Background: an optimization exercise with open tools, aiming at small area, a short achievable clock period and few clock cycles per item. Do not read the settings as production practice. RTL that was checked went through simulation tests only; none was proved equivalent to the original. Some runs may be left out. An edit can pass the tests and still lose a function that they never use. Function not checked in runs 2 to 9 and 13: the RTL went through the layout flow alone.

## flow/design.v in outline (module list and top-level ports)
// module mul: 1395 lines
// module ysyx_mulunit: 21 lines
module ysyx_mulunit (
    input          clk,
    input          rst_n,
    input          mul_valid,
    input  [63:0]  alu_src1,
    input  [63:0]  alu_src2,
    input  [3:0]   mul_expand_signed,
    output [129:0] mul_res,
    output         sh_fnsh_flag
);
  // ...
==> flow/run.sh <==
#!/bin/bash
# synth_recipe.tcl (not shown) runs the flow's synth.tcl, then flattens the netlist and writes it again
# the make line also repeats each setting of config.mk as NAME=value (left out here)
make -C /OpenROAD-flow-scripts/flow DESIGN_CONFIG=/design/flow/config.mk WORK_HOME=/design/flow/orfs CLKGATE_MAP_FILE= SYNTH_SCRIPT=/design/flow/synth_recipe.tcl finish
==> flow/config.mk <==
export PLATFORM = sky130hd
export DESIGN_NAME = ysyx_mulunit
export DESIGN_NICKNAME = ysyx_mulunit
export VERILOG_FILES = /design/flow/design.v
export SDC_FILE = /design/flow/constraint.sdc
export NUM_CORES = 8
export LEC_CHECK = 0
export CAP_MARGIN = 20
export CORE_MARGIN = 2
export CORE_UTILIZATION = 50
export SETUP_SLACK_MARGIN = 4.0
export SLEW_MARGIN = 20
==> flow/constraint.sdc <==
create_clock -name core_clock -period 8.0 [get_ports {clk}]
set_input_delay 1.6000 -clock core_clock [delete_from_list [all_inputs] [get_ports {clk}]]
set_output_delay 1.6000 -clock core_clock [all_outputs]
set_load 0.01 [all_outputs]
Fig. 1: run 1, selected gate families
Scale: 1.5 px per um.
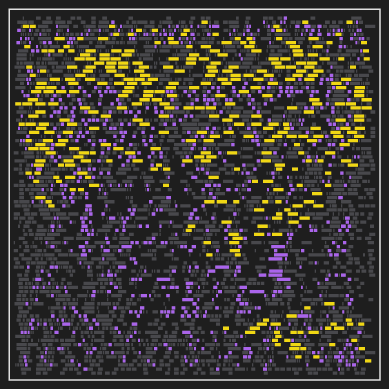
| family | colour | cells |
|---|---|---|
| adder and majority cells | yellow | 364 |
| inverting AOI/OAI gates | purple | 791 |

Fig. 2: run 1, pin placement
Scale: 2 px per um. Pins as bars across the die edge, other pins in grey.
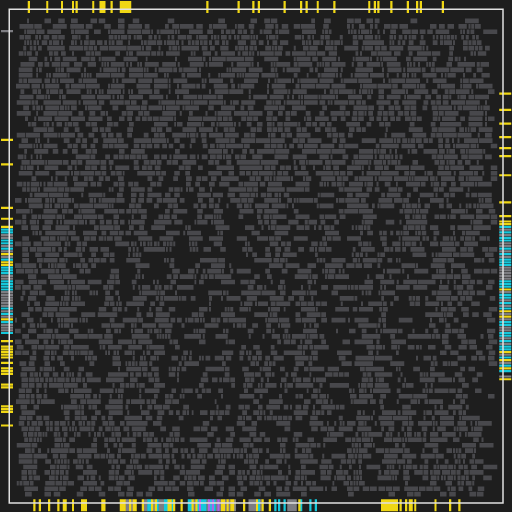
| port | colour | pins | direction | edge |
|---|---|---|---|---|
| `alu_src1` | cyan | 64 | input | 26 right, 21 bottom, 17 left |
| `mul_expand_signed` | purple | 4 | input | bottom |
| `mul_res` | yellow | 130 | output | 54 bottom, 33 top, 25 left, 18 right |
all pins by edge: 105 bottom, 67 right, 61 left, 33 top

Fig. 3: run 1, signal wires by layer
Scale: 3 px per um.
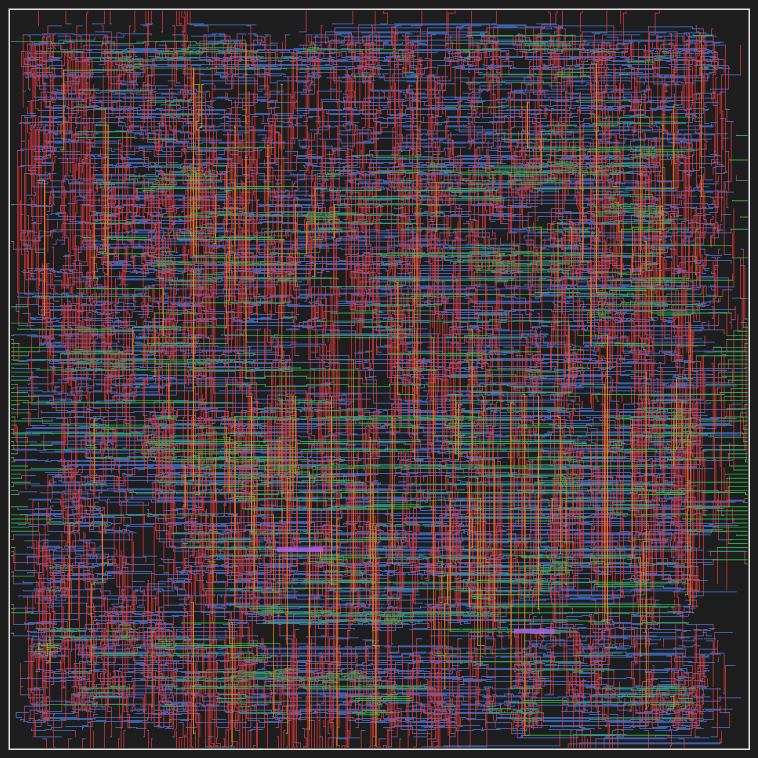
| layer | colour | wire length |
|---|---|---|
| metal 4 | orange | 4640 um |
| metal 5 | purple | 25.8 um |
| metal 3 | green | 12600 um |
| metal 2 | red | 52.3 mm |
| metal 1 | blue | 49.6 mm |

==> reports/results.tsv, run 1 <==
metric	value	unit
core box area	57810	um2
Post-Synth Adder-Cell Area	22.16	%
GP Congestion	0.9975	
IO buf count	263	
nature of the critical path startpoint	input port	
commonest non-fill, non-tap cells in the layout	inv_1, a22oi_1, xnor2_1, nand2_1, dfxtp_1	
Starting Density	50.72	%
reg2reg path depth	12	
fmax	0.2442	GHz
die width	246.2	um
I/O Pins	266	
Placed Area	32030	um2
type of destination of the critical path	flop	
Routed WL	119200	um
Synth top area share	19.66	%
Yosys cell types	101	
run status	timing/DRC/antenna clean	
largest net degree at the start of global routing	121	
post-route cell area	34990	um2
fraction of the mapped netlist area in compound gates	21.11	%
Vias	28080	
Die H	246.2	um
Largest register FFs	128	
Hold Crit Depth	1	
slowest stage delay, CP	0.87	ns
antenna violations before repair	6	
Synth Flop Type	dfxtp_1	
Worst-Margin Slew	1.024	ns
DR pass1 iterations	8	
worst-path fanout max	9	
drt via density	6.399	
Post-DP HPWL	87580	um
simple-gate share of the synthesized area	14.23	%
clock transition at the registers of the reported paths	0.06	ns
Mean Syn Cell Area	8.392	um2
Max Cap Viol	0	
first-pass GRT wire length	175300	um
layout cells sized above 1	8.950	%
Worst Skew	0.01963	ns
clk buf depth	3	
count of final setup violators	0	
largest family of logic cells by synthesized area	adder cells	
CTS Root Cell	clkbuf_16	
most common cell after layout, fill and taps aside	inv_1	
CTS H-tree depth	2	
post-synth top area cell	dfxtp_1	
flop and latch count out of synthesis	291	
Post-Syn Area	29320	um2
Crit Path Category	input port to flop	
drt drc	0	
Max-slew headroom	31.40	%
async set or reset register ratio after synthesis	1.031	%
die area	60590	um2
Area contributors post-synth	dfxtp_1, fa_1, xnor2_1	
Antenna Nets Post-Route	0	
GRT overflow	0	
CP required	8.44	ns
CTS Buf Count	38	
Final Util	60.53	%
# nets final	4090	
Crit. path cell count	8	
row cnt	88	
area grow syn2layout	19.33	%
Final period util	51.19	%
clk sinks	291	
DRT iter0 DRCs	3009	
number of global-route vias before repair	27580	
WL/cell	27.17	um
CTS tree	built	
final hold viol count	0	
critical path's slowest cell	a222oi_1	
shortest period the worst path allows	4.095	ns
setup TNS	0	ns
max-slew violation count	0	
clock latency on the worst-skew pair	0.58	ns
Testbench counts for the RTL of run 1, summed over its fixed seeds: cycles 30,552, muls 4,800.
==> run 1: per-layer routing <==
| layer | track usage (%) | part of all wire [%] | vias to the layer above | wire length [um] |
|---|---|---|---|---|
| met1 | 53.80 | 42 | 13850 | 49580 |
| li1 | - | - | 12210 | - |
| met5 | 0 | 0.021 | - | 25 |
| met4 | 13.35 | 3.9 | 4 | 4642 |
| met3 | 6.895 | 11 | 269 | 12640 |
| met2 | 58.37 | 44 | 1743 | 52320 |
==> run 1: what timing repair did <==
action                                  4_1_cts  5_1_grt
pin swaps                                    24       35
endpoints found under the setup margin      167      144
hold buffers                                  0        0
buffers inserted                             17       18
gates cloned                                  5        7
gates resized for setup                     177      135
==> run 1: through the flow <==
step	instances	setup WS [ns]
CTS	4360	3.996
finish	4388	3.905
floorplan	3495	4.020
detailed placement	4269	1.947
global placement	4269	2.056
global route	4388	3.972
==> run 1: synthesized netlist by cell type (10+ instances only) <==
master / count
inv_1: 370
a22oi_1: 329
xnor2_1: 322
nand2_1: 311
dfxtp_1: 288
fa_1: 259
clkbuf_1: 165
nor2_1: 151
a21oi_1: 127
ha_1: 105
o21ai_0: 104
xor2_1: 83
and2_1: 81
nand3_1: 73
clkbuf_2: 59
o22ai_1: 42
nor3_1: 38
mux2i_1: 37
buf_1: 36
a211oi_1: 33
nor4_1: 32
nand4_1: 29
and3_1: 28
o31ai_1: 24
a21o_1: 21
a31oi_1: 21
buf_2: 19
o211ai_1: 19
a221oi_1: 16
nand2b_1: 16
o21a_1: 15
or3_1: 14
a22o_1: 13
nor2b_1: 12
or4_1: 12
and4_1: 11
a222oi_1: 10
==> run 1: cell type report <==
| class | count | area [um2] |
|---|---|---|
| Antenna cell | 3 | 7.507 |
| Clock buffer | 53 | 1131 |
| Clock inverter | 16 | 264.0 |
| Fill cell | 5127 | 22820 |
| Inverter | 377 | 1430 |
| Multi-Input combinational cell | 2539 | 21650 |
| Sequential cell | 291 | 5857 |
| Tap cell | 765 | 957.2 |
| Timing Repair Buffer | 344 | 3690 |
==> run 1 -> run 2 <==
--- a/flow/design.v
+++ b/flow/design.v
@@ -51,18 +51,24 @@
             chunk[j] = (K*g - 1 + j >= 0 && K*g - 1 + j < 64) ? x[K*g - 1 + j] : 1'b0;
     end
 endfunction
-wire [NC-1:0] ha = ta & ~(ta >> 1);
-wire [NC-1:0] hb = tb & ~(tb >> 1);
-reg [K:0] qa, qb;
-integer i;
-always @(*) begin
-    qa = {(K+1){1'b0}};
-    qb = {(K+1){1'b0}};
-    for (i = 0; i < NC; i = i + 1) begin
-        qa = qa | (chunk(am, i) & {(K+1){ha[i]}});
-        qb = qb | (chunk(bm, i) & {(K+1){hb[i]}});
+function [K:0] top;
+    input [63:0]    x;
+    input [NC-1:0]  t;
+    input [6:0]     w;
+    integer g;
+    begin
+        top = {(K+1){1'b0}};
+        for (g = 0; g < NC; g = g + 1)
+            if (g == NC - 1 || !t[(g + 1) % NC])
+                top = top | (chunk(x & ((w == 64) ? ~64'd0 : ((64'd1 << w) - 1)), g) & {(K+1){t[g]}});
     end
-end
+endfunction
+wire [K:0] qa64 = top(alu_src1, ta64, 7'd64), qb64 = top(alu_src2, tb64, 7'd64);
+wire [K:0] qa32 = top(alu_src1, ta32, 7'd32), qb32 = top(alu_src2, tb32, 7'd32);
+wire [K:0] qa16 = top(alu_src1, ta16, 7'd16), qb16 = top(alu_src2, tb16, 7'd16);
+wire [K:0] qa = e0 ? qa64 : e12 ? qa32 : qa16;
+wire [K:0] qb = e0 ? qb64 : e12 ? qb32 : qb16;
+integer i;
 reg              busy;      
 reg              res;       
 reg  [NC-1:0]    cnt;       
@@ -655,29 +661,32 @@
 wire [W-1:0] ns = {t547, t545, t543, t541, t539, t537, t535, t533, t531, t529, t527, t525, t523, t521, t519, t517, t515, t513, t511, t509, t507, t505, t503, t501, t499, t497, t495, t493, t491, t489, t487, t485, t483, t481, t479, t477, t475, t473, t471, t469, t467, t465, t463, t461, t459, t457, t455, t453, t451, t449, t447, t445, t443, t441, t439, t437, t435, t433, t431, t429, t427, t425, t423, t421, t419, t417, t415, t413, t411, t409, t407, t405, t403, neg1, r0[1], r0[0]};
 wire [W-1:0] nc = {t546, t544, t542, t540, t538, t536, t534, t532, t530, t528, t526, t524, t522, t520, t518, t516, t514, t512, t510, t508, t506, t504, t502, t500, t498, t496, t494, t492, t490, t488, t486, t484, t482, t480, t478, t476, t474, t472, t470, t468, t466, t464, t462, t460, t458, t456, t454, t452, t450, t448, t446, t444, t442, t440, t438, t436, t434, t432, t430, t428, t426, t424, t422, t420, t418, t416, t414, t412, t410, t408, t406, t404, t402, t401, 1'b0, neg0};
 wire [1:0] ncout = {t400, t548};
+reg dlp, dlm;
 wire [K:0]   e    = P[W-1:W-K] + C[W-1:W-K];
-wire [K:0]   em1  = e - 1'b1;
-wire [K:0]   ep1  = e + 1'b1;
-wire [1:0]   nco  = {ncout[1] & ncout[0], ncout[1] ^ ncout[0]};    
-wire [K-1:0] dlow = nco[1] ? ep1[K-1:0] : nco[0] ? e[K-1:0] : em1[K-1:0];
-wire e0z  = (e == 0);
-wire e2k  = (e == (1 << K));
-wire e2km = (e == (1 << K) - 1);
-wire egt  = (e > (1 << K));
-wire udec = e0z & ~nco[0] & ~nco[1];
-wire uinc = egt | (e2k & (nco[0] | nco[1])) | (e2km & nco[1]);
+wire [K+1:0] tz0  = {1'b0, e} - 1'b1;        
+wire [K+1:0] tz1  = {1'b0, e};
+wire [K+1:0] tz2  = {1'b0, e} + 1'b1;
+wire [1:0]   nco  = {ncout[1] & ncout[0], ncout[1] ^ ncout[0]};
+wire [K+1:0] tz   = nco[1] ? tz2 : nco[0] ? tz1 : tz0;
 wire [127-W:0] ub = P[127:W];
-wire [127-W:0] all1, all0;
-assign all1[0] = 1'b1;
-assign all0[0] = 1'b1;
+wire [127-W:K] all1, all0;
+assign all1[K] = 1'b1;
+assign all0[K] = 1'b1;
 genvar g;
-generate for (g = 1; g <= 127 - W; g = g + 1) begin : pa
+generate for (g = K + 1; g <= 127 - W; g = g + 1) begin : pa
     assign all1[g] = all1[g-1] & ub[g-1];
     assign all0[g] = all0[g-1] & ~ub[g-1];
 end endgenerate
-wire [127-W:0] ustep = {ub[127-W-K:0] ^ ((all1[127-W-K:0] & {(128-W-K){uinc}}) |
-                                         (all0[127-W-K:0] & {(128-W-K){udec}})),
-                        dlow};
+wire [127-W:0] ud = {ub[127-W:K] ^ ((all1 & {(128-W-K){dlp}}) | (all0 & {(128-W-K){dlm}})),
+                     ub[K-1:0]};
+wire [127-W:0] ustep = {ud[127-W-K:0], tz[K-1:0]};
+wire tdp = ~tz[K+1] & tz[K];                
+wire tdm = tz[K+1];
+wire [127-W:0] a1d;
+assign a1d[0] = 1'b1;
+generate for (g = 1; g <= 127 - W; g = g + 1) begin : pd
+    assign a1d[g] = a1d[g-1] & ud[g-1];
+end endgenerate
 wire [W:0] rsum;
 wire ra_g0_0 = P[0] & C[0];
 wire ra_p0_0 = P[0] ^ C[0];
@@ -1356,7 +1365,7 @@
 assign rsum[74] = ra_p0_74 ^ ra_G7_73;
 assign rsum[75] = ra_p0_75 ^ ra_G7_74;
 assign rsum[76] = ra_G7_75;
-wire [127-W:0] ures = ub ^ (all1 & {(128-W){rsum[W]}});
+wire [127-W:0] ures = ud ^ (a1d & {(128-W){rsum[W]}});
 wire sx = (f1 & rsum[31]) | (f3 & rsum[15]);
 wire [127:0] rres = {ures, rsum[W-1:64],
                      f0 ? rsum[63:32] : {32{sx}},
@@ -1384,11 +1393,15 @@
         q   <= swp ? qna : qnb;
         P   <= {ustep, ns};
         C   <= nc;
+        dlp <= tdp;
+        dlm <= tdm;
     end else begin
         cnt <= tn;
         q   <= swap ? qa : qb;
         P   <= res ? rres : 128'd0;
         C   <= {W{1'b0}};
+        dlp <= 1'b0;
+        dlm <= 1'b0;
     end
 end
 assign mul_res = {2'b00, P};
==> reports/results.tsv, run 2 <==
metric	value	unit
Max Cap Viol	0	
Vias	29190	
layout cells sized above 1	9.017	%
type of destination of the critical path	flop	
max-slew violation count	0	
Hold Path Class	flop to flop	
post-synth top area cell	dfxtp_1	
row cnt	89	
DRT iter0 DRCs	3128	
Starting Density	50.76	%
CTS Buf Count	39	
# nets final	4294	
Largest register FFs	128	
most instantiated cells after synthesis	inv_1, nand2_1, xnor2_1	
Antenna Nets Post-Route	0	
Synth top area share	19.31	%
largest net degree at the start of global routing	89	
GP Congestion	0.9989	
clock latency on the worst-skew pair	0.59	ns
Crit Path Category	input port to flop	
GRT overflow	0	
critical path's slowest cell	or4_4	
clock transition at the registers of the reported paths	0.06	ns
Routed WL	119400	um
post-route cell area	35570	um2
CTS Root Cell	clkbuf_16	
top-count cell post-synth	inv_1	
Hold Crit Depth	1	
async set or reset register ratio after synthesis	1.024	%
Max-slew headroom	34.92	%
worst-path fanout max	6	
clk buf depth	3	
Worst Skew	0.02203	ns
commonest non-fill, non-tap cells in the layout	inv_1, nand2_1, xnor2_1, a22oi_1, dfxtp_1	
die width	249.2	um
clk sinks	293	
Die H	249.2	um
Yosys cell types	92	
CTS H-tree depth	2	
Worst-Margin Slew	0.9748	ns
Synth Flop Type	dfxtp_1	
I/O Pins	266	
Area contributors post-synth	dfxtp_1, fa_1, xnor2_1	
count of final setup violators	0	
Post-DP HPWL	88700	um
die area	62120	um2
IO buf count	263	
reg2reg path depth	11	
CTS tree	built	
nature of the critical path startpoint	input port	
fmax	0.2519	GHz
drt via density	6.344	
Final period util	49.62	%
Crit. path cell count	14	
setup TNS	0	ns
Mean Syn Cell Area	8.160	um2
area grow syn2layout	18.28	%
run status	timing/DRC/antenna clean	
slowest stage delay, CP	0.56	ns
number of global-route vias before repair	29110	
shortest period the worst path allows	3.970	ns
flop and latch count out of synthesis	293	
Post-Syn Area	30070	um2
most common cell after layout, fill and taps aside	inv_1	
WL/cell	25.95	um
final hold viol count	0	
first-pass GRT wire length	179800	um
drt drc	0	
Placed Area	32870	um2
RSZ-0062 raised after global routing	true	
CP required	8.44	ns
-- run 2: metal layers --
metal  share of wire [%]  global-route usage [%]
met3                 8.9                   6.499
met4                 5.7                   18.90
met1                  40                   48.91
met2                  45                   60.34
met5                   0                       0
-- run 2: repair_timing --
action,in CTS,in global routing
endpoints found under the setup margin,200,143
resized for setup,236,143
gates cloned,4,1
pin swaps,37,41
endpoints found under the hold margin,0,0
setup buffers,27,22
hold buffers,0,0
-- run 2: cells by family (layout without fill, tap and decap cells) --
| group | Yosys count | count (layout) | synth area share, % |
|---|---|---|---|
| buffers and inverters | 661 | 800 | 8.812 |
| DFF | 293 | 293 | 19.56 |
| AOI/OAI and AO/OA | 982 | 983 | 21.78 |
| xor gates and xnor gates | 409 | 409 | 11.96 |
| adders and majority gates | 363 | 363 | 21.57 |
| and+or+nand+nor | 963 | 963 | 15.85 |
| other | 1 | 4 | 0.01247 |
| muxes | 13 | 13 | 0.4577 |
-- run 2: layout make-up --
class / count / area, um2
Fill cell: 5259 / 23670
Multi-Input combinational cell: 2733 / 22380
Sequential cell: 293 / 5896
Timing Repair Buffer: 353 / 3572
Inverter: 376 / 1416
Clock buffer: 48 / 1060
Tap cell: 773 / 967.2
Clock inverter: 23 / 269.0
Antenna cell: 2 / 5.005
-- run 2: worst reg2reg max path, cell delays in order (launching register included) --
cell and delay [ns]:
dfxtp_1 0.45, or4_4 0.63, or3_4 0.42, or3_4 0.41, and3_1 0.17, o21ai_0 0.33, a211oi_2 0.18, and3_4 0.23
and4_1 0.20, a222oi_1 0.55, or4_1 0.19, nand3_1 0.07
-- run 2: through the flow --
stage	instances	hold slack, ns	utilization [%]	setup slack (ns)
finish	4601	0.5097	60.04	4.030
global route	4599	0.5247	60.03	3.929
CTS	4576	0.5105	59.12	3.975
detailed placement	4474	0.4896	55.48	1.889
global placement	4474	0.5004	55.48	1.892
floorplan	3686	0.4153	-	3.867
Fig. 4: run 2, signal wires by layer
Scale: 3 px per um.
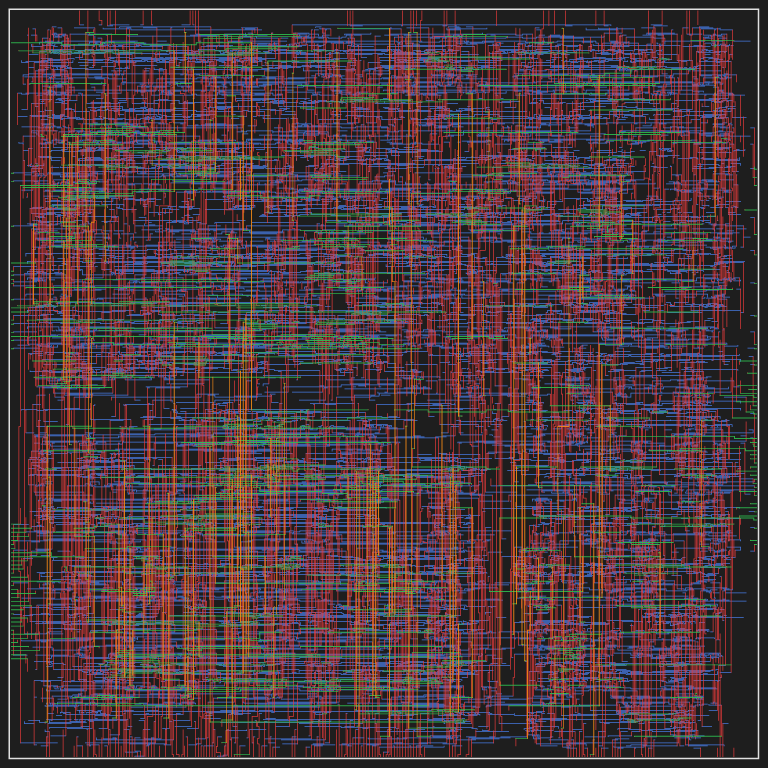
| layer | colour | wire length |
|---|---|---|
| metal 1 | blue | 47.8 mm |
| metal 2 | red | 54.2 mm |
| metal 4 | orange | 6760 um |
| metal 3 | green | 10600 um |

Fig. 5: run 2, selected gate families
Scale: 1.5 px per um.
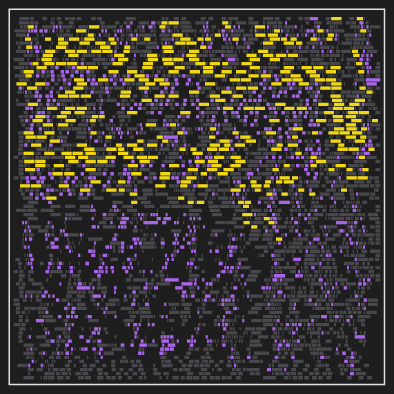
| family | colour | cells |
|---|---|---|
| inverting AOI/OAI gates | purple | 890 |
| adder and majority cells | yellow | 363 |

Fig. 6: run 2, pin placement
Scale: 2 px per um. Pins as bars across the die edge, other pins in grey.
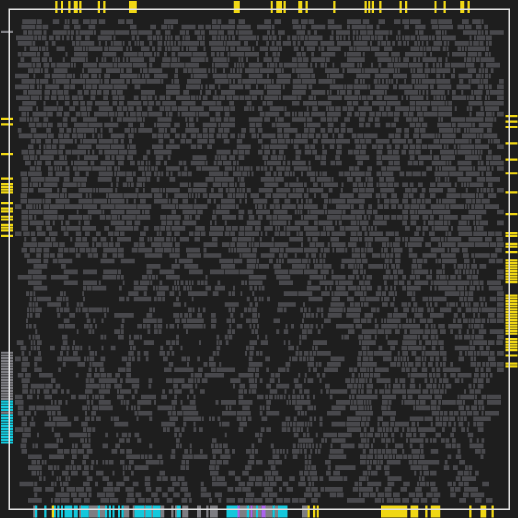
| port | colour | pins | direction | edge |
|---|---|---|---|---|
| `mul_res` | yellow | 130 | output | 45 right, 35 top, 33 bottom, 17 left |
| `alu_src1` | cyan | 64 | input | 49 bottom, 15 left |
| `mul_expand_signed` | purple | 4 | input | bottom |
all pins by edge: 134 bottom, 52 left, 45 right, 35 top

==> run 2 -> run 3 <==
==> flow/flow/run.sh (new file) <==
#!/bin/bash
# Layout flow: the standard layout (standard.sh, which also runs the
# standard synthesis) with two resizer settings changed: the port buffers start
# as buf_2 instead of the buffer the resizer picks, and sizing may swap a cell
# for one of another footprint. make's output goes to make.log; each step's
# tool output is in orfs/logs/.
set -euo pipefail
bash standard.sh MATCH_CELL_FOOTPRINT=0 \
    "BUFFER_PORTS_ARGS=-buffer_cell sky130_fd_sc_hd__buf_2" \
    finish > make.log 2>&1
==> flow/standard.sh (new file) <==
#!/bin/bash
# synth_recipe.tcl (not shown) runs the flow's synth.tcl, then flattens the netlist and writes it again
# the make line also repeats each setting of config.mk as NAME=value (left out here)
make -C /OpenROAD-flow-scripts/flow DESIGN_CONFIG=/design/flow/config.mk WORK_HOME=/design/flow/orfs CLKGATE_MAP_FILE= SYNTH_SCRIPT=/design/flow/synth_recipe.tcl "${@:-finish}"
removed: flow/run.sh
==> reports/results.tsv, run 3 <==
metric	value	unit
run status	timing/DRC/antenna clean	
shortest period the worst path allows	4.043	ns
area grow syn2layout	13.28	%
RSZ-0062 raised after global routing	true	
largest net degree at the start of global routing	102	
worst-path fanout max	34	
Synth top area share	19.31	%
row cnt	89	
Hold Path Class	flop to flop	
flop and latch count out of synthesis	293	
reg2reg path depth	10	
post-synth top area cell	dfxtp_1	
number of global-route vias before repair	28720	
antenna violations before repair	5	
drt via density	6.370	
most common cell after layout, fill and taps aside	inv_1	
GRT overflow	0	
Antenna Nets Post-Route	0	
count of final setup violators	0	
Mean Syn Cell Area	8.160	um2
I/O Pins	266	
most instantiated cells after synthesis	inv_1, nand2_1, xnor2_1	
Area contributors post-synth	dfxtp_1, fa_1, xnor2_1	
CTS Root Cell	clkbuf_16	
Final period util	50.54	%
Max Cap Viol	0	
slowest stage delay, CP	0.56	ns
CTS tree	built	
setup TNS	0	ns
Routed WL	120200	um
layout cells sized above 1	14.34	%
DRT iter0 DRCs	3279	
clock latency on the worst-skew pair	0.58	ns
Die H	249.2	um
commonest non-fill, non-tap cells in the layout	inv_1, nand2_1, xnor2_1, dfxtp_1, a22oi_1	
Post-Syn Area	30070	um2
Starting Density	50.76	%
critical path's slowest cell	or4_4	
DR pass1 iterations	6	
nature of the critical path startpoint	input port	
first-pass GRT wire length	180100	um
Largest register FFs	128	
clk buf depth	3	
Hold Crit Depth	1	
Max-slew headroom	25.40	%
Worst-Margin Slew	1.119	ns
CTS H-tree depth	2	
# nets final	4283	
max-slew violation count	0	
die area	62120	um2
clk sinks	293	
Crit. path cell count	12	
Post-DP HPWL	89830	um
Crit Path Category	input port to flop	
type of destination of the critical path	flop	
Vias	29240	
die width	249.2	um
-- run 3: what timing repair did --
action	4_1_cts	5_1_grt
cloned	3	0
gates resized for setup	107	102
pin swaps	17	24
setup endpoints to repair	183	143
buffers inserted	29	20
hold buffers	0	0
-- run 3: metrics by stage --
step | area (um2) | cells | utilization (%) | setup WS [ns]
finish | 34070 | 4590 | 57.50 | 3.957
global route | 34070 | 4590 | 57.50 | 3.916
global placement | 31490 | 4466 | 53.16 | 2.077
CTS | 33490 | 4567 | 56.52 | 3.939
detailed placement | 31500 | 4466 | 53.17 | 2.044
floorplan | 30180 | 3686 | - | 3.867
-- run 3: area by class of cell --
type	instances	area, um2
diodes	3	7.507
clock buffers	54	1092
clock inverters	15	226.5
fillers	5511	25180
inverters	376	1431
multi-input cells	2734	22250
flip-flops and latches	293	5896
well taps	773	967.2
repair buffers	342	2192
-- run 3: cell families after synthesis --
family / synth area share (%)
AO/OA/AOI/OAI: 21.78
AND/OR/NAND/NOR: 15.85
buffers and inverters: 8.812
XOR/XNOR: 11.96
adder cells (fa/ha/maj): 21.57
flip-flops: 19.56
multiplexers: 0.4577
other: 0.01247
-- run 3: layer usage --
layer  vias up  track usage, %  wire, um
met5         -               0        27
met4         4           18.78      6883
met3       366           5.246      9823
met2      1672           60.48     55120
met1     14360           49.55     48350
li1      12840               -         -
Fig. 7: run 3, pin placement
Scale: 2 px per um. Pins as bars across the die edge, other pins in grey.
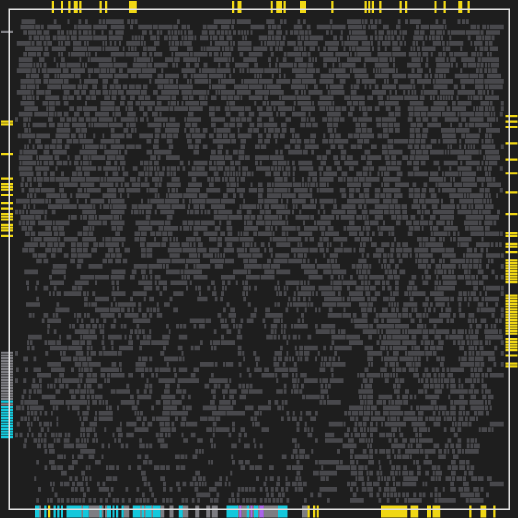
| port | colour | pins | direction | edge |
|---|---|---|---|---|
| `mul_expand_signed` | purple | 4 | input | bottom |
| `alu_src1` | cyan | 64 | input | 51 bottom, 13 left |
| `mul_res` | yellow | 130 | output | 45 right, 35 top, 33 bottom, 17 left |
all pins by edge: 136 bottom, 50 left, 45 right, 35 top

Fig. 8: run 3, sequential cells grouped by signal name
Scale: 2 px per um. Other sequential cells in the stronger grey, the rest of the logic in the fainter grey.
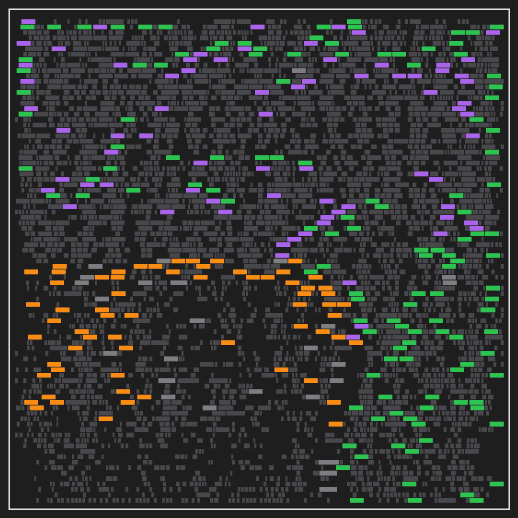
| netlist name | colour | sequential cells |
|---|---|---|
| `u_mul.P` | green | 128 |
| `u_mul.M` | orange | 64 |
| `u_mul.C` | purple | 75 |
not coloured: 26

Fig. 9: run 3, signal wires by layer
Scale: 3 px per um.
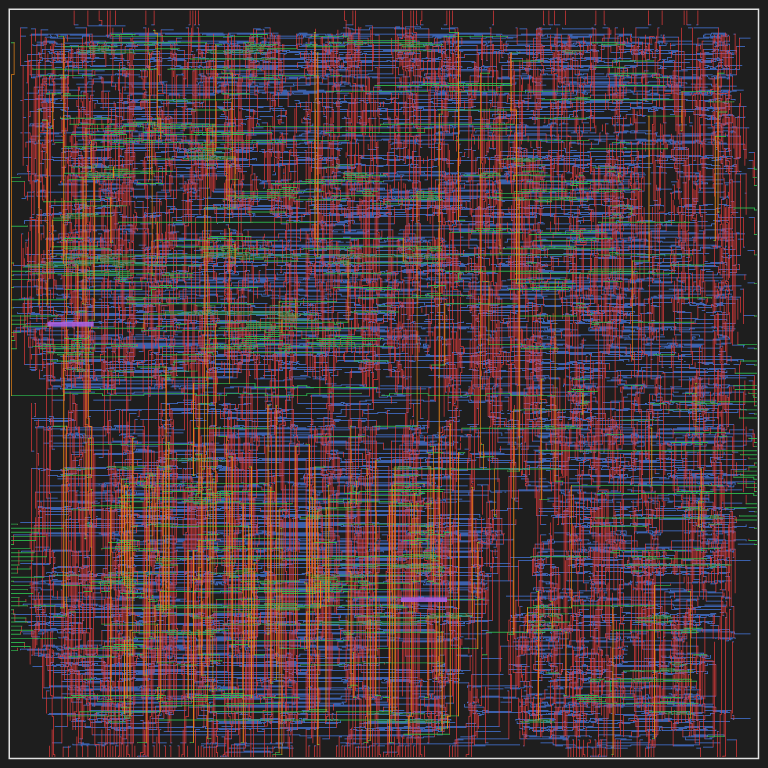
| layer | colour | wire length |
|---|---|---|
| metal 1 | blue | 48.4 mm |
| metal 5 | purple | 27.6 um |
| metal 2 | red | 55.1 mm |
| metal 3 | green | 9820 um |
| metal 4 | orange | 6880 um |

==> run 3 -> run 4 <==
--- a/flow/config.mk
+++ b/flow/config.mk
@@ -8,5 +8,5 @@
 export CAP_MARGIN = 20
 export CORE_MARGIN = 2
 export CORE_UTILIZATION = 50
-export SETUP_SLACK_MARGIN = 4.0
+export SETUP_SLACK_MARGIN = 4.5
 export SLEW_MARGIN = 20
==> reports/results.tsv, run 4 <==
metric	value	unit
Yosys cell types	92	
nature of the critical path startpoint	input port	
GP Congestion	1.037	
clock latency on the worst-skew pair	0.59	ns
core box area	59240	um2
layout cells sized above 1	30.70	%
Final period util	50.01	%
Worst Skew	0.02037	ns
most instantiated cells after synthesis	inv_1, nand2_1, xnor2_1	
top-count cell post-synth	inv_1	
I/O Pins	266	
hold_ws	0.5354	ns
Max Cap Viol	0	
row cnt	89	
reg2reg path depth	12	
max-slew violation count	0	
drt via density	6.611	
type of destination of the critical path	flop	
commonest non-fill, non-tap cells in the layout	inv_1, xnor2_1, nand2_1, fa_1, buf_2	
Hold Path Class	flop to flop	
Synth top area share	19.31	%
post-synth top area cell	dfxtp_1	
area grow syn2layout	32.35	%
setup TNS	0	ns
CTS Root Cell	clkbuf_16	
first-pass GRT wire length	194500	um
Routed WL	137800	um
antenna violations before repair	6	
async set or reset register ratio after synthesis	1.024	%
die width	249.2	um
Hold Crit Depth	2	
largest net degree at the start of global routing	96	
CTS tree	built	
# nets final	4455	
shortest period the worst path allows	4.001	ns
Post-DP HPWL	88830	um
WL/cell	28.95	um
# hold bufs at CTS	0	
GRT overflow	0	
Synth Flop Type	dfxtp_1	
most common cell after layout, fill and taps aside	inv_1	
clk sinks	293	
Largest register FFs	128	
run status	timing/DRC/antenna clean	
DRT iter0 DRCs	3855	
IO buf count	263	
number of global-route vias before repair	30600	
[run 4: cell counts after synthesis]
No cell type changed its count.
[run 4: repair_timing]
action | CTS | global route
gates cloned | 45 | 17
endpoints found under the setup margin | 263 | 229
pin swaps | 173 | 324
setup buffers | 82 | 80
gates resized for setup | 533 | 481
endpoints found under the hold margin | 0 | 0
[run 4: worst max-delay path: stages]
cell	delay (ns)
buf_2	0.10
nor2_1	0.09
buf_4	0.40
nand2_1	0.10
buf_4	0.28
nor3b_2	0.92
a221oi_1	0.43
nand3_1	0.34
nand3_1	0.12
o21ai_1	0.12
[run 4: cells by family after synthesis]
| kind of cell | Yosys count | share of synthesized area, % |
|---|---|---|
| compound gates | 982 | 21.78 |
| simple gates | 963 | 15.85 |
| buf+inv | 661 | 8.812 |
| xor+xnor | 409 | 11.96 |
| fa+ha+maj | 363 | 21.57 |
| flops | 293 | 19.56 |
| mux | 13 | 0.4577 |
| other cells | 1 | 0.01247 |
[run 4: through the flow]
stage / area [um2] / std cells / setup slack [ns] / util (%)
finish: 39800 / 4760 / 3.999 / 67.18
floorplan: 30260 / 3686 / 3.870 / -
global route: 39790 / 4757 / 3.958 / 67.17
global placement: 31510 / 4465 / 2.297 / 53.19
detailed placement: 31510 / 4465 / 2.269 / 53.19
CTS: 36680 / 4660 / 3.980 / 61.91
[run 4: layout make-up]
| cell class | count | area [um2] | share of cell area [%] |
|---|---|---|---|
| Timing Repair inverter | 3 | 43.79 | 0.1100 |
| Timing Repair Buffer | 503 | 4528 | 11.38 |
| Inverter | 376 | 1446 | 3.634 |
| Multi-Input combinational cell | 2741 | 25480 | 64.02 |
| Clock inverter | 21 | 291.5 | 0.7325 |
| Clock buffer | 47 | 1069 | 2.685 |
| Tap cell | 773 | 967.2 | 2.430 |
| Antenna cell | 3 | 7.507 | 0.01886 |
| Sequential cell | 293 | 5968 | 15.00 |
[run 4: metal layers]
layer | GRT usage [%] | vias up | part of all wire (%)
li1 | - | 13220 | -
met1 | 51.36 | 15300 | 37
met2 | 64.52 | 2269 | 44
met3 | 9.592 | 673 | 12
met4 | 24.11 | 8 | 7.7
met5 | 0 | - | 0.048
Fig. 10: run 4, congestion heat map
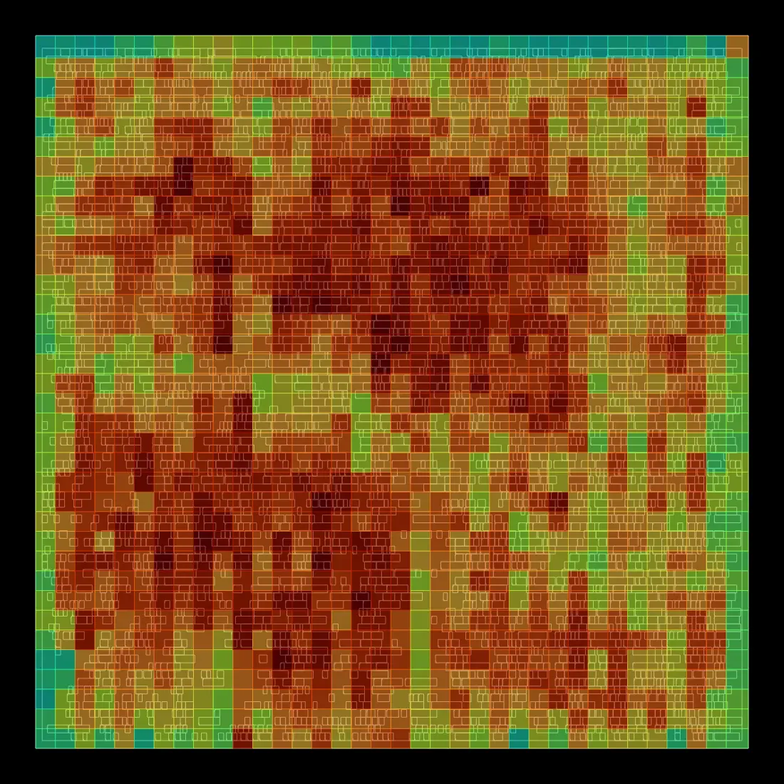
total track usage: 40.98%
Final Util: 67.18%
busiest grt layer: met2

Fig. 11: run 4, selected gate families
Scale: 1.5 px per um.
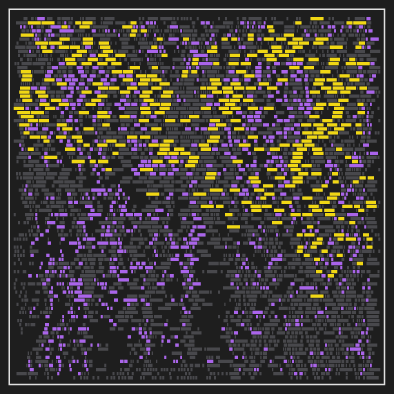
| family | colour | cells |
|---|---|---|
| inverting AOI/OAI gates | purple | 889 |
| adder and majority cells | yellow | 363 |

Fig. 12: run 4, signal wires by layer
Scale: 3 px per um.
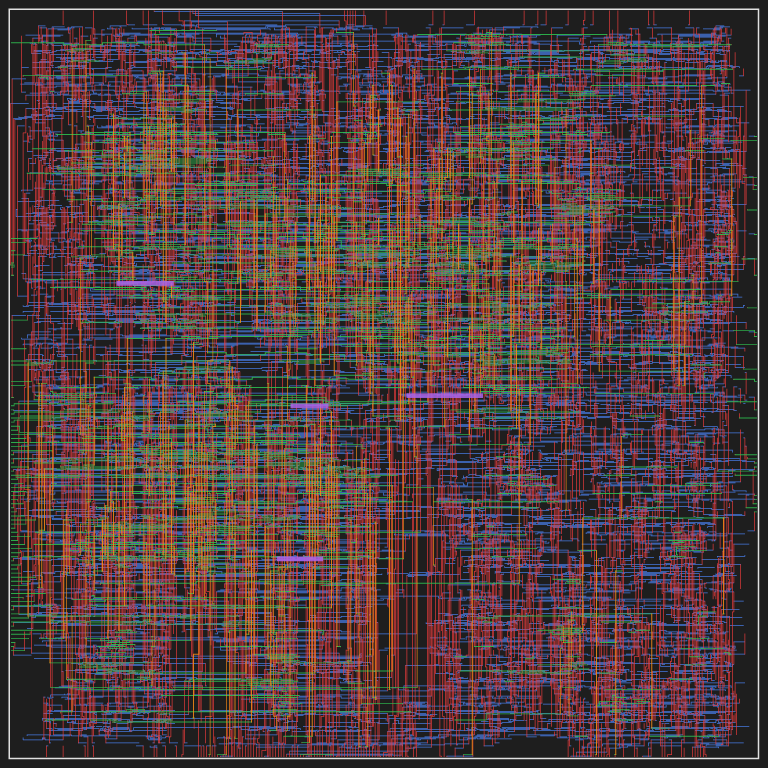
| layer | colour | wire length |
|---|---|---|
| metal 4 | orange | 10600 um |
| metal 2 | red | 60.7 mm |
| metal 5 | purple | 66.2 um |
| metal 3 | green | 16000 um |
| metal 1 | blue | 50.5 mm |

==> run 4 -> run 5 <==
--- a/flow/config.mk
+++ b/flow/config.mk
@@ -8,5 +8,5 @@
 export CAP_MARGIN = 20
 export CORE_MARGIN = 2
 export CORE_UTILIZATION = 50
-export SETUP_SLACK_MARGIN = 4.5
+export SETUP_SLACK_MARGIN = 5.0
 export SLEW_MARGIN = 20
==> reports/results.tsv, run 5 <==
metric	value	unit
most instantiated cells after synthesis	inv_1, nand2_1, xnor2_1	
fmax	0.2417	GHz
Hold Path Class	flop to flop	
# nets final	4531	
Yosys cell types	92	
critical path's slowest cell	a221oi_1	
die area	62120	um2
type of destination of the critical path	flop	
Worst-Margin Slew	1.031	ns
drt via density	6.647	
Synth top area share	19.31	%
DRT iter0 DRCs	4063	
max-slew violation count	0	
reg2reg path depth	15	
shortest period the worst path allows	4.137	ns
CP required	8.48	ns
async set or reset register ratio after synthesis	1.024	%
Antenna Nets Post-Route	0	
Mean Syn Cell Area	8.160	um2
Vias	32140	
CTS H-tree depth	2	
Routed WL	144100	um
setup TNS	0	ns
top-count cell post-synth	inv_1	
slowest stage delay, CP	0.53	ns
worst-path fanout max	5	
count of final setup violators	0	
layout cells sized above 1	37.84	%
GP Congestion	1.027	
Seq/Total Area, Yosys	19.56	%
Starting Density	50.76	%
flop and latch count out of synthesis	293	
CTS Buf Count	39	
Syn Inst Count	3685	
core box area	59240	um2
clock latency on the worst-skew pair	0.60	ns
area grow syn2layout	37.59	%
commonest non-fill, non-tap cells in the layout	inv_1, xnor2_1, buf_2, nand2_1, dfxtp_1	
clk sinks	293	
Post-synth EDFFs	0	
cell chain of the critical path	buf_12 -> or4_4 -> or4_4 -> nor3_4 -> o2111ai_2 -> a21oi_2 -> o211ai_4 -> buf_12 -> clkbuf_16 -> a221oi_1 -> a211oi_1 -> o21ai_0	
Synth Flop Type	dfxtp_1	
row cnt	89	
synthesis warning total	1	
worst path arrival time	4.62	ns
Post-Syn Area	30070	um2
Die H	249.2	um
DR pass1 iterations	9	
CTS Root Cell	clkbuf_16	
antenna violations before repair	0	
CTS tree	built	
Post-DP HPWL	91310	um
Worst R2R Setup Slack	4.28	ns
RSZ-0062 raised after global routing	true	
run status	timing/DRC/antenna clean	
GRT overflow	0	
number of global-route vias before repair	31730	
Area contributors post-synth	dfxtp_1, fa_1, xnor2_1	
post-synth top area cell	dfxtp_1	
clock transition at the registers of the reported paths	0.06	ns
drt drc	0	
Largest register FFs	128	
IO buf count	263	
final hold viol count	0	
# hold bufs at CTS	0	
Hold Crit Depth	1	
largest net degree at the start of global routing	94	
die width	249.2	um
Worst Skew	0.04185	ns
first-pass GRT wire length	205800	um
most common cell after layout, fill and taps aside	inv_1	
I/O Pins	266	
Final period util	51.71	%
Max Cap Viol	0	
clk buf depth	3	
Crit Path Category	input port to flop	
Max-slew headroom	31.28	%
nature of the critical path startpoint	input port	
-- run 5: cell families after synthesis --
logic type               after synthesis  share of synthesized area (%)
AO/OA/AOI/OAI                        982                          21.78
XOR/XNOR                             409                          11.96
adder cells (fa/ha/maj)              363                          21.57
buffers and inverters                661                          8.812
flip-flops                           293                          19.56
multiplexers                          13                         0.4577
other                                  1                        0.01247
AND/OR/NAND/NOR                      963                          15.85
-- run 5: routing by layer --
metal	wire, um	vias up	share of wire [%]	global-route usage, %
met2	62780	2338	44	67.41
met3	17130	693	12	11.76
met5	60	-	0.042	0
li1	-	13360	-	-
met4	11220	2	7.8	25.94
met1	52930	15750	37	55.40
-- run 5: critical path, delay by kind of cell --
kind,cells,cell delay (ns)
and+or+nand+nor,3,1.23
buffers and inverters,3,0.44
AOI/OAI and AO/OA,6,1.33
-- run 5: what timing repair did --
item,4_1_cts,5_1_grt
setup buffers,175,71
endpoints found under the setup margin,277,267
gates cloned,51,4
pin swaps,326,208
gates resized for setup,737,233
-- run 5: area by class of cell --
type,count,area [um2]
Clock inverter,20,270.3
Inverter,376,1440
Timing Repair inverter,4,60.06
Multi-Input combinational cell,2741,26150
Clock buffer,50,1047
Sequential cell,293,5993
Timing Repair Buffer,578,5443
Tap cell,773,967.2
Antenna cell,1,2.502
Fill cell,4333,17870
-- run 5: stage by stage --
step | utilization (%) | std cells | setup slack, ns | cell area [um2] | hold slack, ns
after global routing | 69.84 | 4835 | 3.834 | 41370 | 0.5102
final | 69.84 | 4836 | 3.863 | 41380 | 0.4732
after global placement | 55.74 | 4464 | 2.425 | 33020 | 0.4558
after CTS | 66.96 | 4760 | 3.945 | 39670 | 0.4804
after floorplan | - | 3686 | 3.870 | 32220 | 0.4153
after detailed placement | 55.74 | 4464 | 2.384 | 33020 | 0.4715
Fig. 13: run 5, selected gate families
Scale: 1.5 px per um.
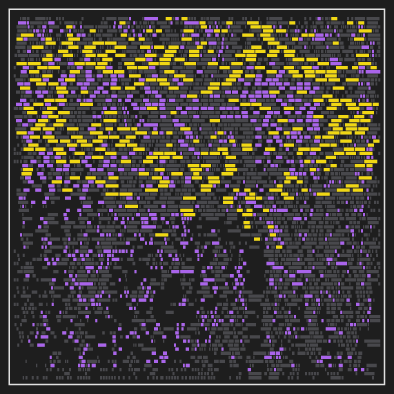
| family | colour | cells |
|---|---|---|
| adder and majority cells | yellow | 363 |
| inverting AOI/OAI gates | purple | 889 |

Fig. 14: run 5, congestion heat map
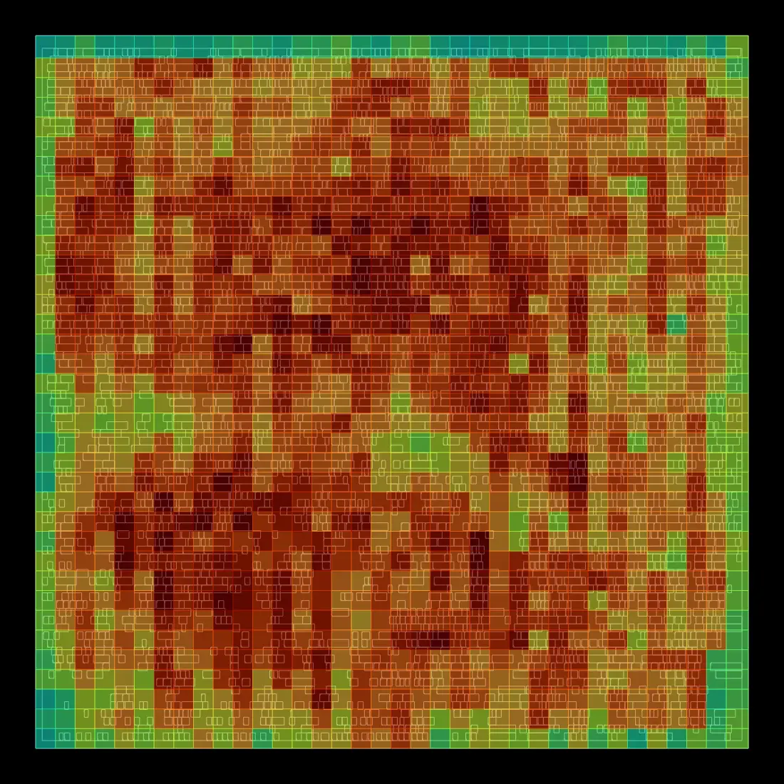
grt met2 use: 67.41%
met1 usage: 55.40%
WL/cell: 29.80 um
total track usage: 43.88%
met3 usage: 11.76%

Fig. 15: run 5, signal wires by layer
Scale: 3 px per um.
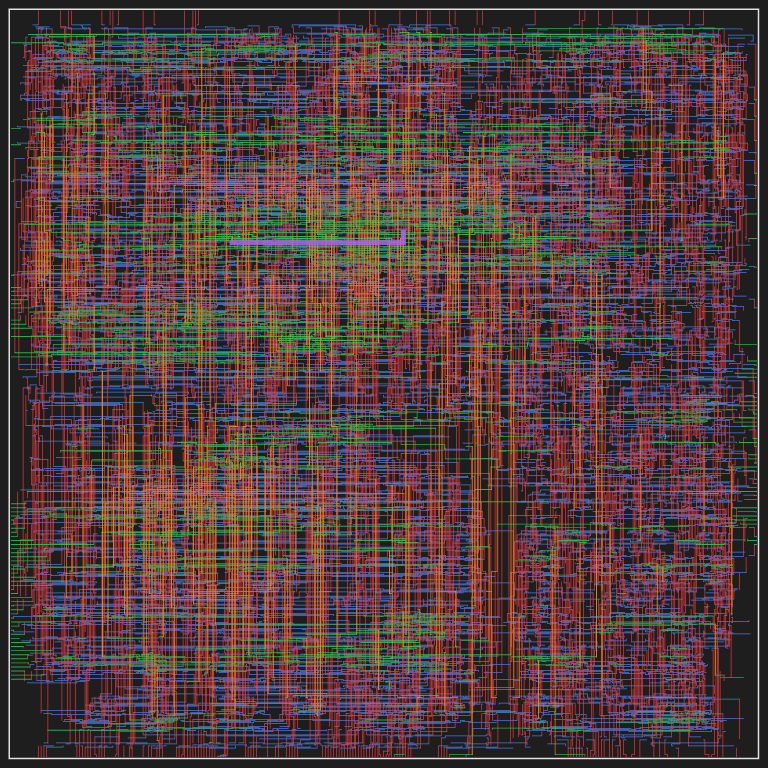
| layer | colour | wire length |
|---|---|---|
| metal 1 | blue | 52.9 mm |
| metal 5 | purple | 60.4 um |
| metal 2 | red | 62.8 mm |
| metal 4 | orange | 11200 um |
| metal 3 | green | 17100 um |

==> run 6: too many edits to list; what changed since run 5 <==
flow/design.v: 1429 -> 2035 lines; modules unchanged: 1
  mul: edited, 1408 -> 2014 lines
--- a/flow/config.mk
+++ b/flow/config.mk
@@ -9,4 +9,4 @@
 export CORE_MARGIN = 2
 export CORE_UTILIZATION = 50
-export SETUP_SLACK_MARGIN = 5.0
+export SETUP_SLACK_MARGIN = 4.0
 export SLEW_MARGIN = 20
==> reports/results.tsv, run 6 <==
metric	value	unit
core box area	57810	um2
fmax	0.2549	GHz
run status	timing/DRC/antenna clean	
CTS Root Cell	clkbuf_16	
Hold Path Class	flop to flop	
post-route cell area	32440	um2
row cnt	88	
post-synthesis mux area share	2.620	%
async set or reset register ratio after synthesis	1.307	%
nature of the critical path startpoint	input port	
largest family of logic cells by synthesized area	adder cells	
Worst-Margin Slew	1.016	ns
antenna violations before repair	5	
GP Congestion	1.007	
number of global-route vias before repair	26110	
Worst Skew	0.02467	ns
clock transition at the registers of the reported paths	0.07	ns
most instantiated cells after synthesis	inv_1, dfxtp_1, a22oi_1	
drt via density	6.147	
Post-synth EDFFs	0	
reg2reg path depth	9	
Synth top area share	20.62	%
Starting Density	50.73	%
fraction of the mapped netlist area in compound gates	18.16	%
final hold viol count	0	
Crit Path Category	input port to flop	
CTS H-tree depth	2	
clk buf depth	3	
CP required	8.47	ns
met1 usage	48.41	%
Routed WL	107200	um
CTS tree	built	
area grow syn2layout	10.61	%
Max-slew headroom	31.55	%
GRT overflow	0	
Final period util	49.04	%
clock latency on the worst-skew pair	0.59	ns
largest net degree at the start of global routing	97	
die area	60600	um2
clk sinks	306	
Area contributors post-synth	dfxtp_1, fa_1, xor2_1	
Mean Syn Cell Area	8.552	um2
most common cell after layout, fill and taps aside	inv_1	
IO buf count	263	
Post-DP HPWL	81900	um
count of final setup violators	0	
synthesis warning total	1	
met3 usage	5.349	%
layout cells sized above 1	13.72	%
CTS Buf Count	39	
Synth Flop Type	dfxtp_1	
setup TNS	0	ns
Max Cap Viol	0	
drt drc	0	
type of destination of the critical path	flop	
## run 6: cell types whose count changed in the layout (fill, tap and decap cells not counted), sizes merged, moves of 18 or more
cell,previous run,this run
a21o,41,14
a21oi,211,95
a221oi,29,11
a22o,11,41
buf,552,306
clkbuf,76,44
mux2i,7,70
nand2,346,243
nand3,97,50
nor2,161,187
nor3,47,66
o21ai,183,130
xnor2,331,172
xor2,78,245
## run 6: logic make-up after synthesis
logic type / after synthesis
flops: 306
fa+ha+maj: 362
buf+inv: 661
compound gates: 760
simple gates: 846
mux: 76
xor+xnor: 417
other cells: 1
## run 6: final cells by class
class	count	area (um2)
flip-flops and latches	306	6191
clock buffers	44	1035
inverters	379	1430
clock inverters	27	359.1
well taps	765	957.2
multi-input cells	2465	20810
repair buffers	306	1654
fillers	5383	25370
diodes	1	2.502
## run 6: repair_timing
| item | CTS | global route |
|---|---|---|
| buffers inserted | 2 | 13 |
| setup endpoints to repair | 126 | 70 |
| gates cloned | 0 | 2 |
| pin swaps | 3 | 7 |
| gates resized for setup | 31 | 40 |
## run 6: critical path: stages
cell and delay (ns):
buf_2 0.10, or2_4 0.36, or3_1 0.36, buf_6 0.24
inv_4 0.16, and2_4 0.32, a22oi_1 0.12, nand3_1 0.12
a221oi_1 0.05, and2_1 0.18, a21oi_2 0.19, inv_1 0.11
ha_1 0.20, mux2_2 0.26
## run 6: routing by layer
metal / up-vias / routed length [um]
met5: - / 27
met4: 4 / 3555
met3: 209 / 8722
met2: 1306 / 49420
met1: 13050 / 45430
li1: 11820 / -
## run 6: stage by stage
| stage | std cells | setup WS (ns) | hold slack (ns) |
|---|---|---|---|
| detailed placement | 4204 | 2.877 | 0.4635 |
| global route | 4292 | 3.836 | 0.5111 |
| CTS | 4277 | 4.007 | 0.4822 |
| floorplan | 3430 | 3.990 | 0.4027 |
| global placement | 4204 | 2.844 | 0.4752 |
| finish | 4293 | 4.077 | 0.4781 |
Fig. 16: run 6, sequential cells grouped by signal name
Scale: 2 px per um. Other sequential cells in the stronger grey, the rest of the logic in the fainter grey.
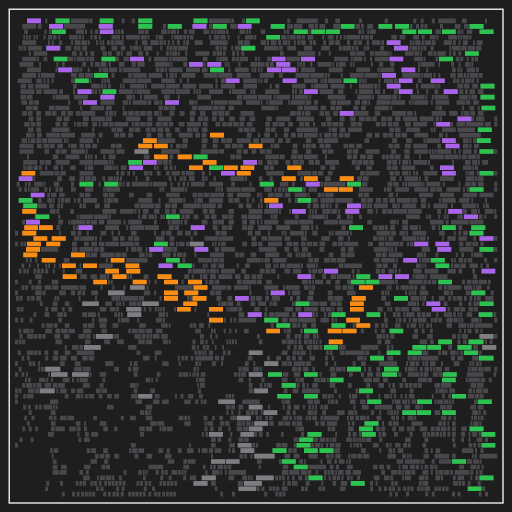
| netlist name | colour | sequential cells |
|---|---|---|
| `u_mul.M` | orange | 64 |
| `u_mul.P` | green | 128 |
| `u_mul.C` | purple | 75 |

Fig. 17: run 6, selected gate families
Scale: 1.5 px per um.
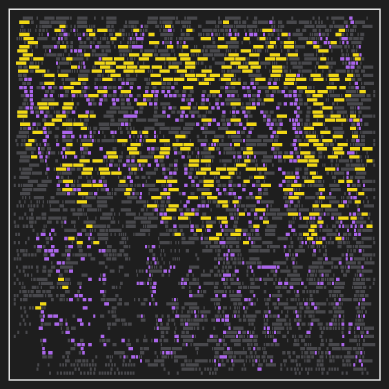
| family | colour | cells |
|---|---|---|
| adder and majority cells | yellow | 362 |
| inverting AOI/OAI gates | purple | 666 |

Fig. 18: run 6, signal wires by layer
Scale: 3 px per um.
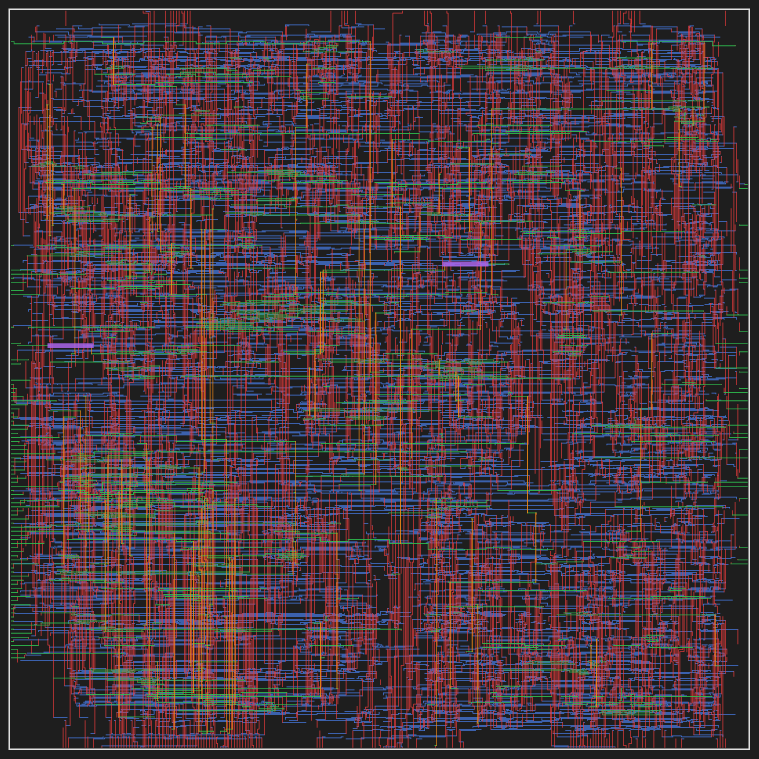
| layer | colour | wire length |
|---|---|---|
| metal 4 | orange | 3560 um |
| metal 2 | red | 49.4 mm |
| metal 1 | blue | 45.4 mm |
| metal 5 | purple | 27.6 um |
| metal 3 | green | 8720 um |

==> run 6 -> run 7 <==
--- a/flow/config.mk
+++ b/flow/config.mk
@@ -8,5 +8,5 @@
 export CAP_MARGIN = 20
 export CORE_MARGIN = 2
 export CORE_UTILIZATION = 50
-export SETUP_SLACK_MARGIN = 4.0
+export SETUP_SLACK_MARGIN = 4.5
 export SLEW_MARGIN = 20
==> reports/results.tsv, run 7 <==
metric	value	unit
max-slew violation count	0	
drt via density	6.184	
CP required	8.48	ns
clock transition at the registers of the reported paths	0.06	ns
run status	timing/DRC/antenna clean	
Final period util	44.39	%
# hold bufs at CTS	0	
die width	246.2	um
Highest Signal Layer	met4	
number of global-route vias before repair	27130	
I/O Pins	266	
Largest register FFs	128	
flop and latch count out of synthesis	306	
Synth top area share	20.62	%
Post-Syn Area	29320	um2
DP Worst Slack	2.979	ns
fmax	0.2816	GHz
top-count cell post-synth	inv_1	
GP Congestion	1.025	
CTS H-tree depth	2	
antenna violations before repair	1	
DRT iter0 DRCs	2666	
reg2reg path depth	12	
die area	60600	um2
commonest non-fill, non-tap cells in the layout	inv_1, a22oi_1, buf_2, fa_1, xor2_1	
clk sinks	306	
Vias	27170	
most common cell after layout, fill and taps aside	inv_1	
Hold Path Class	flop to flop	
GRT overflow	0	
final hold viol count	0	
first-pass GRT wire length	167000	um
core box area	57810	um2
synthesis warning total	1	
Post-synth EDFFs	0	
Layout fillers	5139	
Die H	246.2	um
Worst R2R Setup Slack	4.45	ns
## run 7: cell count changes in the layout (fill, tap and decap cells not counted), sizes merged
cell	before	now
diode	1	0
clkinvlp	3	2
buf	306	396
or2	12	13
inv	386	380
nor4b	5	4
nand2	243	244
bufinv	7	8
clkbuf	44	54
clkinv	10	14
and4	15	16
and3	19	20
## run 7: critical path, cell delays in order, from the launching register on
cell	delay, ns
dfxtp_2	0.35
ha_4	0.29
nand4_1	0.23
nor4_4	0.48
nand4_1	0.22
o221ai_4	0.33
o21ai_4	0.16
a211oi_4	0.33
nor2_4	0.12
o31a_1	0.33
o32ai_4	0.31
xnor2_1	0.11
a22o_1	0.18
## run 7: layer usage
layer  global-route usage [%]  up-vias
li1                         -    12020
met1                    48.29    13440
met2                    58.02     1427
met3                    5.566      278
met4                    15.78        0
met5                        0        -
## run 7: logic make-up (layout without fill, tap and decap cells)
family / count (synthesis) / after routing / synth area share (%)
AO/OA/AOI/OAI: 760 / 760 / 18.16
flip-flops: 306 / 306 / 20.96
AND/OR/NAND/NOR: 846 / 851 / 14.64
other: 1 / 2 / 0.01279
buffers and inverters: 661 / 854 / 9.058
adder cells (fa/ha/maj): 362 / 362 / 22.08
multiplexers: 76 / 76 / 2.620
XOR/XNOR: 417 / 417 / 12.48
## run 7: final cells by class
cell class                      instances  area share, %
Tap cell                              765          2.760
Timing Repair inverter                  1        0.02526
Clock buffer                           48          3.114
Multi-Input combinational cell       2468          63.08
Sequential cell                       306          18.13
Timing Repair Buffer                  402          7.631
Clock inverter                         24          1.082
Inverter                              379          4.174
## run 7: through the flow
step	hold slack (ns)	std cells	utilization, %	cell area [um2]
floorplan	0.4027	3430	-	29550
global placement	0.4285	4200	53.16	30730
detailed placement	0.4519	4201	53.18	30740
CTS	0.4634	4336	57.64	33320
global route	0.4823	4393	59.99	34680
finish	0.4640	4393	59.99	34680
## run 7: what timing repair did
item | CTS | global route
endpoints found under the setup margin | 205 | 95
pin swaps | 36 | 72
cloned | 3 | 6
gates resized for setup | 144 | 198
setup buffers | 60 | 51
Fig. 19: run 7, congestion heat map
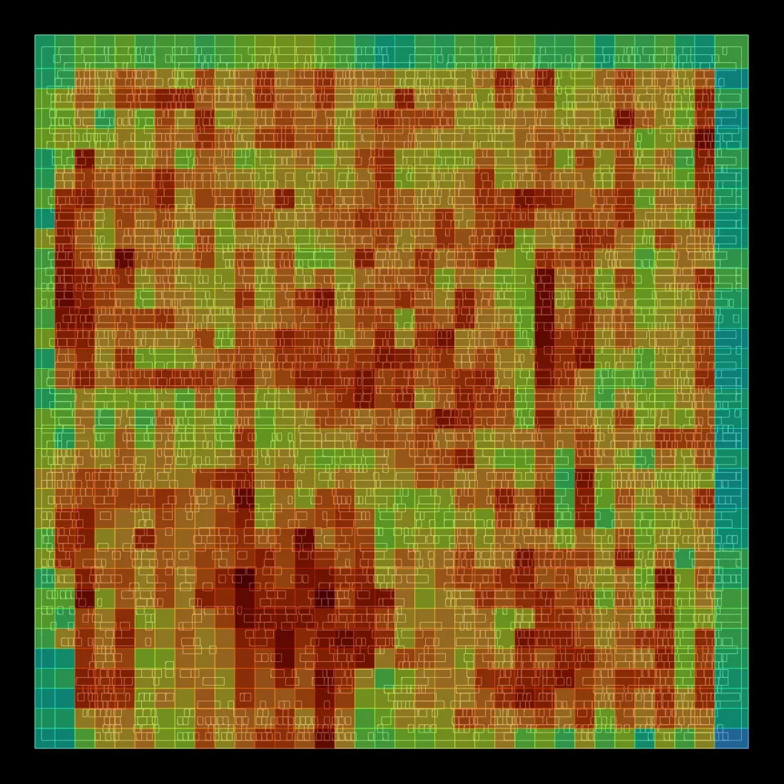
WL/cell: 25.61 um
grt met2 use: 58.02%
total track usage: 36.18%
Final Util: 59.99%

Fig. 20: run 7, selected gate families
Scale: 1.5 px per um.
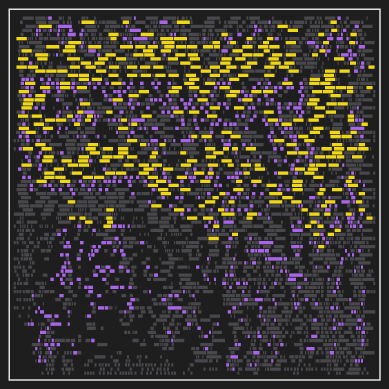
| family | colour | cells |
|---|---|---|
| inverting AOI/OAI gates | purple | 666 |
| adder and majority cells | yellow | 362 |

Fig. 21: run 7, signal wires by layer
Scale: 3 px per um.
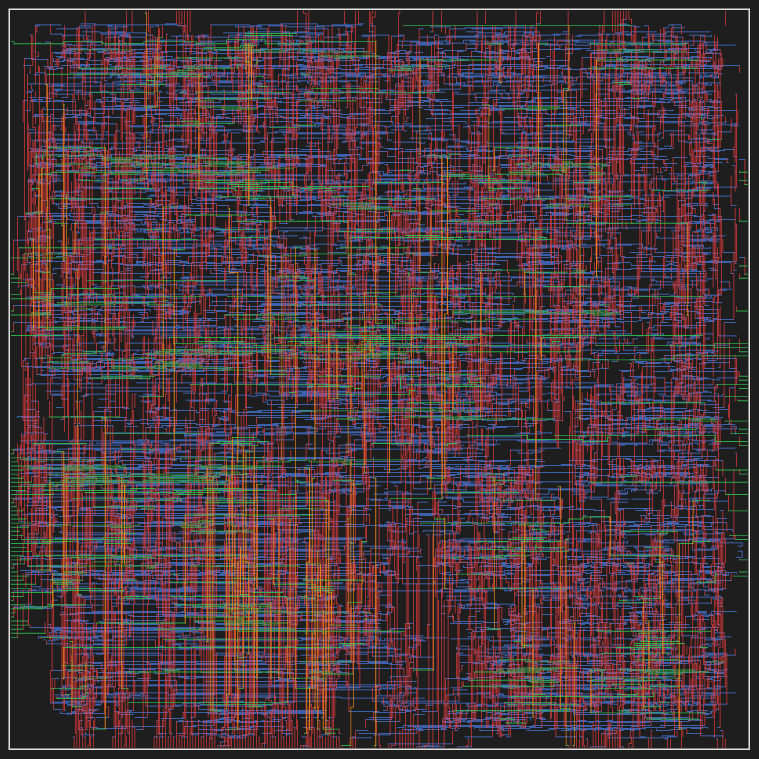
| layer | colour | wire length |
|---|---|---|
| metal 1 | blue | 45.8 mm |
| metal 3 | green | 9340 um |
| metal 4 | orange | 5480 um |
| metal 2 | red | 51.9 mm |

==> run 7 -> run 8 <==
--- a/flow/design.v
+++ b/flow/design.v
@@ -18,9 +18,6 @@
 wire e2  = (md == 4'd2);
 wire e3  = (md == 4'd3);
 wire e12 = e1 | e2;
-wire [63:0] mask = {{32{e0}}, {16{e0 | e12}}, {16{e0 | e12 | e3}}};
-wire [63:0] am = alu_src1 & mask;
-wire [63:0] bm = alu_src2 & mask;
 function [NC-1:0] therm;
     input [63:0] x;
     input [6:0]  w;
@@ -82,7 +79,10 @@
 reg              dlp, dlm;  
 reg  [63:0]      M;
 reg  [QW-1:0]    q;
-reg              f0, f1, f3;
+reg              f0, f1, f3, f12, fa;
+wire [63:0] mask = {{32{f0}}, {16{f12}}, {16{fa}}};
+wire [63:0] am = alu_src1 & mask;
+wire [63:0] bm = alu_src2 & mask;
 wire idle = ~prep & ~busy & ~res & ~sh_fnsh_flag;
 wire last = ~cnt[1];
 wire [NC-1:0] nxt = prep ? hm : (cnt >> 1) & ~(cnt >> 2);
@@ -1995,6 +1995,8 @@
     f0  <= e0;
     f1  <= e1;
     f3  <= e3;
+    f12 <= e0 | e12;
+    fa  <= e0 | e12 | e3;
     q   <= qn;
     if (busy) begin
         cnt <= cnt >> 1;
==> reports/results.tsv, run 8 <==
metric	value	unit
Post-Syn Area	29380	um2
run status	timing/DRC/antenna clean	
Starting Density	50.73	%
Final period util	47.19	%
Area contributors post-synth	dfxtp_1, fa_1, xor2_1	
commonest non-fill, non-tap cells in the layout	inv_1, a22oi_1, dfxtp_1, fa_1, buf_2	
WL/cell	24.46	um
type of destination of the critical path	flop	
async set or reset register ratio after synthesis	1.299	%
# nets final	4076	
Seq/Total Area, Yosys	21.05	%
cell chain of the critical path	buf_6 -> or4_4 -> nor2_4 -> nand2_4 -> nor2_4 -> nand3_2 -> or3_4 -> o211a_4 -> o32ai_4 -> a21oi_4 -> buf_12 -> or3_1 -> a21oi_2	
clk sinks	308	
Syn Inst Count	3407	
Crit Path Category	input port to flop	
CP top delay family	simple AND/OR/NAND/NOR gates	
drt drc	0	
fin cells	4371	
clock latency on the worst-skew pair	0.58	ns
Post-synth EDFFs	0	
DRT iter0 DRCs	2618	
Yosys cell types	96	
area grow syn2layout	17.68	%
count of final setup violators	0	
DR pass1 iterations	6	
reg2reg path depth	16	
GRT overflow	0	
nature of the critical path startpoint	input port	
Mean Syn Cell Area	8.624	um2
row cnt	88	
largest family of logic cells by synthesized area	adder cells	
simple-gate share of the synthesized area	15.19	%
Synth top area share	20.71	%
setup TNS	0	ns
critical path's slowest cell	or4_4	
CTS tree	built	
Hold Path Class	flop to flop	
Routed WL	106900	um
antenna violations before repair	3	
layout cells sized above 1	20.22	%
flop and latch count out of synthesis	308	
die area	60720	um2
Worst R2R Setup Slack	4.43	ns
cell mode on critical path	nor2_4	
xor/xnor share of the synthesized area	12.34	%
Max-slew headroom	28.55	%
Post-DP HPWL	80000	um
clock transition at the registers of the reported paths	0.06	ns
worst path arrival time	4.26	ns
ANT cells	0	
Max Cap Viol	0	
I/O Pins	266	
top-count cell post-synth	inv_1	
GP Congestion	0.9958	
Layout fillers	5183	
RSZ-0062 raised after global routing	true	
worst path bufs/invs	2	
max-slew violation count	0	
largest net degree at the start of global routing	101	
CTS Root Cell	clkbuf_16	
most common cell after layout, fill and taps aside	inv_1	
clk buf depth	3	
Crit. path cell count	13	
worst-path fanout max	6	
slowest stage delay, CP	0.54	ns
total track usage	34.63	%
core box area	57920	um2
first-pass GRT wire length	161300	um
die width	246.4	um
drt via density	6.059	
dpl cells	4187	
fmax	0.2649	GHz
Post-Synth Adder-Cell Area	22.03	%
==> run 8: cell count changes after synthesis, sizes merged, moves of 14 or more <==
cell,delta
a21o,+15
a222oi,-15
nor2b,+37
nor2,-55
a21oi,-15
inv,-14
nand2,+15
==> run 8: layout make-up <==
cell class,count,area (um2),share of cell area (%)
flip-flops and latches,308,6289,18.19
clock buffers,52,1166,3.373
multi-input cells,2457,21880,63.28
well taps,765,957.2,2.768
repair buffers,405,2764,7.994
inverters,368,1384,4.002
clock inverters,16,135.1,0.3908
==> run 8: cells by family after synthesis <==
group                    after synthesis
AO/OA/AOI/OAI                        745
XOR/XNOR                             414
adder cells (fa/ha/maj)              362
buffers and inverters                644
flip-flops                           308
multiplexers                          84
other                                  1
AND/OR/NAND/NOR                      849
==> run 8: timing repair <==
item                                   CTS  global route
pin swaps                               46            97
resized for setup                      166           184
endpoints found under the hold margin    0             0
hold buffers                             0             0
setup buffers                           44            69
cloned                                   1             2
setup endpoints to repair              180            93
==> run 8: stage by stage <==
stage | instance area [um2] | hold slack (ns) | util, % | setup slack, ns
finish | 34580 | 0.4109 | 59.70 | 4.224
global route | 34580 | 0.4620 | 59.70 | 4.144
CTS | 33250 | 0.4095 | 57.41 | 4.251
detailed placement | 30780 | 0.4207 | 53.15 | 3.089
global placement | 30780 | 0.4160 | 53.15 | 3.205
floorplan | 29470 | 0.4027 | - | 4.021
==> run 8: metal layers <==
layer  vias to the layer above  GRT usage [%]  wire length [um]
met5                         -              0                30
met4                         4          12.40              4299
met3                       237          5.316              7927
met2                      1222          55.36             49380
met1                     13110          47.47             45280
li1                      11920              -                 -
Fig. 22: run 8, sequential cells grouped by signal name
Scale: 2 px per um. Other sequential cells in the stronger grey, the rest of the logic in the fainter grey.
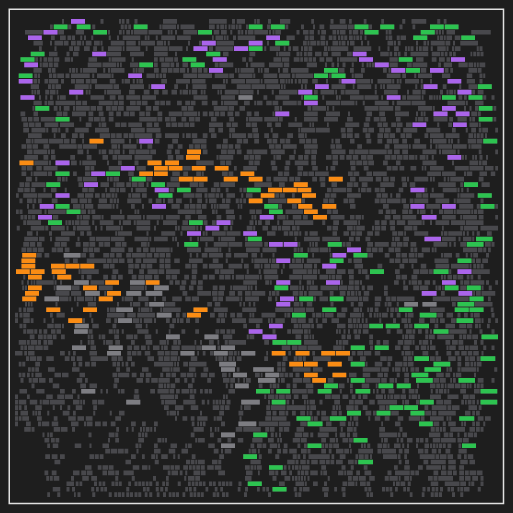
| netlist name | colour | sequential cells |
|---|---|---|
| `u_mul.C` | purple | 75 |
| `u_mul.P` | green | 128 |
| `u_mul.M` | orange | 64 |

Fig. 23: run 8, signal wires by layer
Scale: 3 px per um.
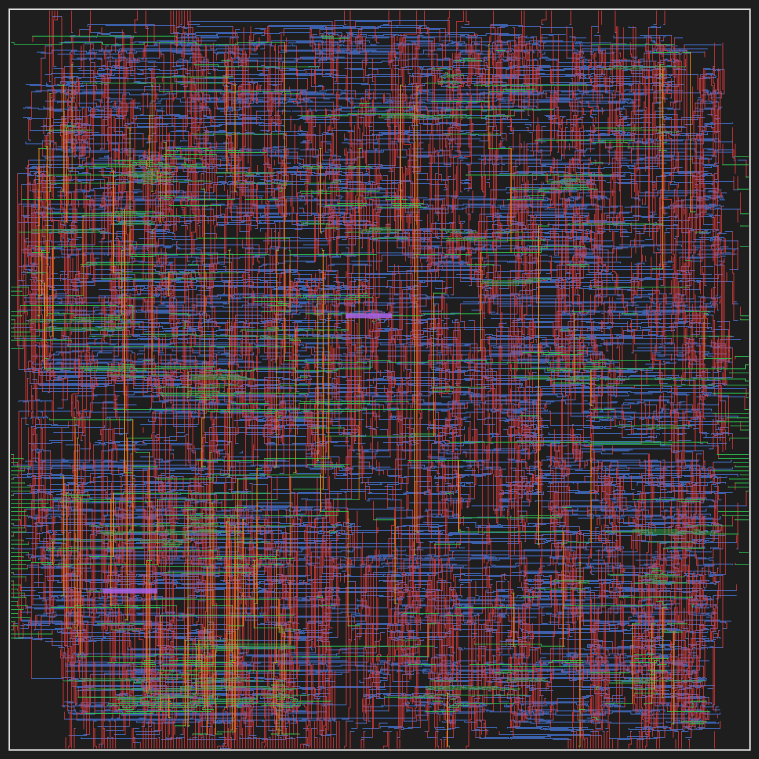
| layer | colour | wire length |
|---|---|---|
| metal 3 | green | 7930 um |
| metal 2 | red | 49.4 mm |
| metal 4 | orange | 4300 um |
| metal 5 | purple | 30.4 um |
| metal 1 | blue | 45.3 mm |

Fig. 24: run 8, selected gate families
Scale: 1.5 px per um.
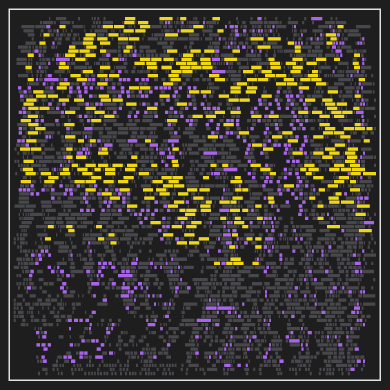
| family | colour | cells |
|---|---|---|
| inverting AOI/OAI gates | purple | 635 |
| adder and majority cells | yellow | 362 |

==> run 8 -> run 9 <==
--- a/flow/config.mk
+++ b/flow/config.mk
@@ -8,5 +8,5 @@
 export CAP_MARGIN = 20
 export CORE_MARGIN = 2
 export CORE_UTILIZATION = 50
-export SETUP_SLACK_MARGIN = 4.5
+export SETUP_SLACK_MARGIN = 5.0
 export SLEW_MARGIN = 20
==> reports/results.tsv, run 9 <==
metric	value	unit
run status	timing/DRC/antenna clean	
CP required	8.49	ns
cell chain of the critical path	buf_8 -> or4_4 -> nor2_4 -> nand2_4 -> nor2_4 -> nand3_2 -> or3_4 -> o211a_1 -> o32ai_4 -> a21oi_4 -> buf_6 -> or3_1 -> a21oi_2	
setup TNS	0	ns
count of final setup violators	0	
shortest period the worst path allows	3.795	ns
Layout fillers	4940	
first-pass GRT wire length	168200	um
worst path arrival time	4.28	ns
drt via density	6.241	
flop and latch count out of synthesis	308	
commonest non-fill, non-tap cells in the layout	inv_1, fa_1, buf_2, a22oi_1, xor2_1	
post-synth top area cell	dfxtp_1	
Routed WL	120900	um
I/O Pins	266	
GRT overflow	0	
row cnt	88	
async set or reset register ratio after synthesis	1.299	%
DRT iter0 DRCs	2905	
drt drc	0	
reg2reg path depth	16	
Worst R2R Setup Slack	4.60	ns
Synth top area share	20.71	%
top-count cell post-synth	inv_1	
Starting Density	50.73	%
Max Cap Viol	0	
worst-path fanout max	5	
Final period util	47.44	%
CTS H-tree depth	2	
layout cells sized above 1	26.91	%
hold_ws	0.4312	ns
clk sinks	308	
largest net degree at the start of global routing	90	
Crit. path cell count	13	
CP top delay family	simple AND/OR/NAND/NOR gates	
RSZ-0062 raised after global routing	true	
Post-synth EDFFs	0	
max-slew violation count	0	
CTS Buf Count	38	
synthesis warning total	1	
type of destination of the critical path	flop	
final hold viol count	0	
Post-DP HPWL	81020	um
fmax	0.2635	GHz
area grow syn2layout	25.32	%
cell mode on critical path	nor2_4	
Worst Skew	0.03412	ns
Hold Crit Depth	1	
antenna violations before repair	2	
Hold Path Class	flop to flop	
Seq/Total Area, Yosys	21.05	%
Synth Flop Type	dfxtp_1	
nature of the critical path startpoint	input port	
Post-Syn Area	29380	um2
Worst-Margin Slew	0.9964	ns
Yosys cell types	96	
clk buf depth	3	
Mean Syn Cell Area	8.624	um2
core box area	57920	um2
die width	246.4	um
clock transition at the registers of the reported paths	0.06	ns
clock latency on the worst-skew pair	0.59	ns
# nets final	4174	
CTS tree	built	
Vias	27900	
DR pass1 iterations	6	
GP Congestion	1.021	
die area	60720	um2
Max-slew headroom	33.06	%
slowest stage delay, CP	0.55	ns
most common cell after layout, fill and taps aside	inv_1	
WL/cell	27.04	um
Crit Path Category	input port to flop	
critical path's slowest cell	or4_4	
most instantiated cells after synthesis	inv_1, dfxtp_1, a22oi_1	
number of global-route vias before repair	27180	
Antenna Nets Post-Route	0	
run 9: cell counts after synthesis:
Identical to the previous run, type by type.
run 9: final cells by class:
class	instances	area (um2)	area share [%]
multi-input combinational	2458	22760	61.82
sequential	308	6362	17.28
timing repair buffer	502	4046	10.99
inverter	368	1401	3.806
clock buffer	55	1116	3.031
tap	765	957.2	2.599
clock inverter	13	166.4	0.4519
timing repair inverter	1	5.005	0.01359
antenna	1	2.502	0.006796
run 9: repair_timing:
action	in CTS	in global routing
pin swaps	77	154
endpoints found under the setup margin	224	153
hold endpoints to repair	0	0
hold buffers	0	0
cloned	5	25
resized for setup	284	308
buffers inserted	103	81
run 9: layer usage:
layer	vias to the layer above	GRT usage (%)	wire, um
li1	12120	-	-
met1	13850	48.86	48260
met2	1575	58.03	54480
met3	357	6.623	12100
met4	6	13.34	5980
met5	-	0	62
run 9: worst reg2reg max path, cell delays in order, from the launching register on:
cell,delay (ns)
dfxtp_4,0.35
ha_4,0.16
ha_4,0.16
a211oi_4,0.25
o21ai_4,0.10
a2111oi_4,0.34
buf_4,0.19
buf_6,0.10
o31ai_4,0.09
a41o_1,0.22
o31a_1,0.28
xnor2_2,0.22
o221a_4,0.23
nor2_4,0.05
buf_12,0.15
and3_1,0.15
a221o_1,0.25
run 9: cell families (layout without fill, tap and decap cells):
kind of cell | after synthesis | after routing | share of synthesized area (%)
AO/OA/AOI/OAI | 745 | 745 | 17.69
AND/OR/NAND/NOR | 849 | 851 | 15.19
flip-flops | 308 | 308 | 21.05
buffers and inverters | 644 | 939 | 8.764
multiplexers | 84 | 84 | 2.908
other | 1 | 3 | 0.01276
XOR/XNOR | 414 | 414 | 12.34
adder cells (fa/ha/maj) | 362 | 362 | 22.03
run 9: through the flow:
stage / worst slack (ns) / cell area, um2 / instances
after floorplan: 4.021 / 29850 / 3408
after global placement: 3.146 / 31060 / 4187
after detailed placement: 3.159 / 31070 / 4188
after CTS: 4.264 / 34330 / 4364
after global routing: 4.172 / 36820 / 4470
final: 4.205 / 36820 / 4471
Fig. 25: run 9, congestion heat map
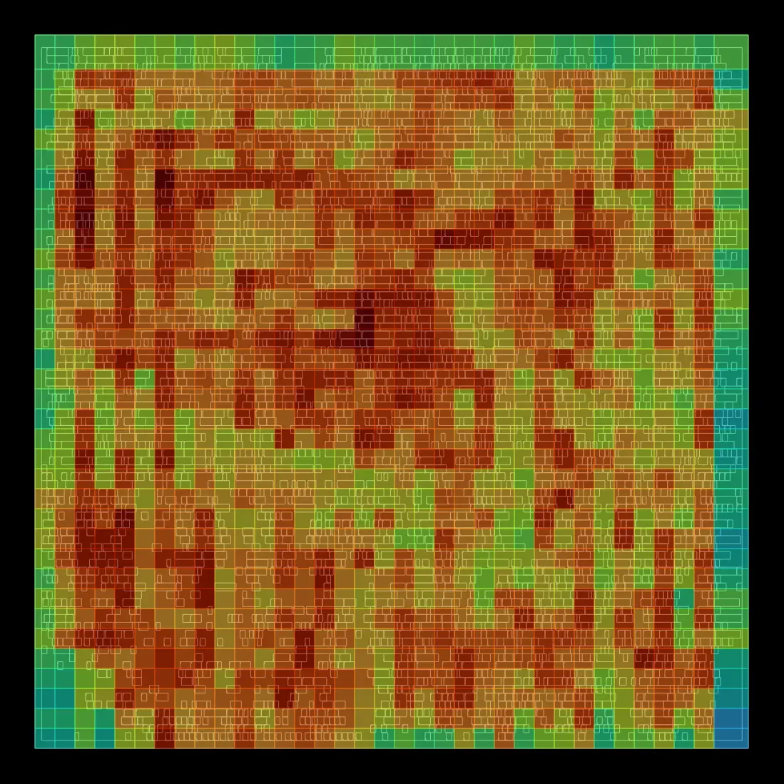
Final Util: 63.58%
total track usage: 36.26%
met1 usage: 48.86%
met3 usage: 6.623%

Fig. 26: run 9, sequential cells grouped by signal name
Scale: 2 px per um. Other sequential cells in the stronger grey, the rest of the logic in the fainter grey.
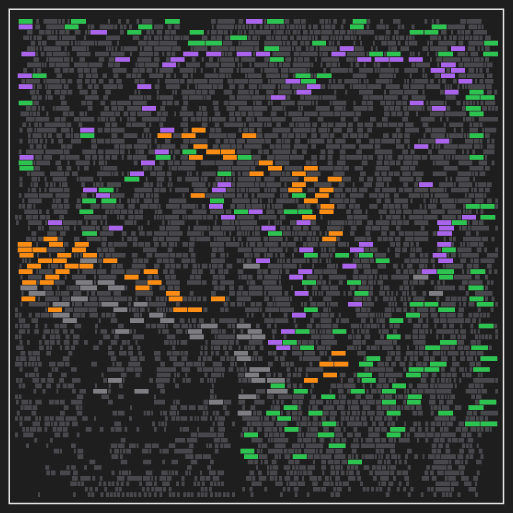
| netlist name | colour | sequential cells |
|---|---|---|
| `u_mul.P` | green | 128 |
| `u_mul.C` | purple | 75 |
| `u_mul.M` | orange | 64 |
not coloured: 41

Fig. 27: run 9, selected gate families
Scale: 1.5 px per um.
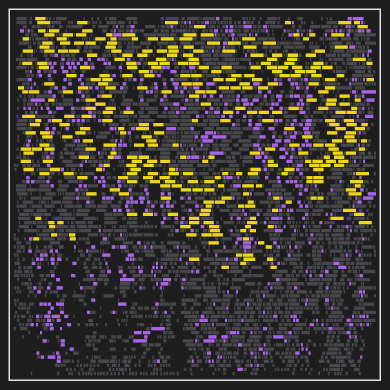
| family | colour | cells |
|---|---|---|
| adder and majority cells | yellow | 362 |
| inverting AOI/OAI gates | purple | 635 |

==> run 9 -> run 10 <==
--- a/flow/design.v
+++ b/flow/design.v
@@ -72,7 +72,7 @@
 reg              busy;      
 reg              res;       
 reg  [NC-1:0]    cnt;       
-reg  [NC-1:0]    hm;        
+reg  [NC-1:0]    hra, hrb;  
 reg              swp;
 reg  [127:0]     P;         
 reg  [W-1:0]     C;         
@@ -85,7 +85,7 @@
 wire [63:0] bm = alu_src2 & mask;
 wire idle = ~prep & ~busy & ~res & ~sh_fnsh_flag;
 wire last = ~cnt[1];
-wire [NC-1:0] nxt = prep ? hm : (cnt >> 1) & ~(cnt >> 2);
+wire [NC-1:0] nxt = prep ? (swp ? hra : hrb) : (cnt >> 1) & ~(cnt >> 2);
 reg  [K:0] qna, qnb;
 integer i;
 always @(*) begin
@@ -1990,7 +1990,8 @@
 end
 always @(posedge clk) begin
     swp <= swap;
-    hm  <= swap ? ha : hb;
+    hra <= ha;
+    hrb <= hb;
     M   <= swp ? bm : am;
     f0  <= e0;
     f1  <= e1;
==> flow/flow/run.sh (replaced) <==
#!/bin/bash
# Layout flow: the standard layout (standard.sh, which also runs the
# standard synthesis) with these settings changed:
#  - the port buffers start as buf_2 instead of the buffer the resizer picks;
#  - sizing may swap a cell for one of another footprint;
#  - clock tree synthesis inserts no dummy loads.
# make's output goes to make.log; each step's tool output is in orfs/logs/.
set -euo pipefail
bash standard.sh MATCH_CELL_FOOTPRINT=0 \
    "BUFFER_PORTS_ARGS=-buffer_cell sky130_fd_sc_hd__buf_2" \
    "CTS_ARGS=-sink_clustering_enable -repair_clock_nets -dont_use_dummy_load" \
    finish > make.log 2>&1
==> reports/results.tsv, run 10 <==
metric	value	unit
drt drc	0	
total track usage	35.29	%
Hold Path Class	flop to flop	
Post-synth EDFFs	0	
Seq/Total Area, Yosys	21.64	%
multi-input logic area	22120	um2
# nets final	4049	
largest net degree at the start of global routing	92	
layout cells sized above 1	22.48	%
dpl cells	4135	
run status	timing/DRC/antenna clean	
Worst-Margin Slew	1.051	ns
DR pass1 iterations	10	
WL/cell	26.44	um
Routed WL	114100	um
CTS Buf Count	41	
Vias	26720	
commonest non-fill, non-tap cells in the layout	inv_1, dfxtp_1, fa_1, buf_2, a22oi_1	
Yosys cell types	99	
post-synth top area cell	dfxtp_1	
CP required	8.53	ns
GP Congestion	0.9867	
type of destination of the critical path	flop	
Post-DP HPWL	75640	um
Worst Skew	0.04670	ns
busiest grt layer	met2	
critical path's slowest cell	a2111oi_4	
IO buf count	263	
Layout fillers	5062	
slowest stage delay, CP	0.46	ns
GRT overflow	0	
die area	60780	um2
Crit Path Category	flop to flop	
final hold viol count	0	
die width	246.5	um
DRT iter0 DRCs	2884	
core box area	57920	um2
Crit. path cell count	17	
number of global-route vias before repair	26460	
fin cells	4315	
most common cell after layout, fill and taps aside	inv_1	
Largest register FFs	128	
clock latency on the worst-skew pair	0.59	ns
Final period util	45.42	%
clk sinks	317	
worst path arrival time	4.16	ns
CTS H-tree depth	2	
first-pass GRT wire length	163700	um
cell chain of the critical path	ha_4 -> ha_4 -> a211oi_4 -> o21ai_4 -> a2111oi_4 -> buf_4 -> o221a_4 -> o32ai_4 -> buf_12 -> o2111ai_4 -> a2111oi_4 -> buf_6 -> buf_6 -> nand4_1 -> xor2_1 -> nand4b_1 -> nand3_1	
Synth top area share	21.30	%
shortest period the worst path allows	3.634	ns
Syn Inst Count	3353	
row cnt	88	
Final Util	61.11	%
ANT cells	0	
Antenna Nets Post-Route	0	
grt met2 use	55.27	%
Mean Syn Cell Area	8.772	um2
flop and latch count out of synthesis	317	
Max-slew headroom	29.92	%
clk buf depth	3	
worst-path fanout max	7	
count of final setup violators	0	
Synth Flop Type	dfxtp_1	
Post-Syn Area	29410	um2
met3 usage	6.416	%
CP top delay family	compound AO/OA/AOI/OAI gates	
Hold Crit Depth	2	
worst path bufs/invs	4	
async set or reset register ratio after synthesis	1.262	%
post-route cell area	35390	um2
setup TNS	0	ns
RSZ-0062 raised after global routing	true	
Placed Area	31150	um2
fmax	0.2752	GHz
top-count cell post-synth	inv_1	
I/O Pins	266	
Starting Density	50.78	%
Die H	246.5	um
synthesis warning total	1	
Seq. cell area	6471	um2
met1 usage	47.32	%
CTS Root Cell	clkbuf_16	
Testbench counts for the RTL of run 10, summed over its fixed seeds: cycles 34,522, muls 4,800.
==> run 10: cell count changes in the layout (fill, tap and decap cells not counted), sizes merged, moves of 14 or more <==
cell	previous run	this run
o21ai	139	125
nand2	257	223
nor2b	53	79
buf	484	404
nor3	53	35
a222oi	0	18
a22o	33	48
==> run 10: what timing repair did <==
action / 4_1_cts / 5_1_grt
endpoints found under the setup margin: 210 / 152
cloned: 10 / 24
setup buffers: 61 / 44
pin swaps: 88 / 118
hold buffers: 0 / 0
gates resized for setup: 257 / 194
==> run 10: per-layer routing <==
metal / up-vias / share of wire, %
li1: 11700 / -
met1: 13150 / 39
met2: 1502 / 44
met3: 369 / 10
met4: 4 / 5.8
met5: - / 0.024
==> run 10: kinds of logic (layout without fill, tap and decap cells) <==
kind of cell    after synthesis  after routing  synth area share, %
simple gates                780            780                13.89
other cells                   1              2              0.01275
fa+ha+maj                   363            363                22.04
buf+inv                     638            834                8.683
xor+xnor                    428            428                12.80
compound gates              737            737                17.84
flops                       317            317                21.64
mux                          89             89                3.088
==> run 10: layout make-up <==
cell class / count / area share, %
Clock buffer: 41 / 2.899
Inverter: 368 / 3.949
Multi-Input combinational cell: 2399 / 62.50
Sequential cell: 317 / 18.28
Tap cell: 765 / 2.704
Timing Repair Buffer: 424 / 9.640
Timing Repair inverter: 1 / 0.02475
==> run 10: stage by stage <==
step,hold slack (ns),setup WS [ns]
final,0.4741,4.366
after global routing,0.5147,4.280
after CTS,0.4770,4.319
after detailed placement,0.4646,3.355
after global placement,0.4536,3.377
after floorplan,0.4023,4.842
==> run 10: worst reg2reg max path: cells and delay by family (launching register included) <==
| family | cells | cell delay [ns] |
|---|---|---|
| simple gates | 3 | 0.36 |
| xor+xnor | 1 | 0.19 |
| compound gates | 7 | 1.69 |
| buf+inv | 4 | 0.66 |
| fa+ha+maj | 2 | 0.33 |
| flops | 1 | 0.35 |
Fig. 28: run 10, selected gate families
Scale: 1.5 px per um.
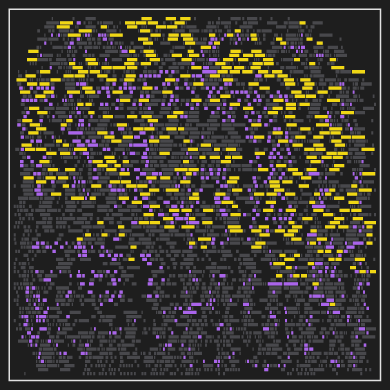
| family | colour | cells |
|---|---|---|
| inverting AOI/OAI gates | purple | 627 |
| adder and majority cells | yellow | 363 |

Fig. 29: run 10, signal wires by layer
Scale: 3 px per um.
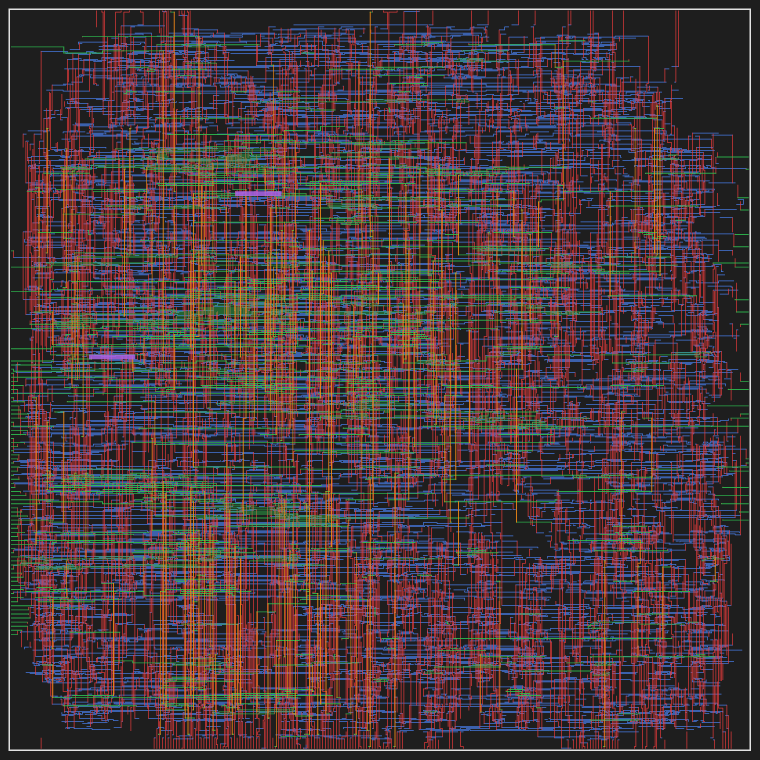
| layer | colour | wire length |
|---|---|---|
| metal 3 | green | 11900 um |
| metal 4 | orange | 6620 um |
| metal 5 | purple | 27.6 um |
| metal 1 | blue | 45.0 mm |
| metal 2 | red | 50.5 mm |

Fig. 30: run 10, pin placement
Scale: 2 px per um. Pins as bars across the die edge, other pins in grey.
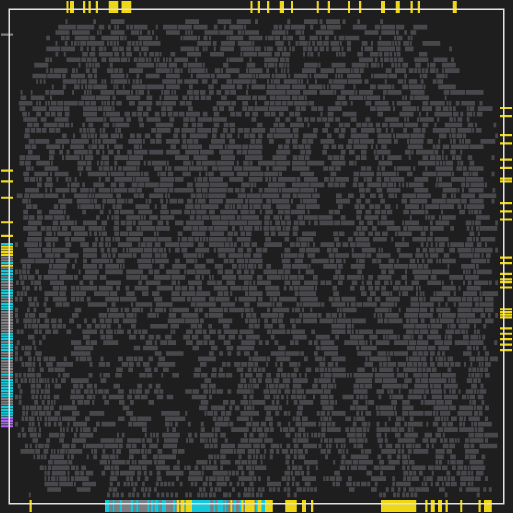
| port | colour | pins | direction | edge |
|---|---|---|---|---|
| `mul_res` | yellow | 130 | output | 60 bottom, 34 top, 26 right, 10 left |
| `alu_src1` | cyan | 64 | input | 34 bottom, 30 left |
| `mul_expand_signed` | purple | 4 | input | left |
all pins by edge: 132 bottom, 74 left, 34 top, 26 right

==> run 10 -> run 11 <==
--- a/flow/config.mk
+++ b/flow/config.mk
@@ -8,5 +8,5 @@
 export CAP_MARGIN = 20
 export CORE_MARGIN = 2
 export CORE_UTILIZATION = 50
-export SETUP_SLACK_MARGIN = 5.0
+export SETUP_SLACK_MARGIN = 4.5
 export SLEW_MARGIN = 20
==> reports/results.tsv, run 11 <==
metric	value	unit
Crit Path Category	flop to flop	
async set or reset register ratio after synthesis	1.262	%
clock latency on the worst-skew pair	0.58	ns
clock transition at the registers of the reported paths	0.05	ns
Largest register FFs	128	
die area	60780	um2
synthesis warning total	1	
Worst Skew	0.03928	ns
Worst R2R Setup Slack	4.35	ns
DRT iter0 DRCs	2558	
GP Congestion	0.9804	
Die H	246.5	um
die width	246.5	um
Seq/Total Area, Yosys	21.64	%
nature of the critical path startpoint	flop	
IO buf count	263	
Post-synth EDFFs	0	
drt via density	6.070	
DR WL met3	7569	um
Synth Flop Type	dfxtp_1	
clk buf depth	3	
worst path arrival time	4.12	ns
GRT overflow	0	
fmax	0.2740	GHz
Post-DP HPWL	77330	um
commonest non-fill, non-tap cells in the layout	inv_1, a22oi_1, dfxtp_1, buf_2, fa_1	
max-slew violation count	0	
Antenna Nets Post-Route	0	
Max-slew headroom	29.23	%
CTS Buf Count	41	
layout cells sized above 1	16.73	%
M1 wire length	43680	um
shortest period the worst path allows	3.649	ns
final hold viol count	0	
largest net degree at the start of global routing	98	
Hold Crit Depth	1	
Starting Density	50.78	%
critical path's slowest cell	o22ai_4	
most common cell after layout, fill and taps aside	inv_1	
worst-path fanout max	8	
# nets final	3966	
top-count cell post-synth	inv_1	
RSZ-0062 raised after global routing	true	
run status	timing/DRC/antenna clean	
clk sinks	317	
Synth top area share	21.30	%
Post-Syn Area	29410	um2
reg2reg path depth	16	
cell mode on critical path	buf_4	
antenna violations before repair	2	
setup TNS	0	ns
Final Util	57.56	%
area grow syn2layout	13.35	%
multi-input logic area	21430	um2
Yosys cell types	99	
row cnt	88	
CP required	8.47	ns
Mean Syn Cell Area	8.772	um2
number of global-route vias before repair	25570	
slowest stage delay, CP	0.42	ns
Hold Path Class	flop to flop	
CTS Root Cell	clkbuf_16	
post-synth top area cell	dfxtp_1	
Syn Inst Count	3353	
CTS tree	built	
Seq. cell area	6446	um2
type of destination of the critical path	flop	
WL met2	48010	um
Final period util	45.61	%
Area contributors post-synth	dfxtp_1, fa_1, xor2_1	
drt drc	0	
-- run 11: cell families (layout without fill, tap and decap cells) --
kind of cell	count (synthesis)	after routing	share of synthesized area (%)
buffers and inverters	638	751	8.683
adders and majority gates	363	363	22.04
and+or+nand+nor	780	780	13.89
other	1	4	0.01275
muxes	89	89	3.088
xor gates and xnor gates	428	428	12.80
AOI/OAI and AO/OA	737	737	17.84
DFF	317	317	21.64
-- run 11: area by class of cell --
type	instances	share of cell area [%]
Antenna cell	2	0.01501
Clock buffer	41	3.077
Inverter	368	4.158
Multi-Input combinational cell	2399	64.27
Sequential cell	317	19.34
Tap cell	765	2.871
Timing Repair Buffer	342	6.275
-- run 11: worst max-delay path: cells and delay by family, from the launching register on --
kind                     cells  cell delay [ns]
AO/OA/AOI/OAI               10             2.11
buffers and inverters        4             0.77
flip-flops                   1             0.33
adder cells (fa/ha/maj)      2             0.33
-- run 11: repair_timing --
| item | in CTS | in global routing |
|---|---|---|
| setup buffers | 19 | 33 |
| resized for setup | 114 | 89 |
| hold endpoints to repair | 0 | 0 |
| pin swaps | 29 | 33 |
| cloned | 3 | 1 |
| endpoints found under the setup margin | 173 | 112 |
-- run 11: metal layers --
layer / vias to the layer above / track usage, %
met5: - / 0
met4: 0 / 13.87
met3: 251 / 4.630
met2: 1202 / 54.48
met1: 12720 / 45.46
li1: 11530 / -
-- run 11: through the flow --
| step | area [um2] | instances | hold WS, ns | worst slack [ns] |
|---|---|---|---|---|
| final | 33340 | 4234 | 0.4637 | 4.351 |
| after CTS | 32590 | 4198 | 0.4682 | 4.378 |
| after floorplan | 29420 | 3354 | 0.4023 | 4.528 |
| after detailed placement | 30730 | 4135 | 0.4634 | 3.432 |
| after global placement | 30730 | 4135 | 0.4363 | 3.476 |
| after global routing | 33340 | 4234 | 0.4852 | 4.207 |
Fig. 31: run 11, signal wires by layer
Scale: 3 px per um.
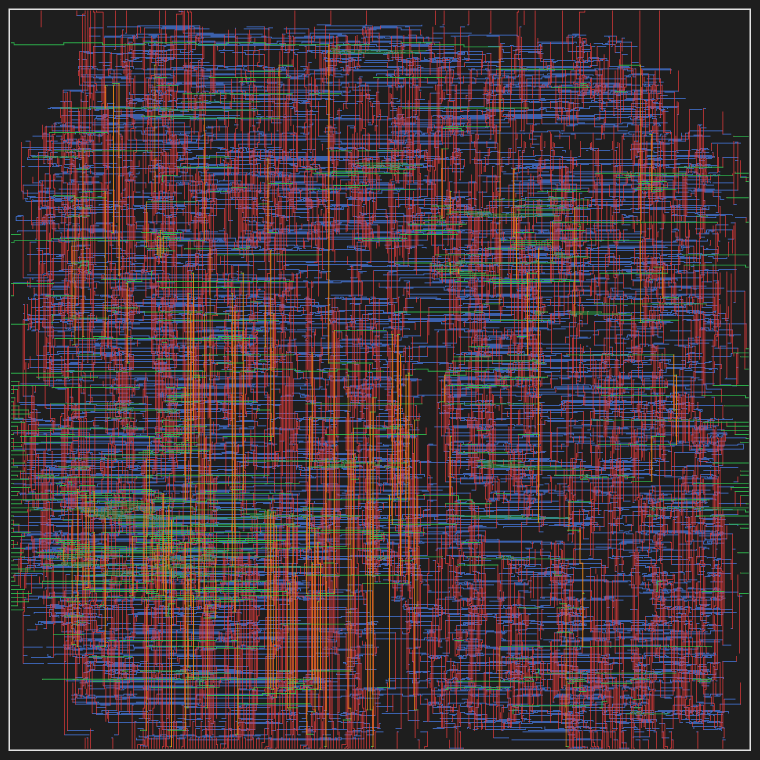
| layer | colour | wire length |
|---|---|---|
| metal 4 | orange | 4880 um |
| metal 3 | green | 7570 um |
| metal 2 | red | 48.0 mm |
| metal 1 | blue | 43.7 mm |

Fig. 32: run 11, congestion heat map
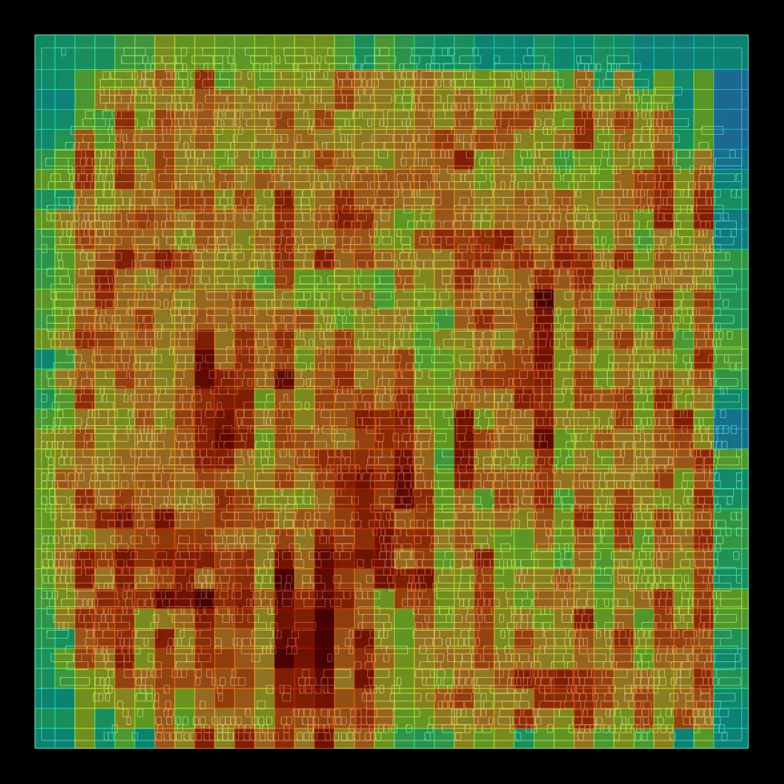
met3 usage: 4.630%
met1 usage: 45.46%
WL/cell: 24.59 um
grt met2 use: 54.48%

Fig. 33: run 11, selected gate families
Scale: 1.5 px per um.
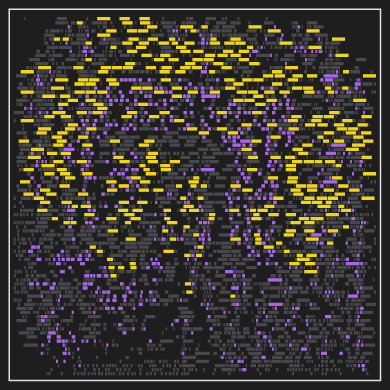
| family | colour | cells |
|---|---|---|
| adder and majority cells | yellow | 363 |
| inverting AOI/OAI gates | purple | 627 |

==> run 11 -> run 12 <==
--- a/flow/config.mk
+++ b/flow/config.mk
@@ -7,6 +7,7 @@
 export LEC_CHECK = 0
 export CAP_MARGIN = 20
 export CORE_MARGIN = 2
-export CORE_UTILIZATION = 50
+export CORE_UTILIZATION = 65
+export PLACE_DENSITY = 0.75
 export SETUP_SLACK_MARGIN = 4.5
 export SLEW_MARGIN = 20
==> reports/results.tsv, run 12 <==
metric	value	unit
Starting Density	66.22	%
antenna violations before repair	4	
CP required	8.44	ns
Syn Inst Count	3353	
Area contributors post-synth	dfxtp_1, fa_1, xor2_1	
nature of the critical path startpoint	flop	
CTS Root Cell	clkbuf_16	
first-pass GRT wire length	155300	um
Post-DP HPWL	73900	um
async set or reset register ratio after synthesis	1.262	%
fmax	0.2682	GHz
top-count cell post-synth	inv_1	
run status	timing/DRC/antenna clean	
max-slew violation count	0	
RSZ-0062 raised after global routing	true	
Die H	216.7	um
Post-Syn Area	29410	um2
# hold bufs at CTS	0	
post-synth top area cell	dfxtp_1	
drt drc	0	
count of final setup violators	0	
clock transition at the registers of the reported paths	0.06	ns
Placed Area	30550	um2
die width	216.7	um
DR pass1 iterations	9	
number of global-route vias before repair	26390	
Final period util	46.62	%
Synth top area share	21.30	%
Worst R2R Setup Slack	4.27	ns
Crit Path Category	flop to flop	
shortest period the worst path allows	3.729	ns
Max-slew headroom	25.52	%
most common cell after layout, fill and taps aside	inv_1	
drt via density	6.543	
clock latency on the worst-skew pair	0.58	ns
largest net degree at the start of global routing	99	
reg2reg path depth	14	
Synth Flop Type	dfxtp_1	
Yosys cell types	99	
Routed WL	101200	um
GP Congestion	1.043	
GRT overflow	0	
I/O Pins	266	
Worst Skew	0.03179	ns
Final Util	74.07	%
clk sinks	317	
row cnt	77	
flop and latch count out of synthesis	317	
most instantiated cells after synthesis	inv_1, dfxtp_1, a22oi_1	
CTS tree	built	
==> run 12: cells by family (layout without fill, tap and decap cells) <==
kind of cell,count (synthesis),count (layout),share of synthesized area [%]
xor+xnor,428,428,12.80
mux,89,89,3.088
flops,317,317,21.64
fa+ha+maj,363,363,22.04
simple gates,780,780,13.89
compound gates,737,737,17.84
other cells,1,4,0.01275
buf+inv,638,745,8.683
==> run 12: repair_timing <==
| item | 4_1_cts | 5_1_grt |
|---|---|---|
| gates resized for setup | 111 | 86 |
| setup buffers | 36 | 13 |
| setup endpoints to repair | 125 | 94 |
| cloned | 2 | 0 |
| pin swaps | 39 | 20 |
==> run 12: metal layers <==
layer	track usage, %	routed length (um)	vias to the layer above	part of all wire [%]
met1	56.42	38790	12810	38
li1	-	-	11540	-
met4	21.23	6288	2	6.2
met2	67.21	45400	1813	45
met5	0	9	-	0.0089
met3	8.337	10710	370	11
==> run 12: worst max-delay path, stage by stage, from the launching register on <==
cell	delay [ns]
dfxtp_1	0.34
ha_2	0.37
nor2_1	0.08
nor2_2	0.21
o41ai_4	0.12
buf_4	0.18
o221a_4	0.31
o32ai_4	0.42
o2111ai_4	0.22
a2111oi_4	0.43
buf_6	0.20
o2111ai_4	0.20
nor3b_4	0.31
xnor2_1	0.16
o21ai_1	0.07
==> run 12: cell type report <==
cell class / count / area [um2] / area share (%)
multi-input combinational: 2399 / 21370 / 64.95
sequential: 317 / 6441 / 19.58
timing repair buffer: 338 / 1988 / 6.043
inverter: 368 / 1381 / 4.199
clock buffer: 39 / 975.9 / 2.967
tap: 592 / 740.7 / 2.252
antenna: 2 / 5.005 / 0.01521
==> run 12: stage by stage <==
stage	setup slack, ns	instances	hold WS (ns)
after floorplan	4.528	3354	0.4023
after global placement	3.458	3962	0.4277
after detailed placement	3.462	3963	0.4507
after CTS	4.414	4040	0.4352
after global routing	4.178	4055	0.4656
final	4.271	4055	0.4438
Fig. 34: run 12, pin placement
Scale: 2 px per um. Pins as bars across the die edge, other pins in grey.
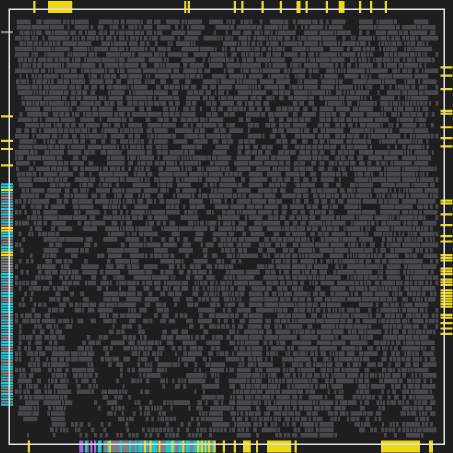
| port | colour | pins | direction | edge |
|---|---|---|---|---|
| `mul_expand_signed` | purple | 4 | input | bottom |
| `mul_res` | yellow | 130 | output | 56 bottom, 35 right, 30 top, 9 left |
| `alu_src1` | cyan | 64 | input | 37 left, 27 bottom |

Fig. 35: run 12, selected gate families
Scale: 1.5 px per um.
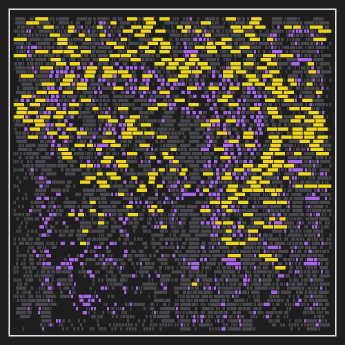
| family | colour | cells |
|---|---|---|
| adder and majority cells | yellow | 363 |
| inverting AOI/OAI gates | purple | 627 |

Fig. 36: run 12, congestion heat map
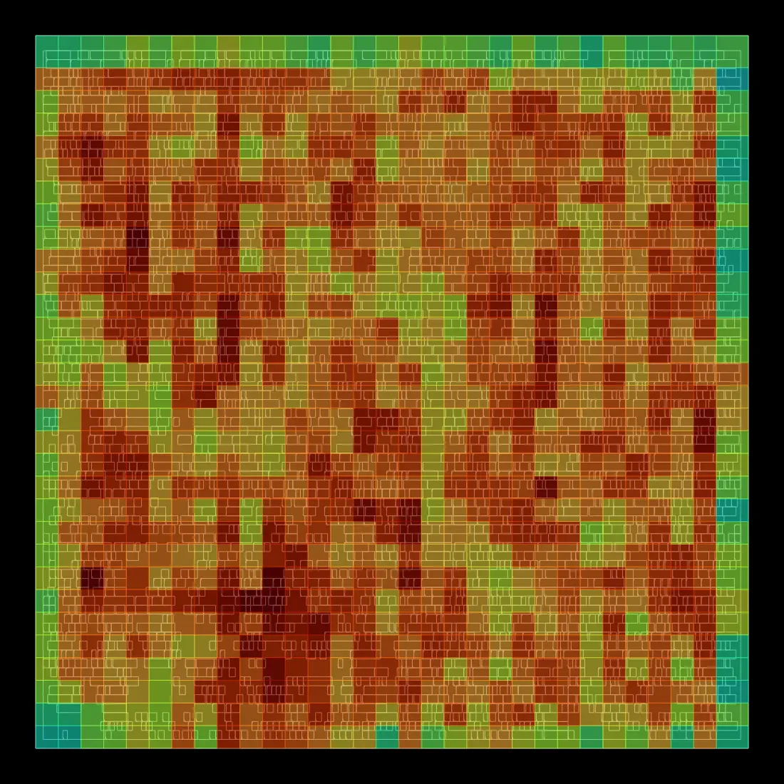
total track usage: 42.72%
met1 usage: 56.42%
WL/cell: 24.96 um

==> run 12 -> run 13 <==
--- a/flow/design.v
+++ b/flow/design.v
@@ -42,12 +42,12 @@
 wire sw64 = |(tb64 & ~ta64);
 wire sw32 = |(tb32 & ~ta32);
 wire sw16 = |(tb16 & ~ta16);
-wire [NC-1:0] ta = e0 ? ta64 : e12 ? ta32 : e3 ? ta16 : {NC{1'b0}};
-wire [NC-1:0] tb = e0 ? tb64 : e12 ? tb32 : e3 ? tb16 : {NC{1'b0}};
 wire swap = e0 ? sw64 : e12 ? sw32 : e3 & sw16;
-wire [NC-1:0] tn = ta & tb;             
-wire [NC-1:0] ha = ta & ~(ta >> 1);     
-wire [NC-1:0] hb = tb & ~(tb >> 1);
+wire [NC-1:0] tn = e0 ? ta64 & tb64 : e12 ? ta32 & tb32 : e3 ? ta16 & tb16 : {NC{1'b0}};
+wire [NC-1:0] ha = e0 ? ta64 & ~(ta64 >> 1) : e12 ? ta32 & ~(ta32 >> 1) :
+                   e3 ? ta16 & ~(ta16 >> 1) : {NC{1'b0}};
+wire [NC-1:0] hb = e0 ? tb64 & ~(tb64 >> 1) : e12 ? tb32 & ~(tb32 >> 1) :
+                   e3 ? tb16 & ~(tb16 >> 1) : {NC{1'b0}};
 function [K:0] chunk;
     input [63:0] x;
     input integer g;
--- a/flow/config.mk
+++ b/flow/config.mk
@@ -7,7 +7,6 @@
 export LEC_CHECK = 0
 export CAP_MARGIN = 20
 export CORE_MARGIN = 2
-export CORE_UTILIZATION = 65
-export PLACE_DENSITY = 0.75
+export CORE_UTILIZATION = 50
 export SETUP_SLACK_MARGIN = 4.5
 export SLEW_MARGIN = 20
==> reports/results.tsv, run 13 <==
metric	value	unit
most common cell after layout, fill and taps aside	inv_1	
shortest period the worst path allows	3.713	ns
clock transition at the registers of the reported paths	0.05	ns
setup TNS	0	ns
Mean Syn Cell Area	8.716	um2
Yosys cell types	90	
Hold Path Class	flop to flop	
drt drc	0	
worst path arrival time	4.16	ns
Antenna Nets Post-Route	0	
DP Worst Slack	3.234	ns
Max-slew headroom	38.77	%
Vias	26120	
most instantiated cells after synthesis	inv_1, dfxtp_1, a22oi_1	
layout cells sized above 1	18.19	%
count of final setup violators	0	
clk buf depth	3	
DRT iter0 DRCs	2489	
final hold viol count	0	
RSZ-0062 raised after global routing	true	
die area	60960	um2
CTS tree	built	
Worst Skew	0.02632	ns
type of destination of the critical path	flop	
clock latency on the worst-skew pair	0.58	ns
GRT overflow	0	
run status	timing/DRC/antenna clean	
number of global-route vias before repair	26040	
# nets final	4001	
Post-Syn Area	29500	um2
hold_ws	0.4984	ns
Layout fillers	5303	
Hold Crit Depth	2	
Worst R2R Setup Slack	4.29	ns
reg2reg path depth	12	
Seq/Total Area, Yosys	21.58	%
Worst-Margin Slew	0.9101	ns
Largest register FFs	128	
Syn Inst Count	3385	
Placed Area	30920	um2
row cnt	89	
Post-DP HPWL	78030	um
nature of the critical path startpoint	flop	
Max Cap Viol	0	
CTS H-tree depth	2	
die width	246.9	um
largest net degree at the start of global routing	170	
CTS Root Cell	clkbuf_16	
antenna violations before repair	1	
CTS Buf Count	42	
Area contributors post-synth	dfxtp_1, fa_1, xor2_1	
post-route cell area	33880	um2
area grow syn2layout	14.83	%
drt via density	6.107	
CP required	8.44	ns
Synth top area share	21.24	%
DR pass1 iterations	10	
WL/cell	24.83	um
clk sinks	317	
top-count cell post-synth	inv_1	
flop and latch count out of synthesis	317	
async set or reset register ratio after synthesis	1.262	%
[run 13: cell count changes after synthesis, moves of 8 or more]
cell,before,now
clkbuf_1,134,161
inv_1,367,377
nand2_1,223,206
nor2_1,125,113
nor3_1,32,50
o21a_1,18,8
o21ai_0,115,95
or4_1,5,15
xnor2_1,171,163
[run 13: cell families (layout without fill, tap and decap cells)]
kind of cell	Yosys count	count (layout)	synth area share, %
AO/OA/AOI/OAI	745	745	17.92
AND/OR/NAND/NOR	795	795	14.28
multiplexers	87	87	3.003
buffers and inverters	661	777	8.855
adder cells (fa/ha/maj)	362	362	21.94
flip-flops	317	317	21.58
XOR/XNOR	417	417	12.40
other	1	3	0.01271
[run 13: routing by layer]
metal / part of all wire (%) / routed length [um] / up-vias / GRT usage [%]
met5: 0 / 0 / - / 0
met3: 7.0 / 7410 / 230 / 5.220
li1: - / - / 11740 / -
met2: 47 / 49930 / 1173 / 54.96
met4: 4.2 / 4410 / 0 / 13.38
met1: 42 / 44410 / 12970 / 46.01
[run 13: per-stage QoR]
| step | instances | util [%] |
|---|---|---|
| 2_1_floorplan | 3386 | - |
| 3_3_place_gp | 4164 | 52.69 |
| 3_5_place_dp | 4164 | 52.69 |
| 4_1_cts | 4244 | 56.04 |
| 5_1_grt | 4276 | 57.73 |
| 6_report | 4276 | 57.73 |
[run 13: cell type report]
class	count	area, um2	share of cell area (%)
multi-input combinational	2408	21650	63.91
clock buffer	42	1051	3.102
antenna	1	2.502	0.007386
tap	773	967.2	2.855
timing repair buffer	357	2326	6.865
sequential	317	6460	19.07
inverter	378	1421	4.195
[run 13: critical path: stages, from the launching register on]
cell and delay [ns]:
dfxtp_4 0.33, or4_4 0.53, or4_4 0.48, nand4b_1 0.28, nor2_2 0.17, o32ai_2 0.12, or4b_4 0.55, or3_4 0.35
a211oi_4 0.25, buf_6 0.16, nand4_1 0.10, xor2_1 0.18, o21ai_1 0.07
[run 13: what timing repair did]
action,in CTS,in global routing
setup buffers,38,27
setup endpoints to repair,144,110
gates cloned,0,4
hold buffers,0,0
pin swaps,30,48
hold endpoints to repair,0,0
resized for setup,138,144
Fig. 37: run 13, sequential cells grouped by signal name
Scale: 2 px per um. Other sequential cells in the stronger grey, the rest of the logic in the fainter grey.
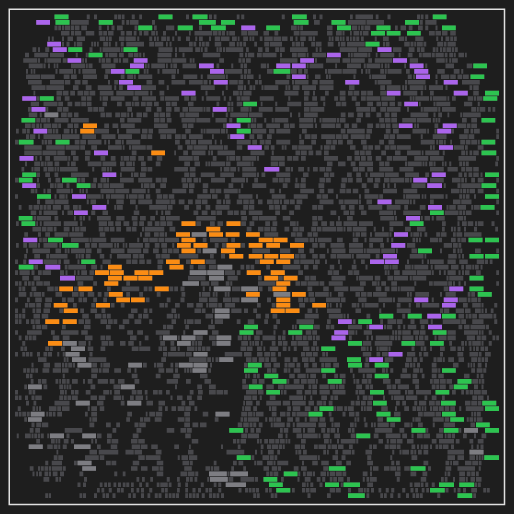
| netlist name | colour | sequential cells |
|---|---|---|
| `u_mul.P` | green | 128 |
| `u_mul.M` | orange | 64 |
| `u_mul.C` | purple | 75 |

Fig. 38: run 13, pin placement
Scale: 2 px per um. Pins as bars across the die edge, other pins in grey.
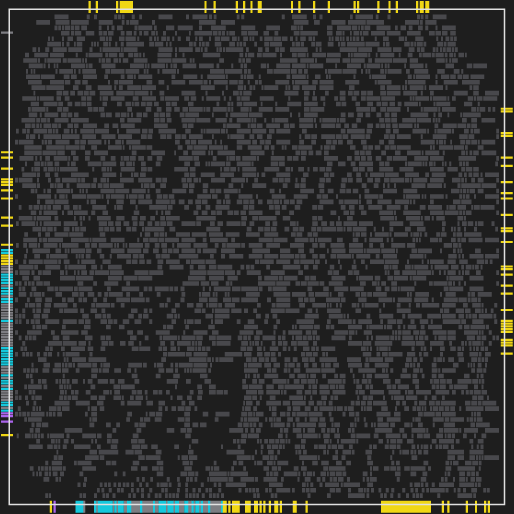
| port | colour | pins | direction | edge |
|---|---|---|---|---|
| `mul_res` | yellow | 130 | output | 55 bottom, 31 top, 28 right, 16 left |
| `alu_src1` | cyan | 64 | input | 38 bottom, 26 left |
| `mul_expand_signed` | purple | 4 | input | 3 left, 1 bottom |

Fig. 39: run 13, congestion heat map
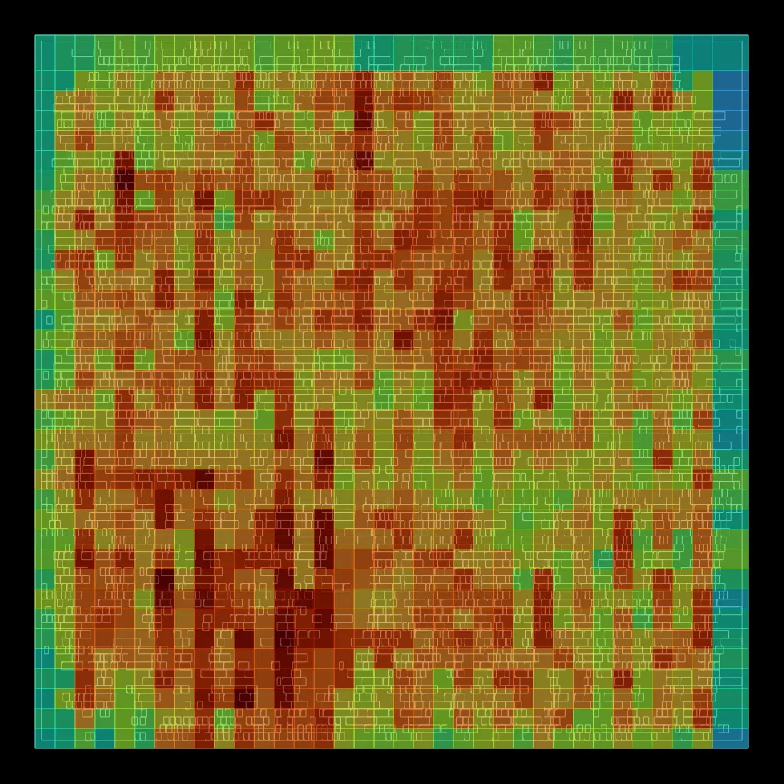
total track usage: 34.13%
met1 usage: 46.01%
Final Util: 57.73%
grt met2 use: 54.96%


## Gallery

Signal wires by layer.
Scale: 3 px per um.
picture 1
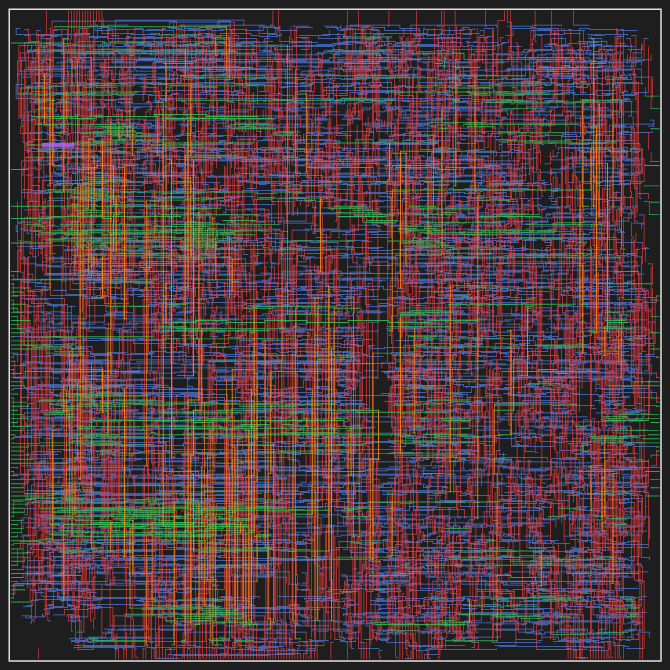
picture 2
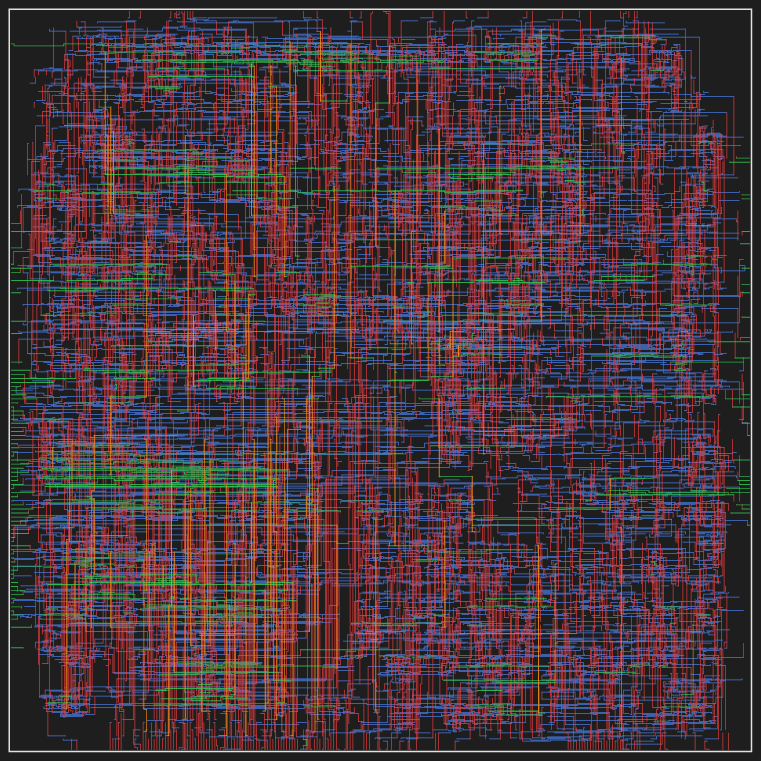
picture 3
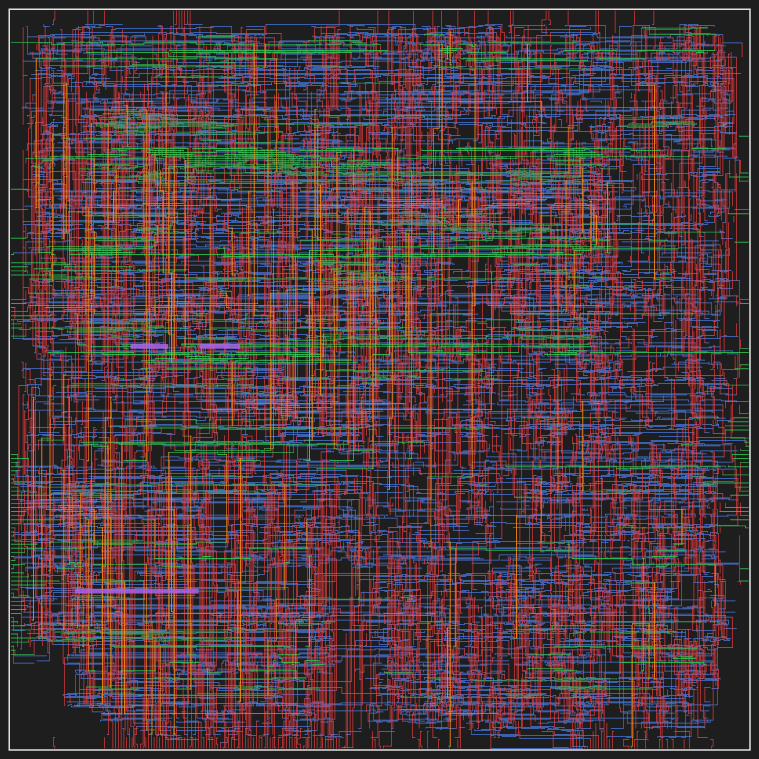
run 9 -> picture 3
run 12 -> picture 1
run 13 -> picture 2

Key to picture 2:
| layer | colour | wire length |
|---|---|---|
| metal 3 | green | 7410 um |
| metal 4 | orange | 4410 um |
| metal 1 | blue | 44.4 mm |
| metal 2 | red | 49.9 mm |


==> layout pictures side by side <==
Pin placement.
Scale: 2 px per um. Pins as bars across the die edge, other pins in grey.
(a)
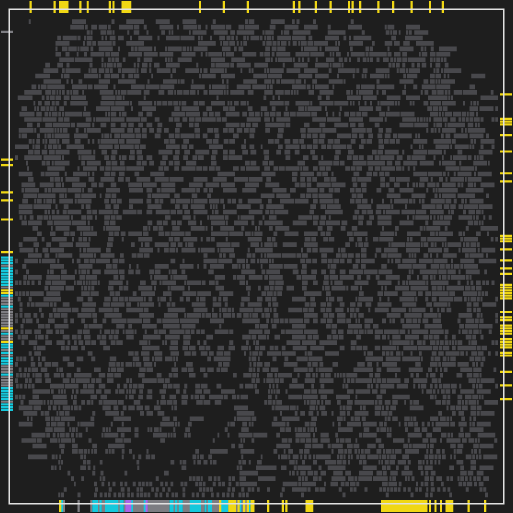
(b)
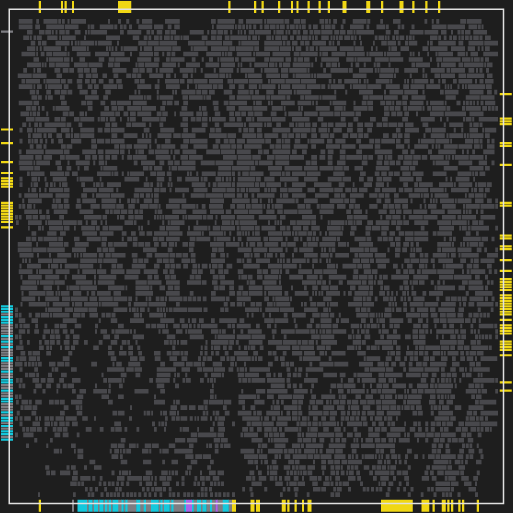
| picture | from |
|---|---|
| (a) | run 11 |
| (b) | run 9 |

Key to (a):
| port | colour | pins | direction | edge |
|---|---|---|---|---|
| `alu_src1` | cyan | 64 | input | 36 bottom, 28 left |
| `mul_res` | yellow | 130 | output | 52 bottom, 37 right, 31 top, 10 left |
| `mul_expand_signed` | purple | 4 | input | bottom |

[static timing again, ports no longer ideal]
The results above use ideal ports. As a check the final layouts listed here were re-extracted and re-timed, cells and wires unchanged. Step 1, drivers: a clkbuf_16 drives clk and a buf_2 each remaining input, both assumed. Step 2 adds t to the input delays and takes it off the output delays; t is the mean of the earliest and latest rising clock arrival at the registers after step 1. Input paths then give back, and output paths get back, about the clock's delay inside the block. Three values: ideal ports, drivers, drivers and shift; two values: the first two.
run | t (ns) | setup WS [ns] | slew at the worst register clock pin (ns) | worst slew at a driven data input, ns | cell pins on the clock port's net
run 1 | 0.634 | 3.905 / 3.908 / 3.274 | 0.06 / 0.06 | 0.09 | 1
run 2 | 0.643 | 4.030 / 4.048 / 3.431 | 0.07 / 0.07 | 0.06 | 1
run 3 | 0.621 | 3.957 / 3.958 / 3.337 | 0.06 / 0.06 | 0.11 | 1
run 4 | 0.645 | 3.999 / 4.003 / 3.357 | 0.07 / 0.07 | 0.11 | 1
run 5 | 0.645 | 3.863 / 3.885 / 3.240 | 0.07 / 0.07 | 0.08 | 1
run 6 | 0.641 | 4.077 / 4.118 / 3.478 | 0.07 / 0.07 | 0.06 | 1
run 7 | 0.644 | 4.449 / 4.449 / 3.925 | 0.07 / 0.07 | 0.04 | 1
run 8 | 0.631 | 4.224 / 4.253 / 3.622 | 0.07 / 0.07 | 0.04 | 1
run 9 | 0.634 | 4.205 / 4.227 / 3.593 | 0.06 / 0.06 | 0.06 | 1
run 10 | 0.633 | 4.366 / 4.366 / 4.366 | 0.06 / 0.06 | 0.06 | 1
run 11 | 0.621 | 4.351 / 4.351 / 3.924 | 0.06 / 0.06 | 0.07 | 1
run 12 | 0.625 | 4.271 / 4.271 / 3.908 | 0.06 / 0.06 | 0.08 | 1
run 13 | 0.634 | 4.287 / 4.287 / 3.880 | 0.06 / 0.06 | 0.11 | 1
After both steps setup and hold are still met in every run listed. The setup slack of run 4, which loses most, moves by +0.004 ns with the drivers and by -0.642 ns with both steps.
